From an optimization exercise on the open Yosys and OpenROAD flow, aimed at small area, a short achievable clock period and few clock cycles per item; shortcuts taken in it are not production practice. Function was checked by simulation only, so behaviour that the tests miss may differ from the original. Some runs may be left out. An edit can pass the tests and still lose a function that they never use. No activity file was given, so power comes from the tool's default toggle rates.

==> constraint.sdc <==
create_clock -name core_clock -period 10.0 [get_ports {clk}]
set_input_delay 2.0000 -clock core_clock [delete_from_list [all_inputs] [get_ports {clk}]]
set_output_delay 2.0000 -clock core_clock [all_outputs]
set_load 0.01 [all_outputs]
==> run.sh <==
#!/bin/bash
# synth_recipe.tcl (not shown) runs the flow's synth.tcl, then flattens the netlist and writes it again
# the make line also repeats each setting of config.mk as NAME=value (left out here)
make -C /OpenROAD-flow-scripts/flow DESIGN_CONFIG=/design/flow/config.mk WORK_HOME=/design/flow/orfs CLKGATE_MAP_FILE= SYNTH_SCRIPT=/design/flow/synth_recipe.tcl finish
==> design.v <==
module c2_dot5 (
    input  [7:0]  p0, p1, p2, p3, p4,
    input  [19:0] one, two, neg,
    input  [22:0] acc_in,
    output [22:0] r0,
    output [22:0] r1
);
wire pp1;
wire pp2;
wire pp3;
wire pp4;
wire pp5;
wire pp6;
wire pp7;
wire pp8;
wire pp9;
wire pn10;
wire pp11;
wire pp12;
wire pp13;
wire pp14;
wire pp15;
wire pp16;
wire pp17;
wire pp18;
wire pp19;
wire pn20;
wire pp21;
wire pp22;
wire pp23;
wire pp24;
wire pp25;
wire pp26;
wire pp27;
wire pp28;
wire pp29;
wire pn30;
wire pp31;
wire pp32;
wire pp33;
wire pp34;
wire pp35;
wire pp36;
wire pp37;
wire pp38;
wire pp39;
wire pn40;
wire pp41;
wire pp42;
wire pp43;
wire pp44;
wire pp45;
wire pp46;
wire pp47;
wire pp48;
wire pp49;
wire pn50;
wire pp51;
wire pp52;
wire pp53;
wire pp54;
wire pp55;
wire pp56;
wire pp57;
wire pp58;
wire pp59;
wire pn60;
wire pp61;
wire pp62;
wire pp63;
wire pp64;
wire pp65;
wire pp66;
wire pp67;
wire pp68;
wire pp69;
wire pn70;
wire pp71;
wire pp72;
wire pp73;
wire pp74;
wire pp75;
wire pp76;
wire pp77;
wire pp78;
wire pp79;
wire pn80;
wire pp81;
wire pp82;
wire pp83;
wire pp84;
wire pp85;
wire pp86;
wire pp87;
wire pp88;
wire pp89;
wire pn90;
wire pp91;
wire pp92;
wire pp93;
wire pp94;
wire pp95;
wire pp96;
wire pp97;
wire pp98;
wire pp99;
wire pn100;
wire pp101;
wire pp102;
wire pp103;
wire pp104;
wire pp105;
wire pp106;
wire pp107;
wire pp108;
wire pp109;
wire pn110;
wire pp111;
wire pp112;
wire pp113;
wire pp114;
wire pp115;
wire pp116;
wire pp117;
wire pp118;
wire pp119;
wire pn120;
wire pp121;
wire pp122;
wire pp123;
wire pp124;
wire pp125;
wire pp126;
wire pp127;
wire pp128;
wire pp129;
wire pn130;
wire pp131;
wire pp132;
wire pp133;
wire pp134;
wire pp135;
wire pp136;
wire pp137;
wire pp138;
wire pp139;
wire pn140;
wire pp141;
wire pp142;
wire pp143;
wire pp144;
wire pp145;
wire pp146;
wire pp147;
wire pp148;
wire pp149;
wire pn150;
wire pp151;
wire pp152;
wire pp153;
wire pp154;
wire pp155;
wire pp156;
wire pp157;
wire pp158;
wire pp159;
wire pn160;
wire pp161;
wire pp162;
wire pp163;
wire pp164;
wire pp165;
wire pp166;
wire pp167;
wire pp168;
wire pp169;
wire pn170;
wire pp171;
wire pp172;
wire pp173;
wire pp174;
wire pp175;
wire pp176;
wire pp177;
wire pp178;
wire pp179;
wire pn180;
wire pp181;
wire pp182;
wire pp183;
wire pp184;
wire pp185;
wire pp186;
wire pp187;
wire pp188;
wire pp189;
wire pn190;
wire pp191;
wire pp192;
wire pp193;
wire pp194;
wire pp195;
wire pp196;
wire pp197;
wire pp198;
wire pp199;
wire pn200;
wire fs201;
wire fc202;
wire fs203;
wire fc204;
wire fs205;
wire fc206;
wire fs207;
wire fc208;
wire hs209;
wire hc210;
wire fs211;
wire fc212;
wire fs213;
wire fc214;
wire fs215;
wire fc216;
wire fs217;
wire fc218;
wire hs219;
wire hc220;
wire fs221;
wire fc222;
wire fs223;
wire fc224;
wire fs225;
wire fc226;
wire fs227;
wire fc228;
wire fs229;
wire fc230;
wire fs231;
wire fc232;
wire fs233;
wire fc234;
wire fs235;
wire fc236;
wire fs237;
wire fc238;
wire hs239;
wire hc240;
wire fs241;
wire fc242;
wire fs243;
wire fc244;
wire fs245;
wire fc246;
wire fs247;
wire fc248;
wire fs249;
wire fc250;
wire fs251;
wire fc252;
wire fs253;
wire fc254;
wire fs255;
wire fc256;
wire fs257;
wire fc258;
wire hs259;
wire hc260;
wire fs261;
wire fc262;
wire fs263;
wire fc264;
wire fs265;
wire fc266;
wire fs267;
wire fc268;
wire fs269;
wire fc270;
wire fs271;
wire fc272;
wire fs273;
wire fc274;
wire fs275;
wire fc276;
wire fs277;
wire fc278;
wire fs279;
wire fc280;
wire fs281;
wire fc282;
wire fs283;
wire fc284;
wire fs285;
wire fc286;
wire fs287;
wire fc288;
wire hs289;
wire hc290;
wire fs291;
wire fc292;
wire fs293;
wire fc294;
wire fs295;
wire fc296;
wire fs297;
wire fc298;
wire fs299;
wire fc300;
wire fs301;
wire fc302;
wire fs303;
wire fc304;
wire fs305;
wire fc306;
wire fs307;
wire fc308;
wire fs309;
wire fc310;
wire fs311;
wire fc312;
wire fs313;
wire fc314;
wire fs315;
wire fc316;
wire fs317;
wire fc318;
wire hs319;
wire hc320;
wire fs321;
wire fc322;
wire fs323;
wire fc324;
wire fs325;
wire fc326;
wire fs327;
wire fc328;
wire fs329;
wire fc330;
wire fs331;
wire fc332;
wire fs333;
wire fc334;
wire fs335;
wire fc336;
wire fs337;
wire fc338;
wire fs339;
wire fc340;
wire fs341;
wire fc342;
wire fs343;
wire fc344;
wire fs345;
wire fc346;
wire fs347;
wire fc348;
wire fs349;
wire fc350;
wire fs351;
wire fc352;
wire fs353;
wire fc354;
wire fs355;
wire fc356;
wire fs357;
wire fc358;
wire hs359;
wire hc360;
wire fs361;
wire fc362;
wire fs363;
wire fc364;
wire fs365;
wire fc366;
wire fs367;
wire fc368;
wire fs369;
wire fc370;
wire fs371;
wire fc372;
wire fs373;
wire fc374;
wire fs375;
wire fc376;
wire fs377;
wire fc378;
wire fs379;
wire fc380;
wire fs381;
wire fc382;
wire fs383;
wire fc384;
wire fs385;
wire fc386;
wire fs387;
wire fc388;
wire fs389;
wire fc390;
wire fs391;
wire fc392;
wire fs393;
wire fc394;
wire fs395;
wire fc396;
wire fs397;
wire fc398;
wire fs399;
wire fc400;
wire fs401;
wire fc402;
wire fs403;
wire fc404;
wire fs405;
wire fc406;
wire fs407;
wire fc408;
wire fs409;
wire fc410;
wire fs411;
wire fc412;
wire fs413;
wire fc414;
wire fs415;
wire fc416;
wire fs417;
wire fc418;
wire fs419;
wire fc420;
wire fs421;
wire fc422;
wire fs423;
wire fc424;
wire fs425;
wire fc426;
wire fs427;
wire fc428;
wire fs429;
wire fc430;
wire fs431;
wire fc432;
wire fs433;
wire fc434;
wire fs435;
wire fc436;
wire fs437;
wire fc438;
wire hs439;
wire hc440;
wire fs441;
wire fc442;
wire fs443;
wire fc444;
wire fs445;
wire fc446;
wire fs447;
wire fc448;
wire fs449;
wire fc450;
wire fs451;
wire fc452;
wire fs453;
wire fc454;
wire fs455;
wire fc456;
wire fs457;
wire fc458;
wire fs459;
wire fc460;
wire fs461;
wire fc462;
wire fs463;
wire fc464;
wire fs465;
wire fc466;
wire fs467;
wire fc468;
wire fs469;
wire fc470;
wire fs471;
wire fc472;
wire fs473;
wire fc474;
wire hs475;
wire hc476;
wire fs477;
wire fc478;
wire fs479;
wire fc480;
wire fs481;
wire fc482;
wire fs483;
wire fc484;
wire fs485;
wire fc486;
wire fs487;
wire fc488;
wire fs489;
wire fc490;
wire fs491;
wire fc492;
wire fs493;
wire fc494;
wire fs495;
wire fc496;
wire fs497;
wire fc498;
wire fs499;
wire fc500;
wire fs501;
wire fc502;
wire fs503;
wire fc504;
wire fs505;
wire fc506;
wire fs507;
wire fc508;
wire hs509;
wire hc510;
wire fs511;
wire fc512;
wire fs513;
wire fc514;
wire fs515;
wire fc516;
wire fs517;
wire fc518;
wire fs519;
wire fc520;
wire fs521;
wire fc522;
wire fs523;
wire fc524;
wire fs525;
wire fc526;
wire fs527;
wire fc528;
wire fs529;
wire fc530;
wire fs531;
wire fc532;
wire fs533;
wire fc534;
wire fs535;
wire fc536;
wire hs537;
wire hc538;
wire fs539;
wire fc540;
wire fs541;
wire fc542;
wire fs543;
wire fc544;
wire fs545;
wire fc546;
wire fs547;
wire fc548;
wire fs549;
wire fc550;
wire fs551;
wire fc552;
wire fs553;
wire fc554;
wire fs555;
wire fc556;
wire fs557;
wire fc558;
wire fs559;
wire fc560;
wire hs561;
wire hc562;
wire fs563;
wire fc564;
wire fs565;
wire fc566;
wire fs567;
wire fc568;
wire fs569;
wire fc570;
wire fs571;
wire fc572;
wire fs573;
wire fc574;
wire fs575;
wire fc576;
wire fs577;
wire fc578;
wire fs579;
wire fc580;
wire fs581;
wire fc582;
wire fs583;
wire fc584;
wire fs585;
wire fc586;
wire fs587;
wire fc588;
wire fs589;
wire fc590;
wire hs591;
wire hc592;
wire fs593;
wire fc594;
wire fs595;
wire fc596;
wire fs597;
wire fc598;
wire hs599;
wire hc600;
wire fs601;
wire fc602;
wire fs603;
wire fc604;
wire hs605;
wire hc606;
wire hs607;
wire hc608;
assign pp1 = (one[0] & p0[0]) ^ neg[0];
assign pp2 = ((one[0] & p0[1]) | (two[0] & p0[0])) ^ neg[0];
assign pp3 = ((one[0] & p0[2]) | (two[0] & p0[1])) ^ neg[0];
assign pp4 = ((one[0] & p0[3]) | (two[0] & p0[2])) ^ neg[0];
assign pp5 = ((one[0] & p0[4]) | (two[0] & p0[3])) ^ neg[0];
assign pp6 = ((one[0] & p0[5]) | (two[0] & p0[4])) ^ neg[0];
assign pp7 = ((one[0] & p0[6]) | (two[0] & p0[5])) ^ neg[0];
assign pp8 = ((one[0] & p0[7]) | (two[0] & p0[6])) ^ neg[0];
assign pp9 = ((one[0] & p0[7]) | (two[0] & p0[7])) ^ neg[0];
assign pn10 = ~pp9;
assign pp11 = (one[1] & p0[0]) ^ neg[1];
assign pp12 = ((one[1] & p0[1]) | (two[1] & p0[0])) ^ neg[1];
assign pp13 = ((one[1] & p0[2]) | (two[1] & p0[1])) ^ neg[1];
assign pp14 = ((one[1] & p0[3]) | (two[1] & p0[2])) ^ neg[1];
assign pp15 = ((one[1] & p0[4]) | (two[1] & p0[3])) ^ neg[1];
assign pp16 = ((one[1] & p0[5]) | (two[1] & p0[4])) ^ neg[1];
assign pp17 = ((one[1] & p0[6]) | (two[1] & p0[5])) ^ neg[1];
assign pp18 = ((one[1] & p0[7]) | (two[1] & p0[6])) ^ neg[1];
assign pp19 = ((one[1] & p0[7]) | (two[1] & p0[7])) ^ neg[1];
assign pn20 = ~pp19;
assign pp21 = (one[2] & p0[0]) ^ neg[2];
assign pp22 = ((one[2] & p0[1]) | (two[2] & p0[0])) ^ neg[2];
assign pp23 = ((one[2] & p0[2]) | (two[2] & p0[1])) ^ neg[2];
assign pp24 = ((one[2] & p0[3]) | (two[2] & p0[2])) ^ neg[2];
assign pp25 = ((one[2] & p0[4]) | (two[2] & p0[3])) ^ neg[2];
assign pp26 = ((one[2] & p0[5]) | (two[2] & p0[4])) ^ neg[2];
assign pp27 = ((one[2] & p0[6]) | (two[2] & p0[5])) ^ neg[2];
assign pp28 = ((one[2] & p0[7]) | (two[2] & p0[6])) ^ neg[2];
assign pp29 = ((one[2] & p0[7]) | (two[2] & p0[7])) ^ neg[2];
assign pn30 = ~pp29;
assign pp31 = (one[3] & p0[0]) ^ neg[3];
assign pp32 = ((one[3] & p0[1]) | (two[3] & p0[0])) ^ neg[3];
assign pp33 = ((one[3] & p0[2]) | (two[3] & p0[1])) ^ neg[3];
assign pp34 = ((one[3] & p0[3]) | (two[3] & p0[2])) ^ neg[3];
assign pp35 = ((one[3] & p0[4]) | (two[3] & p0[3])) ^ neg[3];
assign pp36 = ((one[3] & p0[5]) | (two[3] & p0[4])) ^ neg[3];
assign pp37 = ((one[3] & p0[6]) | (two[3] & p0[5])) ^ neg[3];
assign pp38 = ((one[3] & p0[7]) | (two[3] & p0[6])) ^ neg[3];
assign pp39 = ((one[3] & p0[7]) | (two[3] & p0[7])) ^ neg[3];
assign pn40 = ~pp39;
assign pp41 = (one[4] & p1[0]) ^ neg[4];
assign pp42 = ((one[4] & p1[1]) | (two[4] & p1[0])) ^ neg[4];
assign pp43 = ((one[4] & p1[2]) | (two[4] & p1[1])) ^ neg[4];
assign pp44 = ((one[4] & p1[3]) | (two[4] & p1[2])) ^ neg[4];
assign pp45 = ((one[4] & p1[4]) | (two[4] & p1[3])) ^ neg[4];
assign pp46 = ((one[4] & p1[5]) | (two[4] & p1[4])) ^ neg[4];
assign pp47 = ((one[4] & p1[6]) | (two[4] & p1[5])) ^ neg[4];
assign pp48 = ((one[4] & p1[7]) | (two[4] & p1[6])) ^ neg[4];
assign pp49 = ((one[4] & p1[7]) | (two[4] & p1[7])) ^ neg[4];
assign pn50 = ~pp49;
assign pp51 = (one[5] & p1[0]) ^ neg[5];
assign pp52 = ((one[5] & p1[1]) | (two[5] & p1[0])) ^ neg[5];
assign pp53 = ((one[5] & p1[2]) | (two[5] & p1[1])) ^ neg[5];
assign pp54 = ((one[5] & p1[3]) | (two[5] & p1[2])) ^ neg[5];
assign pp55 = ((one[5] & p1[4]) | (two[5] & p1[3])) ^ neg[5];
assign pp56 = ((one[5] & p1[5]) | (two[5] & p1[4])) ^ neg[5];
assign pp57 = ((one[5] & p1[6]) | (two[5] & p1[5])) ^ neg[5];
assign pp58 = ((one[5] & p1[7]) | (two[5] & p1[6])) ^ neg[5];
assign pp59 = ((one[5] & p1[7]) | (two[5] & p1[7])) ^ neg[5];
assign pn60 = ~pp59;
assign pp61 = (one[6] & p1[0]) ^ neg[6];
assign pp62 = ((one[6] & p1[1]) | (two[6] & p1[0])) ^ neg[6];
assign pp63 = ((one[6] & p1[2]) | (two[6] & p1[1])) ^ neg[6];
assign pp64 = ((one[6] & p1[3]) | (two[6] & p1[2])) ^ neg[6];
assign pp65 = ((one[6] & p1[4]) | (two[6] & p1[3])) ^ neg[6];
assign pp66 = ((one[6] & p1[5]) | (two[6] & p1[4])) ^ neg[6];
assign pp67 = ((one[6] & p1[6]) | (two[6] & p1[5])) ^ neg[6];
assign pp68 = ((one[6] & p1[7]) | (two[6] & p1[6])) ^ neg[6];
assign pp69 = ((one[6] & p1[7]) | (two[6] & p1[7])) ^ neg[6];
assign pn70 = ~pp69;
assign pp71 = (one[7] & p1[0]) ^ neg[7];
assign pp72 = ((one[7] & p1[1]) | (two[7] & p1[0])) ^ neg[7];
assign pp73 = ((one[7] & p1[2]) | (two[7] & p1[1])) ^ neg[7];
assign pp74 = ((one[7] & p1[3]) | (two[7] & p1[2])) ^ neg[7];
assign pp75 = ((one[7] & p1[4]) | (two[7] & p1[3])) ^ neg[7];
assign pp76 = ((one[7] & p1[5]) | (two[7] & p1[4])) ^ neg[7];
assign pp77 = ((one[7] & p1[6]) | (two[7] & p1[5])) ^ neg[7];
assign pp78 = ((one[7] & p1[7]) | (two[7] & p1[6])) ^ neg[7];
assign pp79 = ((one[7] & p1[7]) | (two[7] & p1[7])) ^ neg[7];
assign pn80 = ~pp79;
assign pp81 = (one[8] & p2[0]) ^ neg[8];
assign pp82 = ((one[8] & p2[1]) | (two[8] & p2[0])) ^ neg[8];
assign pp83 = ((one[8] & p2[2]) | (two[8] & p2[1])) ^ neg[8];
assign pp84 = ((one[8] & p2[3]) | (two[8] & p2[2])) ^ neg[8];
assign pp85 = ((one[8] & p2[4]) | (two[8] & p2[3])) ^ neg[8];
assign pp86 = ((one[8] & p2[5]) | (two[8] & p2[4])) ^ neg[8];
assign pp87 = ((one[8] & p2[6]) | (two[8] & p2[5])) ^ neg[8];
assign pp88 = ((one[8] & p2[7]) | (two[8] & p2[6])) ^ neg[8];
assign pp89 = ((one[8] & p2[7]) | (two[8] & p2[7])) ^ neg[8];
assign pn90 = ~pp89;
assign pp91 = (one[9] & p2[0]) ^ neg[9];
assign pp92 = ((one[9] & p2[1]) | (two[9] & p2[0])) ^ neg[9];
assign pp93 = ((one[9] & p2[2]) | (two[9] & p2[1])) ^ neg[9];
assign pp94 = ((one[9] & p2[3]) | (two[9] & p2[2])) ^ neg[9];
assign pp95 = ((one[9] & p2[4]) | (two[9] & p2[3])) ^ neg[9];
assign pp96 = ((one[9] & p2[5]) | (two[9] & p2[4])) ^ neg[9];
assign pp97 = ((one[9] & p2[6]) | (two[9] & p2[5])) ^ neg[9];
assign pp98 = ((one[9] & p2[7]) | (two[9] & p2[6])) ^ neg[9];
assign pp99 = ((one[9] & p2[7]) | (two[9] & p2[7])) ^ neg[9];
assign pn100 = ~pp99;
assign pp101 = (one[10] & p2[0]) ^ neg[10];
assign pp102 = ((one[10] & p2[1]) | (two[10] & p2[0])) ^ neg[10];
assign pp103 = ((one[10] & p2[2]) | (two[10] & p2[1])) ^ neg[10];
assign pp104 = ((one[10] & p2[3]) | (two[10] & p2[2])) ^ neg[10];
assign pp105 = ((one[10] & p2[4]) | (two[10] & p2[3])) ^ neg[10];
assign pp106 = ((one[10] & p2[5]) | (two[10] & p2[4])) ^ neg[10];
assign pp107 = ((one[10] & p2[6]) | (two[10] & p2[5])) ^ neg[10];
assign pp108 = ((one[10] & p2[7]) | (two[10] & p2[6])) ^ neg[10];
assign pp109 = ((one[10] & p2[7]) | (two[10] & p2[7])) ^ neg[10];
assign pn110 = ~pp109;
assign pp111 = (one[11] & p2[0]) ^ neg[11];
assign pp112 = ((one[11] & p2[1]) | (two[11] & p2[0])) ^ neg[11];
assign pp113 = ((one[11] & p2[2]) | (two[11] & p2[1])) ^ neg[11];
assign pp114 = ((one[11] & p2[3]) | (two[11] & p2[2])) ^ neg[11];
assign pp115 = ((one[11] & p2[4]) | (two[11] & p2[3])) ^ neg[11];
assign pp116 = ((one[11] & p2[5]) | (two[11] & p2[4])) ^ neg[11];
assign pp117 = ((one[11] & p2[6]) | (two[11] & p2[5])) ^ neg[11];
assign pp118 = ((one[11] & p2[7]) | (two[11] & p2[6])) ^ neg[11];
assign pp119 = ((one[11] & p2[7]) | (two[11] & p2[7])) ^ neg[11];
assign pn120 = ~pp119;
assign pp121 = (one[12] & p3[0]) ^ neg[12];
assign pp122 = ((one[12] & p3[1]) | (two[12] & p3[0])) ^ neg[12];
assign pp123 = ((one[12] & p3[2]) | (two[12] & p3[1])) ^ neg[12];
assign pp124 = ((one[12] & p3[3]) | (two[12] & p3[2])) ^ neg[12];
assign pp125 = ((one[12] & p3[4]) | (two[12] & p3[3])) ^ neg[12];
assign pp126 = ((one[12] & p3[5]) | (two[12] & p3[4])) ^ neg[12];
assign pp127 = ((one[12] & p3[6]) | (two[12] & p3[5])) ^ neg[12];
assign pp128 = ((one[12] & p3[7]) | (two[12] & p3[6])) ^ neg[12];
assign pp129 = ((one[12] & p3[7]) | (two[12] & p3[7])) ^ neg[12];
assign pn130 = ~pp129;
assign pp131 = (one[13] & p3[0]) ^ neg[13];
assign pp132 = ((one[13] & p3[1]) | (two[13] & p3[0])) ^ neg[13];
assign pp133 = ((one[13] & p3[2]) | (two[13] & p3[1])) ^ neg[13];
assign pp134 = ((one[13] & p3[3]) | (two[13] & p3[2])) ^ neg[13];
assign pp135 = ((one[13] & p3[4]) | (two[13] & p3[3])) ^ neg[13];
assign pp136 = ((one[13] & p3[5]) | (two[13] & p3[4])) ^ neg[13];
assign pp137 = ((one[13] & p3[6]) | (two[13] & p3[5])) ^ neg[13];
assign pp138 = ((one[13] & p3[7]) | (two[13] & p3[6])) ^ neg[13];
assign pp139 = ((one[13] & p3[7]) | (two[13] & p3[7])) ^ neg[13];
assign pn140 = ~pp139;
assign pp141 = (one[14] & p3[0]) ^ neg[14];
assign pp142 = ((one[14] & p3[1]) | (two[14] & p3[0])) ^ neg[14];
assign pp143 = ((one[14] & p3[2]) | (two[14] & p3[1])) ^ neg[14];
assign pp144 = ((one[14] & p3[3]) | (two[14] & p3[2])) ^ neg[14];
assign pp145 = ((one[14] & p3[4]) | (two[14] & p3[3])) ^ neg[14];
assign pp146 = ((one[14] & p3[5]) | (two[14] & p3[4])) ^ neg[14];
assign pp147 = ((one[14] & p3[6]) | (two[14] & p3[5])) ^ neg[14];
assign pp148 = ((one[14] & p3[7]) | (two[14] & p3[6])) ^ neg[14];
assign pp149 = ((one[14] & p3[7]) | (two[14] & p3[7])) ^ neg[14];
assign pn150 = ~pp149;
assign pp151 = (one[15] & p3[0]) ^ neg[15];
assign pp152 = ((one[15] & p3[1]) | (two[15] & p3[0])) ^ neg[15];
assign pp153 = ((one[15] & p3[2]) | (two[15] & p3[1])) ^ neg[15];
assign pp154 = ((one[15] & p3[3]) | (two[15] & p3[2])) ^ neg[15];
assign pp155 = ((one[15] & p3[4]) | (two[15] & p3[3])) ^ neg[15];
assign pp156 = ((one[15] & p3[5]) | (two[15] & p3[4])) ^ neg[15];
assign pp157 = ((one[15] & p3[6]) | (two[15] & p3[5])) ^ neg[15];
assign pp158 = ((one[15] & p3[7]) | (two[15] & p3[6])) ^ neg[15];
assign pp159 = ((one[15] & p3[7]) | (two[15] & p3[7])) ^ neg[15];
assign pn160 = ~pp159;
assign pp161 = (one[16] & p4[0]) ^ neg[16];
assign pp162 = ((one[16] & p4[1]) | (two[16] & p4[0])) ^ neg[16];
assign pp163 = ((one[16] & p4[2]) | (two[16] & p4[1])) ^ neg[16];
assign pp164 = ((one[16] & p4[3]) | (two[16] & p4[2])) ^ neg[16];
assign pp165 = ((one[16] & p4[4]) | (two[16] & p4[3])) ^ neg[16];
assign pp166 = ((one[16] & p4[5]) | (two[16] & p4[4])) ^ neg[16];
assign pp167 = ((one[16] & p4[6]) | (two[16] & p4[5])) ^ neg[16];
assign pp168 = ((one[16] & p4[7]) | (two[16] & p4[6])) ^ neg[16];
assign pp169 = ((one[16] & p4[7]) | (two[16] & p4[7])) ^ neg[16];
assign pn170 = ~pp169;
assign pp171 = (one[17] & p4[0]) ^ neg[17];
assign pp172 = ((one[17] & p4[1]) | (two[17] & p4[0])) ^ neg[17];
assign pp173 = ((one[17] & p4[2]) | (two[17] & p4[1])) ^ neg[17];
assign pp174 = ((one[17] & p4[3]) | (two[17] & p4[2])) ^ neg[17];
assign pp175 = ((one[17] & p4[4]) | (two[17] & p4[3])) ^ neg[17];
assign pp176 = ((one[17] & p4[5]) | (two[17] & p4[4])) ^ neg[17];
assign pp177 = ((one[17] & p4[6]) | (two[17] & p4[5])) ^ neg[17];
assign pp178 = ((one[17] & p4[7]) | (two[17] & p4[6])) ^ neg[17];
assign pp179 = ((one[17] & p4[7]) | (two[17] & p4[7])) ^ neg[17];
assign pn180 = ~pp179;
assign pp181 = (one[18] & p4[0]) ^ neg[18];
assign pp182 = ((one[18] & p4[1]) | (two[18] & p4[0])) ^ neg[18];
assign pp183 = ((one[18] & p4[2]) | (two[18] & p4[1])) ^ neg[18];
assign pp184 = ((one[18] & p4[3]) | (two[18] & p4[2])) ^ neg[18];
assign pp185 = ((one[18] & p4[4]) | (two[18] & p4[3])) ^ neg[18];
assign pp186 = ((one[18] & p4[5]) | (two[18] & p4[4])) ^ neg[18];
assign pp187 = ((one[18] & p4[6]) | (two[18] & p4[5])) ^ neg[18];
assign pp188 = ((one[18] & p4[7]) | (two[18] & p4[6])) ^ neg[18];
assign pp189 = ((one[18] & p4[7]) | (two[18] & p4[7])) ^ neg[18];
assign pn190 = ~pp189;
assign pp191 = (one[19] & p4[0]) ^ neg[19];
assign pp192 = ((one[19] & p4[1]) | (two[19] & p4[0])) ^ neg[19];
assign pp193 = ((one[19] & p4[2]) | (two[19] & p4[1])) ^ neg[19];
assign pp194 = ((one[19] & p4[3]) | (two[19] & p4[2])) ^ neg[19];
assign pp195 = ((one[19] & p4[4]) | (two[19] & p4[3])) ^ neg[19];
assign pp196 = ((one[19] & p4[5]) | (two[19] & p4[4])) ^ neg[19];
assign pp197 = ((one[19] & p4[6]) | (two[19] & p4[5])) ^ neg[19];
assign pp198 = ((one[19] & p4[7]) | (two[19] & p4[6])) ^ neg[19];
assign pp199 = ((one[19] & p4[7]) | (two[19] & p4[7])) ^ neg[19];
assign pn200 = ~pp199;
assign fs201 = neg[0] ^ neg[4] ^ neg[8];
assign fc202 = (neg[0] & neg[4]) | (neg[0] & neg[8]) | (neg[4] & neg[8]);
assign fs203 = neg[12] ^ neg[16] ^ acc_in[0];
assign fc204 = (neg[12] & neg[16]) | (neg[12] & acc_in[0]) | (neg[16] & acc_in[0]);
assign fs205 = pp1 ^ pp41 ^ pp81;
assign fc206 = (pp1 & pp41) | (pp1 & pp81) | (pp41 & pp81);
assign fs207 = pp121 ^ pp161 ^ fs201;
assign fc208 = (pp121 & pp161) | (pp121 & fs201) | (pp161 & fs201);
assign hs209 = fs203 ^ fs205;
assign hc210 = fs203 & fs205;
assign fs211 = acc_in[1] ^ pp2 ^ pp42;
assign fc212 = (acc_in[1] & pp2) | (acc_in[1] & pp42) | (pp2 & pp42);
assign fs213 = pp82 ^ pp122 ^ pp162;
assign fc214 = (pp82 & pp122) | (pp82 & pp162) | (pp122 & pp162);
assign fs215 = fc202 ^ fc204 ^ fc206;
assign fc216 = (fc202 & fc204) | (fc202 & fc206) | (fc204 & fc206);
assign fs217 = fs211 ^ fs213 ^ fc208;
assign fc218 = (fs211 & fs213) | (fs211 & fc208) | (fs213 & fc208);
assign hs219 = hc210 ^ fs215;
assign hc220 = hc210 & fs215;
assign fs221 = neg[1] ^ neg[5] ^ neg[9];
assign fc222 = (neg[1] & neg[5]) | (neg[1] & neg[9]) | (neg[5] & neg[9]);
assign fs223 = neg[13] ^ neg[17] ^ acc_in[2];
assign fc224 = (neg[13] & neg[17]) | (neg[13] & acc_in[2]) | (neg[17] & acc_in[2]);
assign fs225 = pp3 ^ pp11 ^ pp43;
assign fc226 = (pp3 & pp11) | (pp3 & pp43) | (pp11 & pp43);
assign fs227 = pp51 ^ pp83 ^ pp91;
assign fc228 = (pp51 & pp83) | (pp51 & pp91) | (pp83 & pp91);
assign fs229 = pp123 ^ pp131 ^ pp163;
assign fc230 = (pp123 & pp131) | (pp123 & pp163) | (pp131 & pp163);
assign fs231 = pp171 ^ fs221 ^ fs223;
assign fc232 = (pp171 & fs221) | (pp171 & fs223) | (fs221 & fs223);
assign fs233 = fc212 ^ fc214 ^ fs225;
assign fc234 = (fc212 & fc214) | (fc212 & fs225) | (fc214 & fs225);
assign fs235 = fs227 ^ fs229 ^ fs231;
assign fc236 = (fs227 & fs229) | (fs227 & fs231) | (fs229 & fs231);
assign fs237 = fc216 ^ fs233 ^ fc218;
assign fc238 = (fc216 & fs233) | (fc216 & fc218) | (fs233 & fc218);
assign hs239 = hc220 ^ fs235;
assign hc240 = hc220 & fs235;
assign fs241 = acc_in[3] ^ pp4 ^ pp12;
assign fc242 = (acc_in[3] & pp4) | (acc_in[3] & pp12) | (pp4 & pp12);
assign fs243 = pp44 ^ pp52 ^ pp84;
assign fc244 = (pp44 & pp52) | (pp44 & pp84) | (pp52 & pp84);
assign fs245 = pp92 ^ pp124 ^ pp132;
assign fc246 = (pp92 & pp124) | (pp92 & pp132) | (pp124 & pp132);
assign fs247 = pp164 ^ pp172 ^ fc222;
assign fc248 = (pp164 & pp172) | (pp164 & fc222) | (pp172 & fc222);
assign fs249 = fc224 ^ fc226 ^ fc228;
assign fc250 = (fc224 & fc226) | (fc224 & fc228) | (fc226 & fc228);
assign fs251 = fc230 ^ fs241 ^ fs243;
assign fc252 = (fc230 & fs241) | (fc230 & fs243) | (fs241 & fs243);
assign fs253 = fs245 ^ fs247 ^ fc232;
assign fc254 = (fs245 & fs247) | (fs245 & fc232) | (fs247 & fc232);
assign fs255 = fc234 ^ fs249 ^ fs251;
assign fc256 = (fc234 & fs249) | (fc234 & fs251) | (fs249 & fs251);
assign fs257 = fc236 ^ fs253 ^ hc240;
assign fc258 = (fc236 & fs253) | (fc236 & hc240) | (fs253 & hc240);
assign hs259 = fc238 ^ fs255;
assign hc260 = fc238 & fs255;
assign fs261 = neg[2] ^ neg[6] ^ neg[10];
assign fc262 = (neg[2] & neg[6]) | (neg[2] & neg[10]) | (neg[6] & neg[10]);
assign fs263 = neg[14] ^ neg[18] ^ acc_in[4];
assign fc264 = (neg[14] & neg[18]) | (neg[14] & acc_in[4]) | (neg[18] & acc_in[4]);
assign fs265 = pp5 ^ pp13 ^ pp21;
assign fc266 = (pp5 & pp13) | (pp5 & pp21) | (pp13 & pp21);
assign fs267 = pp45 ^ pp53 ^ pp61;
assign fc268 = (pp45 & pp53) | (pp45 & pp61) | (pp53 & pp61);
assign fs269 = pp85 ^ pp93 ^ pp101;
assign fc270 = (pp85 & pp93) | (pp85 & pp101) | (pp93 & pp101);
assign fs271 = pp125 ^ pp133 ^ pp141;
assign fc272 = (pp125 & pp133) | (pp125 & pp141) | (pp133 & pp141);
assign fs273 = pp165 ^ pp173 ^ pp181;
assign fc274 = (pp165 & pp173) | (pp165 & pp181) | (pp173 & pp181);
assign fs275 = fs261 ^ fs263 ^ fc242;
assign fc276 = (fs261 & fs263) | (fs261 & fc242) | (fs263 & fc242);
assign fs277 = fc244 ^ fc246 ^ fs265;
assign fc278 = (fc244 & fc246) | (fc244 & fs265) | (fc246 & fs265);
assign fs279 = fs267 ^ fs269 ^ fs271;
assign fc280 = (fs267 & fs269) | (fs267 & fs271) | (fs269 & fs271);
assign fs281 = fs273 ^ fc248 ^ fc250;
assign fc282 = (fs273 & fc248) | (fs273 & fc250) | (fc248 & fc250);
assign fs283 = fc252 ^ fs275 ^ fs277;
assign fc284 = (fc252 & fs275) | (fc252 & fs277) | (fs275 & fs277);
assign fs285 = fs279 ^ fc254 ^ fs281;
assign fc286 = (fs279 & fc254) | (fs279 & fs281) | (fc254 & fs281);
assign fs287 = fc256 ^ fs283 ^ hc260;
assign fc288 = (fc256 & fs283) | (fc256 & hc260) | (fs283 & hc260);
assign hs289 = fc258 ^ fs285;
assign hc290 = fc258 & fs285;
assign fs291 = acc_in[5] ^ pp6 ^ pp14;
assign fc292 = (acc_in[5] & pp6) | (acc_in[5] & pp14) | (pp6 & pp14);
assign fs293 = pp22 ^ pp46 ^ pp54;
assign fc294 = (pp22 & pp46) | (pp22 & pp54) | (pp46 & pp54);
assign fs295 = pp62 ^ pp86 ^ pp94;
assign fc296 = (pp62 & pp86) | (pp62 & pp94) | (pp86 & pp94);
assign fs297 = pp102 ^ pp126 ^ pp134;
assign fc298 = (pp102 & pp126) | (pp102 & pp134) | (pp126 & pp134);
assign fs299 = pp142 ^ pp166 ^ pp174;
assign fc300 = (pp142 & pp166) | (pp142 & pp174) | (pp166 & pp174);
assign fs301 = pp182 ^ fc262 ^ fc264;
assign fc302 = (pp182 & fc262) | (pp182 & fc264) | (fc262 & fc264);
assign fs303 = fc266 ^ fc268 ^ fc270;
assign fc304 = (fc266 & fc268) | (fc266 & fc270) | (fc268 & fc270);
assign fs305 = fc272 ^ fc274 ^ fs291;
assign fc306 = (fc272 & fc274) | (fc272 & fs291) | (fc274 & fs291);
assign fs307 = fs293 ^ fs295 ^ fs297;
assign fc308 = (fs293 & fs295) | (fs293 & fs297) | (fs295 & fs297);
assign fs309 = fs299 ^ fs301 ^ fc276;
assign fc310 = (fs299 & fs301) | (fs299 & fc276) | (fs301 & fc276);
assign fs311 = fc278 ^ fc280 ^ fs303;
assign fc312 = (fc278 & fc280) | (fc278 & fs303) | (fc280 & fs303);
assign fs313 = fs305 ^ fs307 ^ fc282;
assign fc314 = (fs305 & fs307) | (fs305 & fc282) | (fs307 & fc282);
assign fs315 = fs309 ^ fc284 ^ fs311;
assign fc316 = (fs309 & fc284) | (fs309 & fs311) | (fc284 & fs311);
assign fs317 = fc286 ^ fs313 ^ fs315;
assign fc318 = (fc286 & fs313) | (fc286 & fs315) | (fs313 & fs315);
assign hs319 = hc290 ^ fc288;
assign hc320 = hc290 & fc288;
assign fs321 = neg[3] ^ neg[7] ^ neg[11];
assign fc322 = (neg[3] & neg[7]) | (neg[3] & neg[11]) | (neg[7] & neg[11]);
assign fs323 = neg[15] ^ neg[19] ^ acc_in[6];
assign fc324 = (neg[15] & neg[19]) | (neg[15] & acc_in[6]) | (neg[19] & acc_in[6]);
assign fs325 = pp7 ^ pp15 ^ pp23;
assign fc326 = (pp7 & pp15) | (pp7 & pp23) | (pp15 & pp23);
assign fs327 = pp31 ^ pp47 ^ pp55;
assign fc328 = (pp31 & pp47) | (pp31 & pp55) | (pp47 & pp55);
assign fs329 = pp63 ^ pp71 ^ pp87;
assign fc330 = (pp63 & pp71) | (pp63 & pp87) | (pp71 & pp87);
assign fs331 = pp95 ^ pp103 ^ pp111;
assign fc332 = (pp95 & pp103) | (pp95 & pp111) | (pp103 & pp111);
assign fs333 = pp127 ^ pp135 ^ pp143;
assign fc334 = (pp127 & pp135) | (pp127 & pp143) | (pp135 & pp143);
assign fs335 = pp151 ^ pp167 ^ pp175;
assign fc336 = (pp151 & pp167) | (pp151 & pp175) | (pp167 & pp175);
assign fs337 = pp183 ^ pp191 ^ fs321;
assign fc338 = (pp183 & pp191) | (pp183 & fs321) | (pp191 & fs321);
assign fs339 = fs323 ^ fc292 ^ fc294;
assign fc340 = (fs323 & fc292) | (fs323 & fc294) | (fc292 & fc294);
assign fs341 = fc296 ^ fc298 ^ fc300;
assign fc342 = (fc296 & fc298) | (fc296 & fc300) | (fc298 & fc300);
assign fs343 = fs325 ^ fs327 ^ fs329;
assign fc344 = (fs325 & fs327) | (fs325 & fs329) | (fs327 & fs329);
assign fs345 = fs331 ^ fs333 ^ fs335;
assign fc346 = (fs331 & fs333) | (fs331 & fs335) | (fs333 & fs335);
assign fs347 = fc302 ^ fs337 ^ fc304;
assign fc348 = (fc302 & fs337) | (fc302 & fc304) | (fs337 & fc304);
assign fs349 = fc306 ^ fc308 ^ fs339;
assign fc350 = (fc306 & fc308) | (fc306 & fs339) | (fc308 & fs339);
assign fs351 = fs341 ^ fs343 ^ fs345;
assign fc352 = (fs341 & fs343) | (fs341 & fs345) | (fs343 & fs345);
assign fs353 = fc310 ^ fc312 ^ fs347;
assign fc354 = (fc310 & fc312) | (fc310 & fs347) | (fc312 & fs347);
assign fs355 = fs349 ^ fs351 ^ fc314;
assign fc356 = (fs349 & fs351) | (fs349 & fc314) | (fs351 & fc314);
assign fs357 = fc316 ^ fs353 ^ fs355;
assign fc358 = (fc316 & fs353) | (fc316 & fs355) | (fs353 & fs355);
assign hs359 = fc318 ^ hc320;
assign hc360 = fc318 & hc320;
assign fs361 = 1'b1 ^ acc_in[7] ^ pp8;
assign fc362 = (1'b1 & acc_in[7]) | (1'b1 & pp8) | (acc_in[7] & pp8);
assign fs363 = pp16 ^ pp24 ^ pp32;
assign fc364 = (pp16 & pp24) | (pp16 & pp32) | (pp24 & pp32);
assign fs365 = pp48 ^ pp56 ^ pp64;
assign fc366 = (pp48 & pp56) | (pp48 & pp64) | (pp56 & pp64);
assign fs367 = pp72 ^ pp88 ^ pp96;
assign fc368 = (pp72 & pp88) | (pp72 & pp96) | (pp88 & pp96);
assign fs369 = pp104 ^ pp112 ^ pp128;
assign fc370 = (pp104 & pp112) | (pp104 & pp128) | (pp112 & pp128);
assign fs371 = pp136 ^ pp144 ^ pp152;
assign fc372 = (pp136 & pp144) | (pp136 & pp152) | (pp144 & pp152);
assign fs373 = pp168 ^ pp176 ^ pp184;
assign fc374 = (pp168 & pp176) | (pp168 & pp184) | (pp176 & pp184);
assign fs375 = pp192 ^ fc322 ^ fc324;
assign fc376 = (pp192 & fc322) | (pp192 & fc324) | (fc322 & fc324);
assign fs377 = fc326 ^ fc328 ^ fc330;
assign fc378 = (fc326 & fc328) | (fc326 & fc330) | (fc328 & fc330);
assign fs379 = fc332 ^ fc334 ^ fc336;
assign fc380 = (fc332 & fc334) | (fc332 & fc336) | (fc334 & fc336);
assign fs381 = fs361 ^ fs363 ^ fs365;
assign fc382 = (fs361 & fs363) | (fs361 & fs365) | (fs363 & fs365);
assign fs383 = fs367 ^ fs369 ^ fs371;
assign fc384 = (fs367 & fs369) | (fs367 & fs371) | (fs369 & fs371);
assign fs385 = fs373 ^ fs375 ^ fc338;
assign fc386 = (fs373 & fs375) | (fs373 & fc338) | (fs375 & fc338);
assign fs387 = fc340 ^ fc342 ^ fc344;
assign fc388 = (fc340 & fc342) | (fc340 & fc344) | (fc342 & fc344);
assign fs389 = fc346 ^ fs377 ^ fs379;
assign fc390 = (fc346 & fs377) | (fc346 & fs379) | (fs377 & fs379);
assign fs391 = fs381 ^ fs383 ^ fs385;
assign fc392 = (fs381 & fs383) | (fs381 & fs385) | (fs383 & fs385);
assign fs393 = fc348 ^ fc350 ^ fc352;
assign fc394 = (fc348 & fc350) | (fc348 & fc352) | (fc350 & fc352);
assign fs395 = fs387 ^ fs389 ^ fs391;
assign fc396 = (fs387 & fs389) | (fs387 & fs391) | (fs389 & fs391);
assign fs397 = fc354 ^ fs393 ^ fs395;
assign fc398 = (fc354 & fs393) | (fc354 & fs395) | (fs393 & fs395);
assign fs399 = fc356 ^ hc360 ^ fs397;
assign fc400 = (fc356 & hc360) | (fc356 & fs397) | (hc360 & fs397);
assign fs401 = acc_in[8] ^ pn10 ^ pp17;
assign fc402 = (acc_in[8] & pn10) | (acc_in[8] & pp17) | (pn10 & pp17);
assign fs403 = pp25 ^ pp33 ^ pn50;
assign fc404 = (pp25 & pp33) | (pp25 & pn50) | (pp33 & pn50);
assign fs405 = pp57 ^ pp65 ^ pp73;
assign fc406 = (pp57 & pp65) | (pp57 & pp73) | (pp65 & pp73);
assign fs407 = pn90 ^ pp97 ^ pp105;
assign fc408 = (pn90 & pp97) | (pn90 & pp105) | (pp97 & pp105);
assign fs409 = pp113 ^ pn130 ^ pp137;
assign fc410 = (pp113 & pn130) | (pp113 & pp137) | (pn130 & pp137);
assign fs411 = pp145 ^ pp153 ^ pn170;
assign fc412 = (pp145 & pp153) | (pp145 & pn170) | (pp153 & pn170);
assign fs413 = pp177 ^ pp185 ^ pp193;
assign fc414 = (pp177 & pp185) | (pp177 & pp193) | (pp185 & pp193);
assign fs415 = fc362 ^ fc364 ^ fc366;
assign fc416 = (fc362 & fc364) | (fc362 & fc366) | (fc364 & fc366);
assign fs417 = fc368 ^ fc370 ^ fc372;
assign fc418 = (fc368 & fc370) | (fc368 & fc372) | (fc370 & fc372);
assign fs419 = fc374 ^ fs401 ^ fs403;
assign fc420 = (fc374 & fs401) | (fc374 & fs403) | (fs401 & fs403);
assign fs421 = fs405 ^ fs407 ^ fs409;
assign fc422 = (fs405 & fs407) | (fs405 & fs409) | (fs407 & fs409);
assign fs423 = fs411 ^ fs413 ^ fc376;
assign fc424 = (fs411 & fs413) | (fs411 & fc376) | (fs413 & fc376);
assign fs425 = fc378 ^ fc380 ^ fc382;
assign fc426 = (fc378 & fc380) | (fc378 & fc382) | (fc380 & fc382);
assign fs427 = fc384 ^ fs415 ^ fs417;
assign fc428 = (fc384 & fs415) | (fc384 & fs417) | (fs415 & fs417);
assign fs429 = fs419 ^ fs421 ^ fc386;
assign fc430 = (fs419 & fs421) | (fs419 & fc386) | (fs421 & fc386);
assign fs431 = fs423 ^ fc388 ^ fc390;
assign fc432 = (fs423 & fc388) | (fs423 & fc390) | (fc388 & fc390);
assign fs433 = fs425 ^ fs427 ^ fc392;
assign fc434 = (fs425 & fs427) | (fs425 & fc392) | (fs427 & fc392);
assign fs435 = fs429 ^ fc394 ^ fs431;
assign fc436 = (fs429 & fc394) | (fs429 & fs431) | (fc394 & fs431);
assign fs437 = fc396 ^ fs433 ^ fs435;
assign fc438 = (fc396 & fs433) | (fc396 & fs435) | (fs433 & fs435);
assign hs439 = fc398 ^ fs437;
assign hc440 = fc398 & fs437;
assign fs441 = 1'b1 ^ acc_in[9] ^ pp18;
assign fc442 = (1'b1 & acc_in[9]) | (1'b1 & pp18) | (acc_in[9] & pp18);
assign fs443 = pp26 ^ pp34 ^ pp58;
assign fc444 = (pp26 & pp34) | (pp26 & pp58) | (pp34 & pp58);
assign fs445 = pp66 ^ pp74 ^ pp98;
assign fc446 = (pp66 & pp74) | (pp66 & pp98) | (pp74 & pp98);
assign fs447 = pp106 ^ pp114 ^ pp138;
assign fc448 = (pp106 & pp114) | (pp106 & pp138) | (pp114 & pp138);
assign fs449 = pp146 ^ pp154 ^ pp178;
assign fc450 = (pp146 & pp154) | (pp146 & pp178) | (pp154 & pp178);
assign fs451 = pp186 ^ pp194 ^ fc402;
assign fc452 = (pp186 & pp194) | (pp186 & fc402) | (pp194 & fc402);
assign fs453 = fc404 ^ fc406 ^ fc408;
assign fc454 = (fc404 & fc406) | (fc404 & fc408) | (fc406 & fc408);
assign fs455 = fc410 ^ fc412 ^ fc414;
assign fc456 = (fc410 & fc412) | (fc410 & fc414) | (fc412 & fc414);
assign fs457 = fs441 ^ fs443 ^ fs445;
assign fc458 = (fs441 & fs443) | (fs441 & fs445) | (fs443 & fs445);
assign fs459 = fs447 ^ fs449 ^ fc416;
assign fc460 = (fs447 & fs449) | (fs447 & fc416) | (fs449 & fc416);
assign fs461 = fc418 ^ fc420 ^ fc422;
assign fc462 = (fc418 & fc420) | (fc418 & fc422) | (fc420 & fc422);
assign fs463 = fs451 ^ fs453 ^ fs455;
assign fc464 = (fs451 & fs453) | (fs451 & fs455) | (fs453 & fs455);
assign fs465 = fc424 ^ fs457 ^ fc426;
assign fc466 = (fc424 & fs457) | (fc424 & fc426) | (fs457 & fc426);
assign fs467 = fc428 ^ fs459 ^ fs461;
assign fc468 = (fc428 & fs459) | (fc428 & fs461) | (fs459 & fs461);
assign fs469 = fs463 ^ fc430 ^ fc432;
assign fc470 = (fs463 & fc430) | (fs463 & fc432) | (fc430 & fc432);
assign fs471 = fs465 ^ fs467 ^ fc434;
assign fc472 = (fs465 & fs467) | (fs465 & fc434) | (fs467 & fc434);
assign fs473 = fc436 ^ fs469 ^ fs471;
assign fc474 = (fc436 & fs469) | (fc436 & fs471) | (fs469 & fs471);
assign hs475 = fc438 ^ fs473;
assign hc476 = fc438 & fs473;
assign fs477 = 1'b1 ^ acc_in[10] ^ pn20;
assign fc478 = (1'b1 & acc_in[10]) | (1'b1 & pn20) | (acc_in[10] & pn20);
assign fs479 = pp27 ^ pp35 ^ pn60;
assign fc480 = (pp27 & pp35) | (pp27 & pn60) | (pp35 & pn60);
assign fs481 = pp67 ^ pp75 ^ pn100;
assign fc482 = (pp67 & pp75) | (pp67 & pn100) | (pp75 & pn100);
assign fs483 = pp107 ^ pp115 ^ pn140;
assign fc484 = (pp107 & pp115) | (pp107 & pn140) | (pp115 & pn140);
assign fs485 = pp147 ^ pp155 ^ pn180;
assign fc486 = (pp147 & pp155) | (pp147 & pn180) | (pp155 & pn180);
assign fs487 = pp187 ^ pp195 ^ fc442;
assign fc488 = (pp187 & pp195) | (pp187 & fc442) | (pp195 & fc442);
assign fs489 = fc444 ^ fc446 ^ fc448;
assign fc490 = (fc444 & fc446) | (fc444 & fc448) | (fc446 & fc448);
assign fs491 = fc450 ^ fs477 ^ fs479;
assign fc492 = (fc450 & fs477) | (fc450 & fs479) | (fs477 & fs479);
assign fs493 = fs481 ^ fs483 ^ fs485;
assign fc494 = (fs481 & fs483) | (fs481 & fs485) | (fs483 & fs485);
assign fs495 = fc452 ^ fc454 ^ fc456;
assign fc496 = (fc452 & fc454) | (fc452 & fc456) | (fc454 & fc456);
assign fs497 = fc458 ^ fs487 ^ fs489;
assign fc498 = (fc458 & fs487) | (fc458 & fs489) | (fs487 & fs489);
assign fs499 = fs491 ^ fs493 ^ fc460;
assign fc500 = (fs491 & fs493) | (fs491 & fc460) | (fs493 & fc460);
assign fs501 = fc462 ^ fc464 ^ fs495;
assign fc502 = (fc462 & fc464) | (fc462 & fs495) | (fc464 & fs495);
assign fs503 = fs497 ^ fc466 ^ fs499;
assign fc504 = (fs497 & fc466) | (fs497 & fs499) | (fc466 & fs499);
assign fs505 = fc468 ^ fs501 ^ fc470;
assign fc506 = (fc468 & fs501) | (fc468 & fc470) | (fs501 & fc470);
assign fs507 = fs503 ^ fc472 ^ fs505;
assign fc508 = (fs503 & fc472) | (fs503 & fs505) | (fc472 & fs505);
assign hs509 = fc474 ^ hc476;
assign hc510 = fc474 & hc476;
assign fs511 = 1'b1 ^ acc_in[11] ^ pp28;
assign fc512 = (1'b1 & acc_in[11]) | (1'b1 & pp28) | (acc_in[11] & pp28);
assign fs513 = pp36 ^ pp68 ^ pp76;
assign fc514 = (pp36 & pp68) | (pp36 & pp76) | (pp68 & pp76);
assign fs515 = pp108 ^ pp116 ^ pp148;
assign fc516 = (pp108 & pp116) | (pp108 & pp148) | (pp116 & pp148);
assign fs517 = pp156 ^ pp188 ^ pp196;
assign fc518 = (pp156 & pp188) | (pp156 & pp196) | (pp188 & pp196);
assign fs519 = fc478 ^ fc480 ^ fc482;
assign fc520 = (fc478 & fc480) | (fc478 & fc482) | (fc480 & fc482);
assign fs521 = fc484 ^ fc486 ^ fs511;
assign fc522 = (fc484 & fc486) | (fc484 & fs511) | (fc486 & fs511);
assign fs523 = fs513 ^ fs515 ^ fs517;
assign fc524 = (fs513 & fs515) | (fs513 & fs517) | (fs515 & fs517);
assign fs525 = fc488 ^ fc490 ^ fc492;
assign fc526 = (fc488 & fc490) | (fc488 & fc492) | (fc490 & fc492);
assign fs527 = fc494 ^ fs519 ^ fs521;
assign fc528 = (fc494 & fs519) | (fc494 & fs521) | (fs519 & fs521);
assign fs529 = fs523 ^ fc496 ^ fc498;
assign fc530 = (fs523 & fc496) | (fs523 & fc498) | (fc496 & fc498);
assign fs531 = fs525 ^ fs527 ^ fc500;
assign fc532 = (fs525 & fs527) | (fs525 & fc500) | (fs527 & fc500);
assign fs533 = fc502 ^ fs529 ^ fc504;
assign fc534 = (fc502 & fs529) | (fc502 & fc504) | (fs529 & fc504);
assign fs535 = fs531 ^ fc506 ^ fs533;
assign fc536 = (fs531 & fc506) | (fs531 & fs533) | (fc506 & fs533);
assign hs537 = fc508 ^ fs535;
assign hc538 = fc508 & fs535;
assign fs539 = acc_in[12] ^ pn30 ^ pp37;
assign fc540 = (acc_in[12] & pn30) | (acc_in[12] & pp37) | (pn30 & pp37);
assign fs541 = pn70 ^ pp77 ^ pn110;
assign fc542 = (pn70 & pp77) | (pn70 & pn110) | (pp77 & pn110);
assign fs543 = pp117 ^ pn150 ^ pp157;
assign fc544 = (pp117 & pn150) | (pp117 & pp157) | (pn150 & pp157);
assign fs545 = pn190 ^ pp197 ^ fc512;
assign fc546 = (pn190 & pp197) | (pn190 & fc512) | (pp197 & fc512);
assign fs547 = fc514 ^ fc516 ^ fc518;
assign fc548 = (fc514 & fc516) | (fc514 & fc518) | (fc516 & fc518);
assign fs549 = fs539 ^ fs541 ^ fs543;
assign fc550 = (fs539 & fs541) | (fs539 & fs543) | (fs541 & fs543);
assign fs551 = fc520 ^ fc522 ^ fc524;
assign fc552 = (fc520 & fc522) | (fc520 & fc524) | (fc522 & fc524);
assign fs553 = fs545 ^ fs547 ^ fs549;
assign fc554 = (fs545 & fs547) | (fs545 & fs549) | (fs547 & fs549);
assign fs555 = fc526 ^ fc528 ^ fs551;
assign fc556 = (fc526 & fc528) | (fc526 & fs551) | (fc528 & fs551);
assign fs557 = fs553 ^ fc530 ^ fs555;
assign fc558 = (fs553 & fc530) | (fs553 & fs555) | (fc530 & fs555);
assign fs559 = fc532 ^ fs557 ^ fc534;
assign fc560 = (fc532 & fs557) | (fc532 & fc534) | (fs557 & fc534);
assign hs561 = fc536 ^ fs559;
assign hc562 = fc536 & fs559;
assign fs563 = acc_in[13] ^ pp38 ^ pp78;
assign fc564 = (acc_in[13] & pp38) | (acc_in[13] & pp78) | (pp38 & pp78);
assign fs565 = pp118 ^ pp158 ^ pp198;
assign fc566 = (pp118 & pp158) | (pp118 & pp198) | (pp158 & pp198);
assign fs567 = fc540 ^ fc542 ^ fc544;
assign fc568 = (fc540 & fc542) | (fc540 & fc544) | (fc542 & fc544);
assign fs569 = fs563 ^ fs565 ^ fc546;
assign fc570 = (fs563 & fs565) | (fs563 & fc546) | (fs565 & fc546);
assign fs571 = fc548 ^ fc550 ^ fs567;
assign fc572 = (fc548 & fc550) | (fc548 & fs567) | (fc550 & fs567);
assign fs573 = fc552 ^ fs569 ^ fc554;
assign fc574 = (fc552 & fs569) | (fc552 & fc554) | (fs569 & fc554);
assign fs575 = fs571 ^ fc556 ^ fs573;
assign fc576 = (fs571 & fc556) | (fs571 & fs573) | (fc556 & fs573);
assign fs577 = fc558 ^ fs575 ^ fc560;
assign fc578 = (fc558 & fs575) | (fc558 & fc560) | (fs575 & fc560);
assign fs579 = 1'b1 ^ acc_in[14] ^ pn40;
assign fc580 = (1'b1 & acc_in[14]) | (1'b1 & pn40) | (acc_in[14] & pn40);
assign fs581 = pn80 ^ pn120 ^ pn160;
assign fc582 = (pn80 & pn120) | (pn80 & pn160) | (pn120 & pn160);
assign fs583 = pn200 ^ fc564 ^ fc566;
assign fc584 = (pn200 & fc564) | (pn200 & fc566) | (fc564 & fc566);
assign fs585 = fs579 ^ fs581 ^ fc568;
assign fc586 = (fs579 & fs581) | (fs579 & fc568) | (fs581 & fc568);
assign fs587 = fs583 ^ fc570 ^ fc572;
assign fc588 = (fs583 & fc570) | (fs583 & fc572) | (fc570 & fc572);
assign fs589 = fs585 ^ fc574 ^ fs587;
assign fc590 = (fs585 & fc574) | (fs585 & fs587) | (fc574 & fs587);
assign hs591 = fc576 ^ fs589;
assign hc592 = fc576 & fs589;
assign fs593 = 1'b1 ^ acc_in[15] ^ fc580;
assign fc594 = (1'b1 & acc_in[15]) | (1'b1 & fc580) | (acc_in[15] & fc580);
assign fs595 = fc582 ^ fc584 ^ fs593;
assign fc596 = (fc582 & fc584) | (fc582 & fs593) | (fc584 & fs593);
assign fs597 = fc586 ^ fs595 ^ fc588;
assign fc598 = (fc586 & fs595) | (fc586 & fc588) | (fs595 & fc588);
assign hs599 = fc590 ^ fs597;
assign hc600 = fc590 & fs597;
assign fs601 = 1'b1 ^ acc_in[16] ^ fc594;
assign fc602 = (1'b1 & acc_in[16]) | (1'b1 & fc594) | (acc_in[16] & fc594);
assign fs603 = fc596 ^ fs601 ^ fc598;
assign fc604 = (fc596 & fs601) | (fc596 & fc598) | (fs601 & fc598);
assign hs605 = acc_in[17] ^ fc602;
assign hc606 = acc_in[17] & fc602;
assign hs607 = 1'b1 ^ acc_in[18];
assign hc608 = 1'b1 & acc_in[18];
assign r0 = {acc_in[22], acc_in[21], acc_in[20], acc_in[19], hc606, fc604, hc600, hc592, fc578, hc562, hc538, hc510, fs507, hc440, fc400, fc358, fs357, fs317, fs287, fs257, fs237, fs217, fs207};
assign r1 = {1'b0, 1'b1, 1'b1, hc608, hs607, hs605, fs603, hs599, hs591, fs577, hs561, hs537, hs509, hs475, hs439, fs399, hs359, hs319, hs289, hs259, hs239, hs219, hs209};
endmodule
 `timescale 1ns/10ps
module lenet5_conv2 (
    input          clk               ,
    input          areset            ,
    input          i_run             ,
    output         o_idle            ,
    output         o_run             ,
    output         o_en_err          ,
    output         o_n_ready         ,
    output         o_ot_done         ,
    output         o_ot_valid        ,
    output [0 : 0] o_ot_ox_b_idx     ,
    output [2 : 0] o_ot_ox_t_idx     ,
    output [3 : 0] o_ot_oy_idx       ,
    output [1 : 0] o_ot_och_b_idx    ,
    output [31: 0] o_ot_och_t_otfmap ,
    output [8 : 0] b_o_infmap_addr   ,
    output         b_o_infmap_ce     ,
    output         b_o_infmap_we     ,
    input  [31: 0] b_i_infmap_q      ,
    output [8 : 0] b_o_weight_addr   ,
    output         b_o_weight_ce     ,
    output         b_o_weight_we     ,
    input  [39: 0] b_i_weight_q      ,
    output [3 : 0] b_o_bias_addr     ,
    output         b_o_bias_ce       ,
    output         b_o_bias_we       ,
    input  [15: 0] b_i_bias_q
);
reg r_run;
reg r_en_err;
reg r_done;
reg r_n_ready;
always @(posedge clk) begin
    if (areset)
        r_run <= 1'b0;
    else if (i_run)
        r_run <= 1'b1;
    else if (r_done)
        r_run <= 1'b0;
end
always @(posedge clk) begin
    if (areset)
        r_en_err <= 1'b0;
    else if (r_run && i_run && !r_done)
        r_en_err <= 1'b1;
end
reg       pf_act;
reg [1:0] pf_j;
reg [2:0] pf_ky;
reg [2:0] pf_c;
reg [1:0] pf_b;
reg [3:0] pf_y;
reg [2:0] st_d;      
reg       wf_act;
reg [1:0] wf_j;
reg [2:0] wf_ky;
reg [2:0] wf_c;
reg [1:0] wf_b;
reg [3:0] wf_y;
wire pf_end = (pf_j == 2'd3) && (pf_ky == 3'd4) && (pf_c == 3'd5) &&
              (pf_b == 2'd3) && (pf_y == 4'd9);
wire wf_end = (wf_j == 2'd3) && (wf_ky == 3'd4) && (wf_c == 3'd5) &&
              (wf_b == 2'd3) && (wf_y == 4'd9);
always @(posedge clk) begin
    if (areset)
        pf_act <= 1'b0;
    else if (i_run)
        pf_act <= 1'b1;
    else if (pf_end)
        pf_act <= 1'b0;
end
always @(posedge clk) begin
    if (i_run || !pf_act) begin
        pf_j <= 2'd0; pf_ky <= 3'd0; pf_c <= 3'd0; pf_b <= 2'd0; pf_y <= 4'd0;
    end else begin
        pf_j <= pf_j + 2'd1;
        if (pf_j == 2'd3) begin
            pf_ky <= (pf_ky == 3'd4) ? 3'd0 : pf_ky + 3'd1;
            if (pf_ky == 3'd4) begin
                pf_c <= (pf_c == 3'd5) ? 3'd0 : pf_c + 3'd1;
                if (pf_c == 3'd5) begin
                    pf_b <= pf_b + 2'd1;
                    if (pf_b == 2'd3)
                        pf_y <= pf_y + 4'd1;
                end
            end
        end
    end
end
always @(posedge clk) begin
    if (areset)
        st_d <= 3'd0;
    else
        st_d <= {st_d[1:0], i_run};
end
always @(posedge clk) begin
    if (areset)
        wf_act <= 1'b0;
    else if (st_d[2])
        wf_act <= 1'b1;
    else if (wf_end)
        wf_act <= 1'b0;
end
always @(posedge clk) begin
    if (st_d[2] || !wf_act) begin
        wf_j <= 2'd0; wf_ky <= 3'd0; wf_c <= 3'd0; wf_b <= 2'd0; wf_y <= 4'd0;
    end else begin
        wf_j <= wf_j + 2'd1;
        if (wf_j == 2'd3) begin
            wf_ky <= (wf_ky == 3'd4) ? 3'd0 : wf_ky + 3'd1;
            if (wf_ky == 3'd4) begin
                wf_c <= (wf_c == 3'd5) ? 3'd0 : wf_c + 3'd1;
                if (wf_c == 3'd5) begin
                    wf_b <= wf_b + 2'd1;
                    if (wf_b == 2'd3)
                        wf_y <= wf_y + 4'd1;
                end
            end
        end
    end
end
wire [3:0] pf_r    = pf_y + {1'b0, pf_ky};
wire [6:0] pf_r7   = {pf_r, 3'b000} - {3'b000, pf_r};
wire [8:0] pf_addr = pf_c * 9'd49 + {3'b0, pf_r7[6:1]} + {7'b0, pf_j};
reg [8:0] r_i_addr;
reg       r_i_ce;
always @(posedge clk) begin
    r_i_addr <= pf_addr;
    if (areset)
        r_i_ce <= 1'b0;
    else
        r_i_ce <= pf_act;
end
wire [3:0] wf_o    = {wf_b, wf_j};
wire [8:0] wf_addr = wf_o * 9'd30 + wf_c * 9'd5 + {6'b0, wf_ky};
reg [8:0] r_w_addr;
reg       r_w_ce;
reg [3:0] r_b_addr;
reg       r_b_ce;
always @(posedge clk) begin
    r_w_addr <= wf_addr;
    r_b_addr <= wf_o;
    if (areset) begin
        r_w_ce <= 1'b0;
        r_b_ce <= 1'b0;
    end else begin
        r_w_ce <= wf_act;
        r_b_ce <= wf_act && (wf_c == 3'd0) && (wf_ky == 3'd0);
    end
end
assign b_o_infmap_addr = r_i_addr;
assign b_o_infmap_ce   = r_i_ce;
assign b_o_infmap_we   = 1'b0;
assign b_o_weight_addr = r_w_addr;
assign b_o_weight_ce   = r_w_ce;
assign b_o_weight_we   = 1'b0;
assign b_o_bias_addr   = r_b_addr;
assign b_o_bias_ce     = r_b_ce;
assign b_o_bias_we     = 1'b0;
reg [31:0] stg0, stg1, stg2;
always @(posedge clk) begin
    stg0 <= b_i_infmap_q;
    stg1 <= stg0;
    stg2 <= stg1;
end
reg [1:0] rl_d;      
reg [1:0] ro_d;      
always @(posedge clk) begin
    if (areset)
        rl_d <= 2'd0;
    else
        rl_d <= {rl_d[0], pf_act && (pf_j == 2'd3)};
    ro_d <= {ro_d[0], pf_r[0]};
end
reg  [111:0] row_r;
wire [127:0] row_w = {b_i_infmap_q, stg0, stg1, stg2};
always @(posedge clk) begin
    if (rl_d[1])
        row_r <= ro_d[1] ? row_w[127:16] : row_w[111:0];
end
reg [19:0] bo_one, bo_two, bo_neg;
reg [15:0] bias_r;
integer t, k;
reg b2, b1, b0;
always @(posedge clk) begin
    for (t = 0; t < 5; t = t + 1) begin
        for (k = 0; k < 4; k = k + 1) begin
            b2 = b_i_weight_q[8*t + 2*k + 1];
            b1 = b_i_weight_q[8*t + 2*k];
            b0 = (k == 0) ? 1'b0 : b_i_weight_q[8*t + 2*k - 1];
            bo_one[t*4+k] <= b1 ^ b0;
            bo_two[t*4+k] <= (b2 & ~b1 & ~b0) | (~b2 & b1 & b0);
            bo_neg[t*4+k] <= b2;
        end
    end
    bias_r <= b_i_bias_q;
end
reg [2:0] cf_d;      
reg [2:0] cl_d;      
reg [1:0] cj_d0, cj_d1, cj_d2;
always @(posedge clk) begin
    cf_d  <= {cf_d[1:0], (wf_c == 3'd0) && (wf_ky == 3'd0)};
    cj_d0 <= wf_j;
    cj_d1 <= cj_d0;
    cj_d2 <= cj_d1;
    if (areset)
        cl_d <= 3'd0;
    else
        cl_d <= {cl_d[1:0], wf_act && (wf_c == 3'd5) && (wf_ky == 3'd4)};
end
wire       c_first = cf_d[2];
wire       c_last  = cl_d[2];
wire [1:0] c_j     = cj_d2;
reg       cap_last_d1, cap_last_d2;
reg [1:0] cap_j_d1, cap_j_d2;
always @(posedge clk) begin
    if (areset) begin
        cap_last_d1 <= 1'b0;
        cap_last_d2 <= 1'b0;
    end else begin
        cap_last_d1 <= c_last;
        cap_last_d2 <= cap_last_d1;
    end
    cap_j_d1 <= c_j;
    cap_j_d2 <= cap_j_d1;
end
wire [22:0] bias_x = {{7{bias_r[15]}}, bias_r};
wire [7:0]  q_x [0:9];
genvar gx;
generate
for (gx = 0; gx < 10; gx = gx + 1) begin : u
    reg  [22:0] cs_s, cs_c, acc_a, acc_b, acc_c;
    wire [22:0] t_s, t_c;
    wire [22:0] acc_in = c_first ? bias_x : acc_c;
    c2_dot5 u_t (
        .p0 (row_r[8*gx      +: 8]),
        .p1 (row_r[8*gx +  8 +: 8]),
        .p2 (row_r[8*gx + 16 +: 8]),
        .p3 (row_r[8*gx + 24 +: 8]),
        .p4 (row_r[8*gx + 32 +: 8]),
        .one (bo_one), .two (bo_two), .neg (bo_neg),
        .acc_in (acc_in),
        .r0 (t_s), .r1 (t_c)
    );
    always @(posedge clk) begin
        cs_s  <= t_s;
        cs_c  <= t_c;
        acc_a <= cs_s + cs_c;
        acc_b <= acc_a;
        acc_c <= acc_b;
    end
    assign q_x[gx] = acc_a[22] ? 8'd0 :
                     (|acc_a[21:16]) ? 8'd127 : {1'b0, acc_a[15:9]};
end
endgenerate
reg [7:0] ln0 [0:9];
reg [7:0] ln1 [0:9];
reg [7:0] ln2 [0:9];
reg [7:0] ln3 [0:9];
reg [7:0] d0a, d0b, d0c, d1a, d1b, d2a;
wire cap0 = cap_last_d2 && (cap_j_d2 == 2'd0);
wire cap1 = cap_last_d2 && (cap_j_d2 == 2'd1);
wire cap2 = cap_last_d2 && (cap_j_d2 == 2'd2);
wire cap3 = cap_last_d2 && (cap_j_d2 == 2'd3);
integer x;
always @(posedge clk) begin
    for (x = 0; x < 10; x = x + 1) begin
        ln0[x] <= (cap0 || x == 9) ? q_x[x] : ln0[(x + 1) % 10];
        ln1[x] <= (cap1 || x == 9) ? q_x[x] : ln1[(x + 1) % 10];
        ln2[x] <= (cap2 || x == 9) ? q_x[x] : ln2[(x + 1) % 10];
        ln3[x] <= (cap3 || x == 9) ? q_x[x] : ln3[(x + 1) % 10];
    end
    d0a <= ln0[0]; d0b <= d0a; d0c <= d0b;
    d1a <= ln1[0]; d1b <= d1a;
    d2a <= ln2[0];
end
reg       r_valid;
reg [3:0] e_cnt;
reg       e_oxb;
reg [2:0] e_oxt;
reg [1:0] e_b;
reg [3:0] e_y;
wire e_lasttile = (e_b == 2'd3) && (e_y == 4'd9);
always @(posedge clk) begin
    if (areset) begin
        r_valid   <= 1'b0;
        e_cnt     <= 4'd0;
        e_oxb     <= 1'b0;
        e_oxt     <= 3'd0;
        e_b       <= 2'd0;
        e_y       <= 4'd0;
        r_done    <= 1'b0;
        r_n_ready <= 1'b0;
    end else begin
        r_done    <= r_valid && (e_cnt == 4'd8) && e_lasttile;
        r_n_ready <= r_valid && (e_cnt == 4'd7) && e_lasttile;
        if (cap3) begin
            r_valid <= 1'b1;
            e_cnt   <= 4'd0;
            e_oxb   <= 1'b0;
            e_oxt   <= 3'd0;
        end else if (r_valid) begin
            e_cnt <= e_cnt + 4'd1;
            e_oxt <= (e_oxt == 3'd4) ? 3'd0 : e_oxt + 3'd1;
            if (e_oxt == 3'd4)
                e_oxb <= ~e_oxb;
            if (e_cnt == 4'd9)
                r_valid <= 1'b0;
        end
        if (i_run) begin
            e_b <= 2'd0;
            e_y <= 4'd0;
        end else if (r_valid && (e_cnt == 4'd9)) begin
            e_b <= e_b + 2'd1;
            if (e_b == 2'd3)
                e_y <= e_y + 4'd1;
        end
    end
end
assign o_idle            = ~r_run;
assign o_run             = r_run;
assign o_en_err          = r_en_err;
assign o_n_ready         = r_n_ready;
assign o_ot_done         = r_done;
assign o_ot_valid        = r_valid;
assign o_ot_ox_b_idx     = e_oxb;
assign o_ot_ox_t_idx     = e_oxt;
assign o_ot_oy_idx       = e_y;
assign o_ot_och_b_idx    = e_b;
assign o_ot_och_t_otfmap = {ln3[0], d2a, d1b, d0c};
endmodule
`timescale 1ns/10ps
==> config.mk <==
export PLATFORM = sky130hd
export DESIGN_NAME = lenet5_conv2
export DESIGN_NICKNAME = lenet5_conv2
export VERILOG_FILES = /design/flow/design.v
export SDC_FILE = /design/flow/constraint.sdc
export NUM_CORES = 4
export LEC_CHECK = 0
export CAP_MARGIN = 20
export CORE_MARGIN = 2
export CORE_UTILIZATION = 45
export PLACE_DENSITY = 0.6
export SLEW_MARGIN = 20
**Run 1: clock distribution**

(1 px per um)
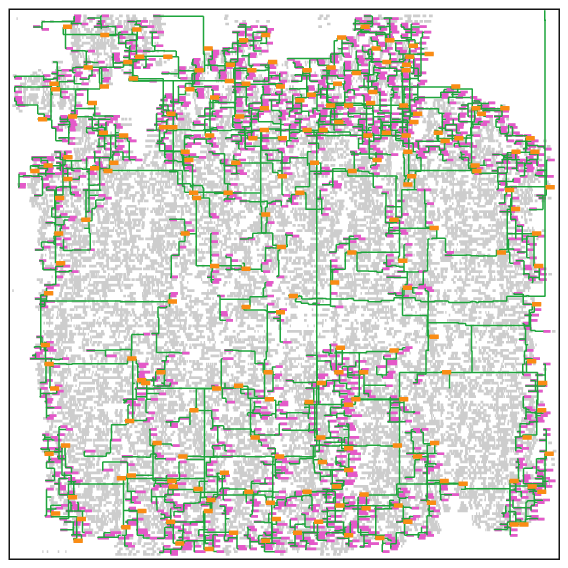
Magenta stands for flip-flops, count 1,802. Orange stands for clock-net drivers, count 209. Green stands for clock wires, length 25.4 mm.
Position of the flops: spread over the die.
clock-net power: 0.00813 W
Clock Skews: 0.0557 ns

**Run 1: ports around the boundary**

Pins as bars across the die edge, other pins in grey.
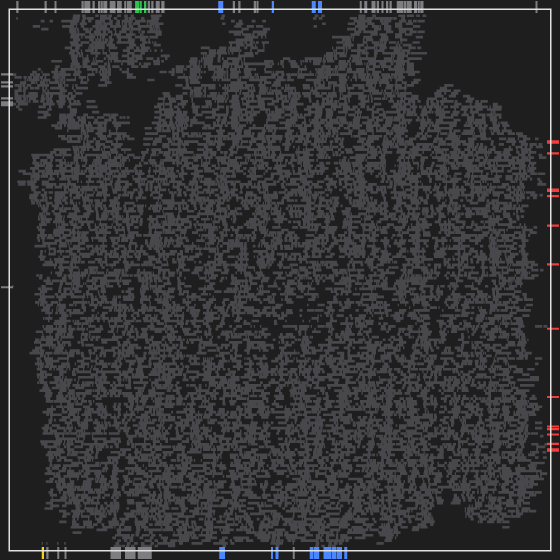
Blue stands for b_i_weight_q, pins 40, direction input, edge 30 bottom, 10 top. Red stands for b_i_bias_q, pins 16, direction input, edge right. Yellow stands for b_o_weight_we, pins 1, direction output, edge bottom. Green stands for b_o_bias_addr, pins 4, direction output, edge top.
floorplan die width: 548 um
Port Buf Inserts: 159
DIE HEIGHT: 548 um

==> notes.md, run 1 <==
Clock network:
- The clock drives ~1,800 sinks.
- The longest clock path from root to sink contains 4 buffers.
- The cell sitting at the root of the clock tree is a clkbuf_16.
- In this run the post-CTS setup repair buffer count came out at 0.
- The cts-stage hold buffer count is 0.
- The number of H-tree branching levels is 4.
- The CTS tree is done.
- The count of cells resized by post-cts repair is 0.
- The clock reaches the later pin of the worst-skew pair after roughly 0.94 ns.

Worst setup path:
- The worst-path maximum fanout is 24.
- The category of the most critical setup path is flip-flop to flip-flop.
- STA puts the critical path data required time at 10.81 ns.
- The kind of capture point of the worst setup path is a flip-flop.
- The startpoint identified for the worst register-to-register timing path is bo_neg[3].
- The sort of element at the start of the critical path is a flip-flop.

Layout:
- The fraction of area in registers is 0.257.
- Non-clock inverters in the final layout number 2,071.
- The count of placed standard cells in the final layout, fillers left out is around 17,000.
- The count of plain and timing-repair buffers is between 400 and 500.
- The area of the multi-input gates is between 80,000 and 90,000 um^2.
- The share of cell area taken by multi-input logic gates is 0.580.
- In the final design database the tool counted 15,146 nets.
- The non-clock buffer share of cell area is 0.0256.
- The layout has approximately 27,000 filler cells.
- The number of combinational gates with multiple inputs is between 8,000 and 9,000.
- Counting the clock-network buffers in the layout gives 265.
- Of the cells placed in the final design, the portion with a size suffix greater than 1 is 0.0663.
- At the end of the flow the core is filled with cells to 0.495.
- Leaving out fill and tap cells, the most frequent cell in the layout is inv_1.
- In the layout the commonest cells are inv_1 (2,064), fa_1 (1,794), dfxtp_1 (1,629).
- The largest contributor to cell area by class is multi-input combinational cells.

Power and ir drop:
- The part of the total power dissipated in the clock network is 0.151.
- The internal portion of the total power is about 0.029 W.
- The proportion of power drawn by combinational gates is 0.623.
- In this run, power in combinational logic comes to 0.0336 W.
- The worst-case IR drop observed on VDD is 0.253 mV.
- The largest part of the power goes to combinational cells.
- The switching power summed over all nets is 0.0245 W.
- The switching part of the total is 0.455.
- The power density normalized to cell area is 370 nW/um^2.

Floorplanning:
- The I/O pin count is ~170.
- The die footprint is approximately 300,000 um^2.
- The starting density of the core is 0.453.
- The area of the core is ~290,000 um^2.
- The flow inserted about 4,000 tap cells.

Routing:
- The detail-routed net length per standard cell is about 32 um.
- The number of DRC markers in iteration 0 is roughly 12,000.
- The total routed wirelength is between 500 and 600 mm.
- The number of DRC violations after detailed routing is 0.
- The first-pass iteration count of the detailed router is 8.
- After detailed routing, the number of vias per cell comes to slightly above 6.

Global routing:
- The first global-routing pass estimated roughly 760 mm of wire.
- The total congestion overflow after global routing is 0.
- The initial antenna violation count is 18.
- The via count of the first global-routing pass is roughly 110k.
- Entering global routing, the biggest net connects 83 pins.
- For this run, the total global-route usage over all layers was measured as 0.353.

Synthesis:
- The xor and xnor fraction of the mapped netlist area is 0.134.
- Of the total synthesized cell area, the portion taken by AND, OR, NAND and NOR gates is 0.0412.
- The number of distinct library cell variants in the gate-level netlist after synthesis is 91.
- The count of flip-flops with a built-in enable after synthesis is 112.
- The share of synthesized area in the top cell type comes to 0.270.
- The count of synthesis-stage warnings from yosys is 5.
- Counting instances in the post-synthesis netlist gives the leading cell types as inv_1 (2,066), fa_1 (1,796), dfxtp_1 (1,690), a22oi_1 (1,400), xnor2_1 (1,036).
- The fraction of registers with async set/reset is 0.
- A synthesized cell averages between 10 and 15 um^2.
- After technology mapping, the gate count stands at 13,177.
- The leading area contributor after synthesis is fa_1.
- After synthesis, the largest family of logic cells by area is adder cells.
- After synthesis, the share of cell area in mux cells is 0.0103.
- The sequential cell area fraction in the yosys report is 0.279.
- The synthesized flop and latch total is approximately 1,800.
- The synthesized-area fraction occupied by ao, oa, aoi and oai cells was 0.133.
- The dominant register cell in the synthesized netlist is dfxtp_1.
- Among all cell types in the netlist, the one instantiated most often is inv_1.

STA:
- The final period demand of the worst path is around 6.5 ns.
- Timing would allow up to approximately 150 MHz.
- The max-slew violation count is 0.
- The final count of negative-setup-slack endpoints is 0.
- The final clock period utilization by the worst path is 0.648.
- The setup TNS is 0 ns.
- Setup repair after global routing left no endpoint under its margin.
- In this run the tightest slew margin relative to its limit is 0.0915.
- Setup slack closes at roughly 3.5 ns.

Place:
- The placer's final routability congestion estimate is 0.939.
- The post-place setup slack is around 3.6 ns.

Flow run:
- Max-cap violations in this run came to 0.

Worst hold path:
- The path class of the tightest hold or removal check is flip-flop to flip-flop.
- The worst hold path begins at u[3].acc_b[13].

Run status:
- The run finished with no timing, DRC or antenna violations.
Testbench counts for the RTL of run 1, summed over its fixed seeds: cycles 231,264, images 48.
**Run 1: cells coloured by class**

(1 px per um) Fill, decap, tap and diode cells in grey.
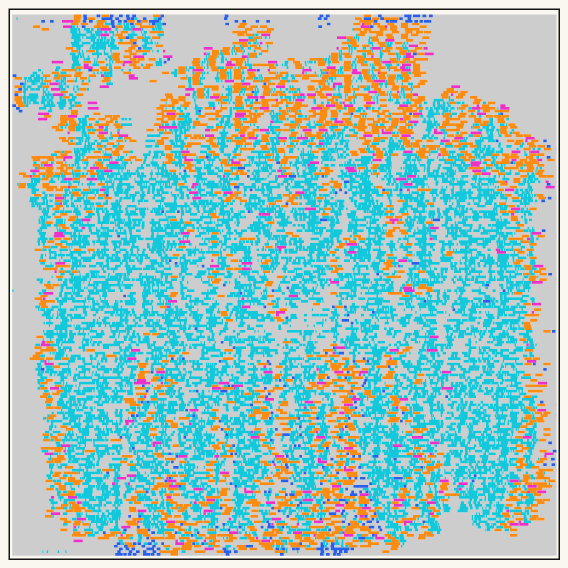
Cyan stands for remaining logic cells, cells 10,353. Orange stands for registers, cells 1,802. Blue stands for remaining buffers and delay cells, cells 410. Magenta stands for clock drivers and dummy loads, cells 385.
Site Rows: 199
area of all placed cells without fillers: 146,000 um^2

[run 1: stage by stage]
step | power [W] | instance area, um^2 | hold slack [ns]
2_1_floorplan | 0.0341 | 133000 | 0.310
3_3_place_gp | 0.0450 | 138000 | 0.310
3_5_place_dp | 0.0455 | 138000 | 0.312
4_1_cts | 0.0540 | 146000 | 0.296
5_1_grt | 0.0591 | 146000 | 0.311
6_report | 0.0539 | 146000 | 0.299
[run 1: critical path, cell delays in order (launching register included)]
cell and delay (ns):
dfxtp_4 0.77, fa_1 0.52, clkinv_1 1.02, fa_1 0.96
fa_1 0.47, fa_1 0.48, fa_1 0.51, fa_1 0.53
fa_1 0.55, inv_1 0.04, ha_1 0.19, ha_1 0.29
[run 1: worst paths after layout]
| kind | to | slack (ns) | cells after the start |
|---|---|---|---|
| min reg2reg | u[3].acc_c[13] | 0.30 | 0 |
| max | u[4].cs_c[10] | 3.52 | 11 |
| min | u[3].acc_c[13] | 0.30 | 0 |
| max reg2reg | u[4].cs_c[10] | 3.52 | 11 |
[run 1: routing by layer]
layer | global-route usage | share of wire
met1 | 0.421 | 0.35
met2 | 0.548 | 0.44
met3 | 0.103 | 0.12
met4 | 0.246 | 0.087
met5 | 0.000950 | 0.00014
## Run 2: large edit since run 1, in outline
design.v: 1559 -> 1312 lines; modules unchanged: 0
  c2_dot5: edited, 1226 -> 863 lines
  c2_addn: new, 105 lines
  lenet5_conv2: edited, 331 -> 342 lines
==> module lenet5_conv2 as of run 2 <==
module lenet5_conv2 (
    input          clk               ,
    input          areset            ,
    input          i_run             ,
    output         o_idle            ,
    output         o_run             ,
    output         o_en_err          ,
    output         o_n_ready         ,
    output         o_ot_done         ,
    output         o_ot_valid        ,
    output [0 : 0] o_ot_ox_b_idx     ,
    output [2 : 0] o_ot_ox_t_idx     ,
    output [3 : 0] o_ot_oy_idx       ,
    output [1 : 0] o_ot_och_b_idx    ,
    output [31: 0] o_ot_och_t_otfmap ,
    output [8 : 0] b_o_infmap_addr   ,
    output         b_o_infmap_ce     ,
    output         b_o_infmap_we     ,
    input  [31: 0] b_i_infmap_q      ,
    output [8 : 0] b_o_weight_addr   ,
    output         b_o_weight_ce     ,
    output         b_o_weight_we     ,
    input  [39: 0] b_i_weight_q      ,
    output [3 : 0] b_o_bias_addr     ,
    output         b_o_bias_ce       ,
    output         b_o_bias_we       ,
    input  [15: 0] b_i_bias_q
);
reg r_run;
reg r_en_err;
reg r_done;
reg r_n_ready;
always @(posedge clk) begin
    if (areset)
        r_run <= 1'b0;
    else if (i_run)
        r_run <= 1'b1;
    else if (r_done)
        r_run <= 1'b0;
end
always @(posedge clk) begin
    if (areset)
        r_en_err <= 1'b0;
    else if (r_run && i_run && !r_done)
        r_en_err <= 1'b1;
end
reg       pf_act;
reg [1:0] pf_j;
reg [2:0] pf_ky;
reg [2:0] pf_c;
reg [1:0] pf_b;
reg [3:0] pf_y;
reg [1:0] st_d;      
reg       wf_act;
reg [1:0] wf_j;
reg [2:0] wf_ky;
reg [2:0] wf_c;
reg [1:0] wf_b;
reg [3:0] wf_y;
wire pf_end = (pf_j == 2'd3) && (pf_ky == 3'd4) && (pf_c == 3'd5) &&
              (pf_b == 2'd3) && (pf_y == 4'd9);
wire wf_end = (wf_j == 2'd3) && (wf_ky == 3'd4) && (wf_c == 3'd5) &&
              (wf_b == 2'd3) && (wf_y == 4'd9);
always @(posedge clk) begin
    if (areset)
        pf_act <= 1'b0;
    else if (i_run)
        pf_act <= 1'b1;
    else if (pf_end)
        pf_act <= 1'b0;
end
always @(posedge clk) begin
    if (i_run || !pf_act) begin
        pf_j <= 2'd0; pf_ky <= 3'd0; pf_c <= 3'd0; pf_b <= 2'd0; pf_y <= 4'd0;
    end else begin
        pf_j <= pf_j + 2'd1;
        if (pf_j == 2'd3) begin
            pf_ky <= (pf_ky == 3'd4) ? 3'd0 : pf_ky + 3'd1;
            if (pf_ky == 3'd4) begin
                pf_c <= (pf_c == 3'd5) ? 3'd0 : pf_c + 3'd1;
                if (pf_c == 3'd5) begin
                    pf_b <= pf_b + 2'd1;
                    if (pf_b == 2'd3)
                        pf_y <= pf_y + 4'd1;
                end
            end
        end
    end
end
always @(posedge clk) begin
    if (areset)
        st_d <= 2'd0;
    else
        st_d <= {st_d[0], i_run};
end
always @(posedge clk) begin
    if (areset)
        wf_act <= 1'b0;
    else if (st_d[1])
        wf_act <= 1'b1;
    else if (wf_end)
        wf_act <= 1'b0;
end
always @(posedge clk) begin
    if (st_d[1] || !wf_act) begin
        wf_j <= 2'd0; wf_ky <= 3'd0; wf_c <= 3'd0; wf_b <= 2'd0; wf_y <= 4'd0;
    end else begin
        wf_j <= wf_j + 2'd1;
        if (wf_j == 2'd3) begin
            wf_ky <= (wf_ky == 3'd4) ? 3'd0 : wf_ky + 3'd1;
            if (wf_ky == 3'd4) begin
                wf_c <= (wf_c == 3'd5) ? 3'd0 : wf_c + 3'd1;
                if (wf_c == 3'd5) begin
                    wf_b <= wf_b + 2'd1;
                    if (wf_b == 2'd3)
                        wf_y <= wf_y + 4'd1;
                end
            end
        end
    end
end
wire [3:0] pf_r    = pf_y + {1'b0, pf_ky};
wire [6:0] pf_r7   = {pf_r, 3'b000} - {3'b000, pf_r};
wire [8:0] pf_addr = pf_c * 9'd49 + {3'b0, pf_r7[6:1]} + {7'b0, pf_j};
reg [8:0] r_i_addr;
reg       r_i_ce;
always @(posedge clk) begin
    r_i_addr <= pf_addr;
    if (areset)
        r_i_ce <= 1'b0;
    else
        r_i_ce <= pf_act;
end
wire [3:0] wf_o    = {wf_b, wf_j};
wire [8:0] wf_addr = wf_o * 9'd30 + wf_c * 9'd5 + {6'b0, wf_ky};
reg [8:0] r_w_addr1, r_w_addr;
reg       r_w_ce1, r_w_ce;
reg [3:0] r_b_addr;
reg       r_b_ce;
always @(posedge clk) begin
    r_w_addr1 <= wf_addr;
    r_w_addr  <= r_w_addr1;
    r_b_addr  <= wf_o;
    if (areset) begin
        r_w_ce1 <= 1'b0;
        r_w_ce  <= 1'b0;
        r_b_ce  <= 1'b0;
    end else begin
        r_w_ce1 <= wf_act;
        r_w_ce  <= r_w_ce1;
        r_b_ce  <= wf_act && (wf_c == 3'd0) && (wf_ky == 3'd0);
    end
end
assign b_o_infmap_addr = r_i_addr;
assign b_o_infmap_ce   = r_i_ce;
assign b_o_infmap_we   = 1'b0;
assign b_o_weight_addr = r_w_addr;
assign b_o_weight_ce   = r_w_ce;
assign b_o_weight_we   = 1'b0;
assign b_o_bias_addr   = r_b_addr;
assign b_o_bias_ce     = r_b_ce;
assign b_o_bias_we     = 1'b0;
reg [31:0] stg0, stg1, stg2;
always @(posedge clk) begin
    stg0 <= b_i_infmap_q;
    stg1 <= stg0;
    stg2 <= stg1;
end
reg [1:0] rl_d;      
reg [1:0] ro_d;      
always @(posedge clk) begin
    if (areset)
        rl_d <= 2'd0;
    else
        rl_d <= {rl_d[0], pf_act && (pf_j == 2'd3)};
    ro_d <= {ro_d[0], pf_r[0]};
end
reg  [111:0] row_r;
wire [127:0] row_w = {b_i_infmap_q, stg0, stg1, stg2};
always @(posedge clk) begin
    if (rl_d[1])
        row_r <= ro_d[1] ? row_w[127:16] : row_w[111:0];
end
reg [19:0] bo_one, bo_two, bo_neg, bo_negb;
reg [15:0] bias_r;
integer t, k;
reg b2, b1, b0;
always @(posedge clk) begin
    for (t = 0; t < 5; t = t + 1) begin
        for (k = 0; k < 4; k = k + 1) begin
            b2 = b_i_weight_q[8*t + 2*k + 1];
            b1 = b_i_weight_q[8*t + 2*k];
            b0 = (k == 0) ? 1'b0 : b_i_weight_q[8*t + 2*k - 1];
            bo_one[t*4+k] <= b1 ^ b0;
            bo_two[t*4+k] <= (b2 & ~b1 & ~b0) | (~b2 & b1 & b0);
            bo_neg[t*4+k] <= b2;
            bo_negb[t*4+k] <= ~b2;
        end
    end
    bias_r <= b_i_bias_q;
end
reg [2:0] cf_d;      
reg [3:0] cl_d;      
reg [1:0] cj_d0, cj_d1, cj_d2, cj_d3;
always @(posedge clk) begin
    cf_d  <= {cf_d[1:0], (wf_c == 3'd0) && (wf_ky == 3'd0)};
    cj_d0 <= wf_j;
    cj_d1 <= cj_d0;
    cj_d2 <= cj_d1;
    cj_d3 <= cj_d2;
    if (areset)
        cl_d <= 4'd0;
    else
        cl_d <= {cl_d[2:0], wf_act && (wf_c == 3'd5) && (wf_ky == 3'd4)};
end
wire       c_first_m1 = cf_d[2];
wire       c_last     = cl_d[3];
wire [1:0] c_j        = cj_d3;
reg       cap_last_d1, cap_last_d2;
reg [1:0] cap_j_d1, cap_j_d2;
always @(posedge clk) begin
    if (areset) begin
        cap_last_d1 <= 1'b0;
        cap_last_d2 <= 1'b0;
    end else begin
        cap_last_d1 <= c_last;
        cap_last_d2 <= cap_last_d1;
    end
    cap_j_d1 <= c_j;
    cap_j_d2 <= cap_j_d1;
end
localparam [22:0] INIT_K = 23'd5124864;
wire [22:0] init_v = {{7{bias_r[15]}}, bias_r} + INIT_K;
wire [7:0]  q_x [0:9];
genvar gx;
generate
for (gx = 0; gx < 10; gx = gx + 1) begin : u
    reg  [22:0] cs0, cs1, cs2, cs3, acc_a, acc_b, acc_c;
    wire [22:0] t0, t1, t2, t3, t_sum;
    c2_dot5 u_t (
        .p0 (row_r[8*gx      +: 8]),
        .p1 (row_r[8*gx +  8 +: 8]),
        .p2 (row_r[8*gx + 16 +: 8]),
        .p3 (row_r[8*gx + 24 +: 8]),
        .p4 (row_r[8*gx + 32 +: 8]),
        .one (bo_one), .two (bo_two), .neg (bo_neg), .negb (bo_negb),
        .acc_in (acc_c),
        .r0 (t0), .r1 (t1), .r2 (t2), .r3 (t3)
    );
    c2_addn u_a (
        .r0 (cs0), .r1 (cs1), .r2 (cs2), .r3 (cs3),
        .s  (t_sum)
    );
    always @(posedge clk) begin
        cs0   <= t0;
        cs1   <= t1;
        cs2   <= t2;
        cs3   <= t3;
        acc_a <= t_sum;
        acc_b <= acc_a;
        acc_c <= c_first_m1 ? init_v : acc_b;
    end
    assign q_x[gx] = acc_a[22] ? 8'd0 :
                     (|acc_a[21:16]) ? 8'd127 : {1'b0, acc_a[15:9]};
end
endgenerate
reg [7:0] ln0 [0:9];
reg [7:0] ln1 [0:9];
reg [7:0] ln2 [0:9];
reg [7:0] ln3 [0:9];
reg [7:0] d0a, d0b, d0c, d1a, d1b, d2a;
wire cap0 = cap_last_d2 && (cap_j_d2 == 2'd0);
wire cap1 = cap_last_d2 && (cap_j_d2 == 2'd1);
wire cap2 = cap_last_d2 && (cap_j_d2 == 2'd2);
wire cap3 = cap_last_d2 && (cap_j_d2 == 2'd3);
integer x;
always @(posedge clk) begin
    for (x = 0; x < 10; x = x + 1) begin
        ln0[x] <= (cap0 || x == 9) ? q_x[x] : ln0[(x + 1) % 10];
        ln1[x] <= (cap1 || x == 9) ? q_x[x] : ln1[(x + 1) % 10];
        ln2[x] <= (cap2 || x == 9) ? q_x[x] : ln2[(x + 1) % 10];
        ln3[x] <= (cap3 || x == 9) ? q_x[x] : ln3[(x + 1) % 10];
    end
    d0a <= ln0[0]; d0b <= d0a; d0c <= d0b;
    d1a <= ln1[0]; d1b <= d1a;
    d2a <= ln2[0];
end
reg       r_valid;
reg [3:0] e_cnt;
reg       e_oxb;
reg [2:0] e_oxt;
reg [1:0] e_b;
reg [3:0] e_y;
wire e_lasttile = (e_b == 2'd3) && (e_y == 4'd9);
always @(posedge clk) begin
    if (areset) begin
        r_valid   <= 1'b0;
        e_cnt     <= 4'd0;
        e_oxb     <= 1'b0;
        e_oxt     <= 3'd0;
        e_b       <= 2'd0;
        e_y       <= 4'd0;
        r_done    <= 1'b0;
        r_n_ready <= 1'b0;
    end else begin
        r_done    <= r_valid && (e_cnt == 4'd8) && e_lasttile;
        r_n_ready <= r_valid && (e_cnt == 4'd7) && e_lasttile;
        if (cap3) begin
            r_valid <= 1'b1;
            e_cnt   <= 4'd0;
            e_oxb   <= 1'b0;
            e_oxt   <= 3'd0;
        end else if (r_valid) begin
            e_cnt <= e_cnt + 4'd1;
            e_oxt <= (e_oxt == 3'd4) ? 3'd0 : e_oxt + 3'd1;
            if (e_oxt == 3'd4)
                e_oxb <= ~e_oxb;
            if (e_cnt == 4'd9)
                r_valid <= 1'b0;
        end
        if (i_run) begin
            e_b <= 2'd0;
            e_y <= 4'd0;
        end else if (r_valid && (e_cnt == 4'd9)) begin
            e_b <= e_b + 2'd1;
            if (e_b == 2'd3)
                e_y <= e_y + 4'd1;
        end
    end
end
assign o_idle            = ~r_run;
assign o_run             = r_run;
assign o_en_err          = r_en_err;
assign o_n_ready         = r_n_ready;
assign o_ot_done         = r_done;
assign o_ot_valid        = r_valid;
assign o_ot_ox_b_idx     = e_oxb;
assign o_ot_ox_t_idx     = e_oxt;
assign o_ot_oy_idx       = e_y;
assign o_ot_och_b_idx    = e_b;
assign o_ot_och_t_otfmap = {ln3[0], d2a, d1b, d0c};
endmodule
**Run 2: ports around the boundary**

Pins as bars across the die edge, other pins in grey.
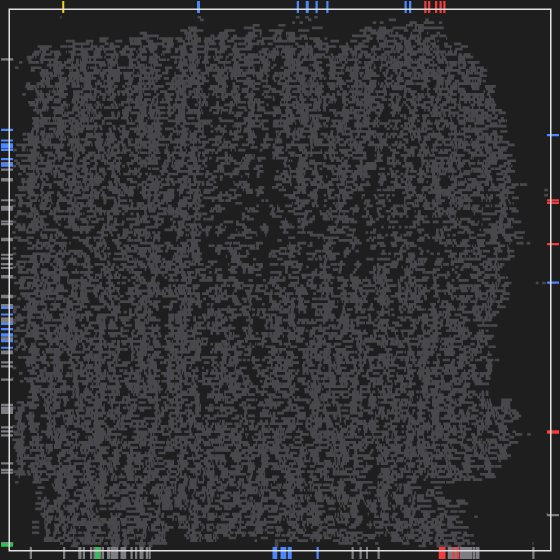
Yellow stands for b_o_weight_we, pins 1, direction output, edge top. Red stands for b_i_bias_q, pins 16, direction input, edge 6 bottom, 5 top, 5 right. Blue stands for b_i_weight_q, pins 40, direction input, edge 17 left, 12 bottom, 9 top, 2 right. Green stands for b_o_bias_addr, pins 4, direction output, edge 2 bottom, 2 left.
floorplan die width: 553 um
DIE HEIGHT: 553 um

**Run 2: clock distribution**

(1 px per um)
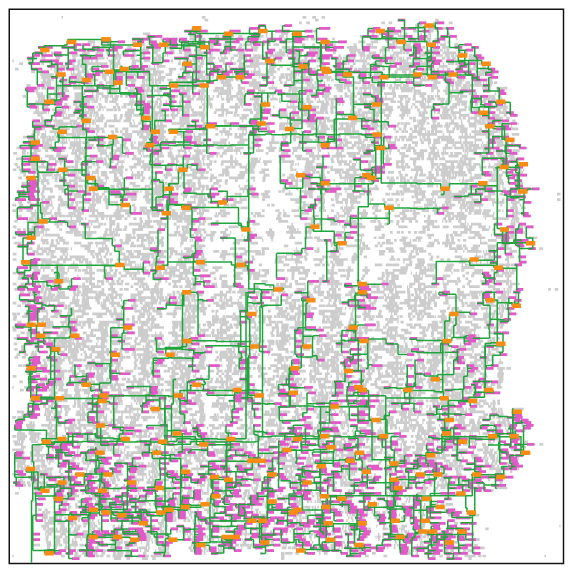
Orange stands for clock-net drivers, count 236. Green stands for clock wires, length 28.9 mm. Magenta stands for flip-flops, count 2,115.
Position of the flops: spread over the die.
Clock Skews: 0.105 ns
Clk network pwr share: 0.149
clock-net power: 0.00922 W
clock network latency to the later pin of the worst-skew pair: 0.98 ns

==> notes.md, run 2 <==
Worst setup path:
- The worst register-to-register path begins at bo_one[10].
- Tracing the worst setup path back leads to its startpoint at bo_one[10].
- The minimum setup slack among reg-to-reg paths came to 4.88 ns (+1.36 ns).
- Data arrives at the worst endpoint at around 6 ns.
- The library cell appearing most often on the critical path is fa_1.
- The cell depth of the worst setup path is 10 (-1).
- The data required time at the worst endpoint was 10.78 ns (-0.03 ns).
- The category of the most critical setup path is flip-flop to flip-flop.
- STA classifies the critical path endpoint as a flip-flop.
- The worst reg-to-reg path cell count is 10 (-1).
- The worst reg2reg path endpoint is u[6].cs3[9].
- The slowest stage of the critical path is the buf_4 cell.
- The count of buffering cells on the critical path with inverters included is 3 (+1).
- In this run the worst setup path terminates at u[6].cs3[9].
- The cell class contributing the biggest share of worst-path delay is adder cells.
- The sort of element at the start of the critical path is a flip-flop.
- The critical path goes through buf_4 > buf_4 > a22oi_1 > xor2_1 > fa_1 > fa_1 > inv_1 > fa_1 > fa_1 > fa_1.
- The stage delay of the slowest cell on the critical path is 0.69 ns (-0.33 ns).
- The worst-path maximum fanout is 33 (+38%).

Routing:
- The number of DRC violations after detailed routing was 0 (unchanged).
- The first-pass iteration count of the detailed router was 8 (unchanged).
- The detailed-route vias per instance is 6.08 (+0.28%).
- The total routed wirelength is 555 mm (+3.6%).
- The number of DRC markers in iteration 0 is 12,974 (+7.2%).
- Once detail routing completed, the nets flagged for antenna violations numbered 0.
- Detailed routing inserted a total of about 100k vias.
- The detail-routed net length per standard cell is 33.5 um (+5.7%).

Synthesis:
- Yosys attributes the largest share of cell area to dfxtp_1 (30%), fa_1 (27%), a22oi_1 (7.8%).
- The top cell type's share of synthesized area is 0.296 (+0.0264).
- Of the total synthesized cell area, the portion taken by full adders, half adders and majority gates is 0.301.
- The post-synthesis area per instance is 10.6 um^2 (+5.0%).
- In the synthesized netlist the dominant register cell turns out to be dfxtp_1.
- The fraction of registers with async set/reset is 0 (unchanged).
- The gate count of the mapped netlist is 12,745 (-3.3%).
- The synthesized flop and latch total was 2,115 (+17%).
- The leading area contributor after synthesis is dfxtp_1.
- In this run the cell area of the synthesized design comes to about 140,000 um^2.
- The xor and xnor fraction of the mapped netlist area is 0.132 (-0.00231).
- Yosys instantiated no cell more often than dfxtp_1.
- The count of flip-flops with a built-in enable after synthesis is 112 (unchanged).
- The count of synthesis-stage warnings from yosys is 5 (unchanged).
- After synthesis, the largest family of logic cells by area is adder cells.
- The synthesized-area fraction occupied by ao, oa, aoi and oai cells was 0.124 (-0.00924).
- The area fraction in and, or, nand and nor cells after synthesis is 0.0423 (+0.00110).
- The portion of netlist area occupied by mux cells is 0.00975 (-0.000540).
- The number of distinct library cell variants in the gate-level netlist after synthesis is 80 (-12%).
- The sequential cell area fraction in the yosys report is 0.321 (+0.0419).
- Ranked by instance count, the synthesized netlist is headed by dfxtp_1 (2,003), fa_1 (1,806), inv_1 (1,518), a22oi_1 (1,401), xor2_1 (1,112).

Floorplanning:
- The area of the core is 300,000 um^2 (+1.8%).
- The row count is 201 (+1.0%).
- The I/O pin count is 167 (unchanged).
- The starting density of the core came to 0.452 (-0.000818).
- The die footprint is 306,000 um^2 (+1.6%).

Global routing:
- The overall track demand over capacity in global routing is 0.357 (+0.00477).
- The via count of the first global-routing pass came to 107,357 (-1.3%).
- The initial antenna violation count is 22 (+4).
- The total congestion overflow after global routing came to 0 (unchanged).
- The pin count of the biggest net entering global routing is 82 (-1.2%).
- The global-route wire length before repair is 782 mm (+2.4%).

Clock network:
- After clock tree synthesis, the clock-pin slew on the worst setup and hold paths is around 0.06 ns.
- The cts-stage hold buffer count is 0 (unchanged).
- The clock buffer count from CTS is around 240.
- The maximum buffer depth of the clock tree came to 4 (unchanged).
- The cell chosen for the clock root is clkbuf_16.
- The post-CTS setup buffer count was 0 (unchanged).
- The count of cells resized by post-cts repair is 0 (unchanged).
- The total number of clock tree sinks came to 2,115 (+17%).
- The number of H-tree branching levels was 4 (unchanged).
- TritonCTS built the clock tree.

Place:
- The number of buffers inserted by port buffering is 159 (unchanged).
- The placer's final routability congestion estimate came to 0.994 (+5.8%).
- Summed over all nets, the half-perimeter wirelength after detailed placement is around 360 mm.
- The placement-stage cell area was 141,000 um^2 (+1.6%).
- The post-place setup slack is 5.02 ns (+1.38 ns).
- Including well taps, the total number of placed cells is ~16,000.

STA:
- The worst slew slack as a fraction of its limit was 0.123 (+0.0317).
- The hold violation total from the final report is 0.
- The worst-case setup margin in the final layout was 4.88 ns (+1.36 ns).
- Setup repair after global routing left no endpoint under its margin.
- The minimum hold slack is 0.301 ns (+0.00133 ns).
- The final count of negative-setup-slack endpoints is 0 (unchanged).
- The setup TNS is 0 ns (unchanged).
- The maximum clock rate is 195 MHz (+27%).
- The final period demand of the worst path is 5.12 ns (-1.36 ns).
- The max-slew violation count came to 0 (unchanged).
- The final clock period utilization by the worst path is 0.512 (-0.136).
- The measured slew at the worst slew-check pin is around 1.3 ns.

Layout:
- The fraction of layout instances using a drive strength above 1 is 0.0720 (+0.00566).
- The count of placed standard cells in the final layout, fillers left out is 16,572 (-1.9%).
- The final non-filler cell area was 149,000 um^2 (+2.2%).
- The share of the core filled with cells was 0.497 (+0.00190).
- The library cells used most frequently in the layout, excluding fill and tap cells, are dfxtp_1 (1,943), fa_1 (1,806), inv_1 (1,516).
- The area growth from synthesis to layout is 9.86%.
- The most frequent standard cell in the layout excluding fill and tap cells is dfxtp_1.
- The total number of nets in the final design came to 14,670 (-3.1%).
- The largest registers in the layout are u.acc_a x230, u.acc_b x230, u.acc_c x230.

Power and ir drop:
- The power consumption is 0.0620 W (+15%).
- The power density normalized to cell area is 417 nW/um^2 (+13%).
- The leakage power of the design is just over 60 nW.
- The maximum ir drop on the vdd rail was 0.504 mV (+99%).

Flow run:
- The number of max-capacitance violations reported is 0 (unchanged).

Run status:
- The flow ran to the end and the layout has no timing, DRC or antenna violations.

Worst hold path:
- The path with the worst hold slack has its endpoint at u[5].acc_b[1].
- The instance count along the most critical hold path is 0 (unchanged).
- The class of the tightest hold or removal check is flip-flop to flip-flop.
- The hold path startpoint is u[5].acc_a[1].
Testbench counts for the RTL of run 2, summed over its fixed seeds: cycles 231,264, images 48.
## run 2: changes by cell type in the layout (fill, tap and decap cells not counted), moves of 68 or more
cell | previous run | this run
inv_1 | 2064 | 1516
xnor2_1 | 1036 | 929
a21oi_1 | 327 | 173
a21o_1 | 137 | 69
ha_1 | 483 | 375
o21ai_0 | 397 | 526
dfxtp_1 | 1629 | 1943
xor2_1 | 1008 | 1112
## run 2: layer usage
layer / track usage / up-vias / part of all wire
li1: - / 40344 / -
met1: 0.440 / 50902 / 0.37
met2: 0.549 / 7359 / 0.44
met3: 0.104 / 2159 / 0.12
met4: 0.228 / 8 / 0.077
met5: 0.000625 / - / 0.000092
## run 2: final cells by class
| cell class | instances | area, um^2 |
|---|---|---|
| multi-input combinational | 8111 | 82600 |
| tap | 3958 | 4950 |
| sequential | 2115 | 43700 |
| fill | 26892 | 151000 |
| clock inverter | 121 | 1390 |
| antenna | 15 | 37.5 |
| timing repair buffer | 409 | 3650 |
| clock buffer | 318 | 6810 |
| inverter | 1525 | 5750 |
## run 2: report_power, final
part	total (W)	internal [W]	switching, W
sequential	0.0131	0.0115	0.00161
clock	0.00922	0.00538	0.00384
combinational	0.0397	0.0153	0.0244

==> static timing again, ports no longer ideal <==
How much do the figures lean on ideal ports? The routed layouts below were timed once more, with nothing changed but the port constraints. Step 1, drivers: a clkbuf_16 drives clk and a buf_2 each remaining input, both assumed. Step 2 moves the port delays by t, midway between the first and last clock arrival at a register: inputs arrive t later, outputs are due t later. That takes back most of the time a late clock gives input paths. a / b / c = ideal / step 1 / step 2; a / b = the first two.
run	t, ns	slack for setup (ns)	hold slack, ns	slew at the worst register clock pin (ns)
run 1	1.031	3.515 / 3.515 / 3.515	0.299 / 0.299 / 0.299	0.07 / 0.07
run 2	1.037	4.877 / 4.877 / 4.877	0.301 / 0.301 / 0.301	0.08 / 0.08
After both steps setup and hold are still met in every run listed.
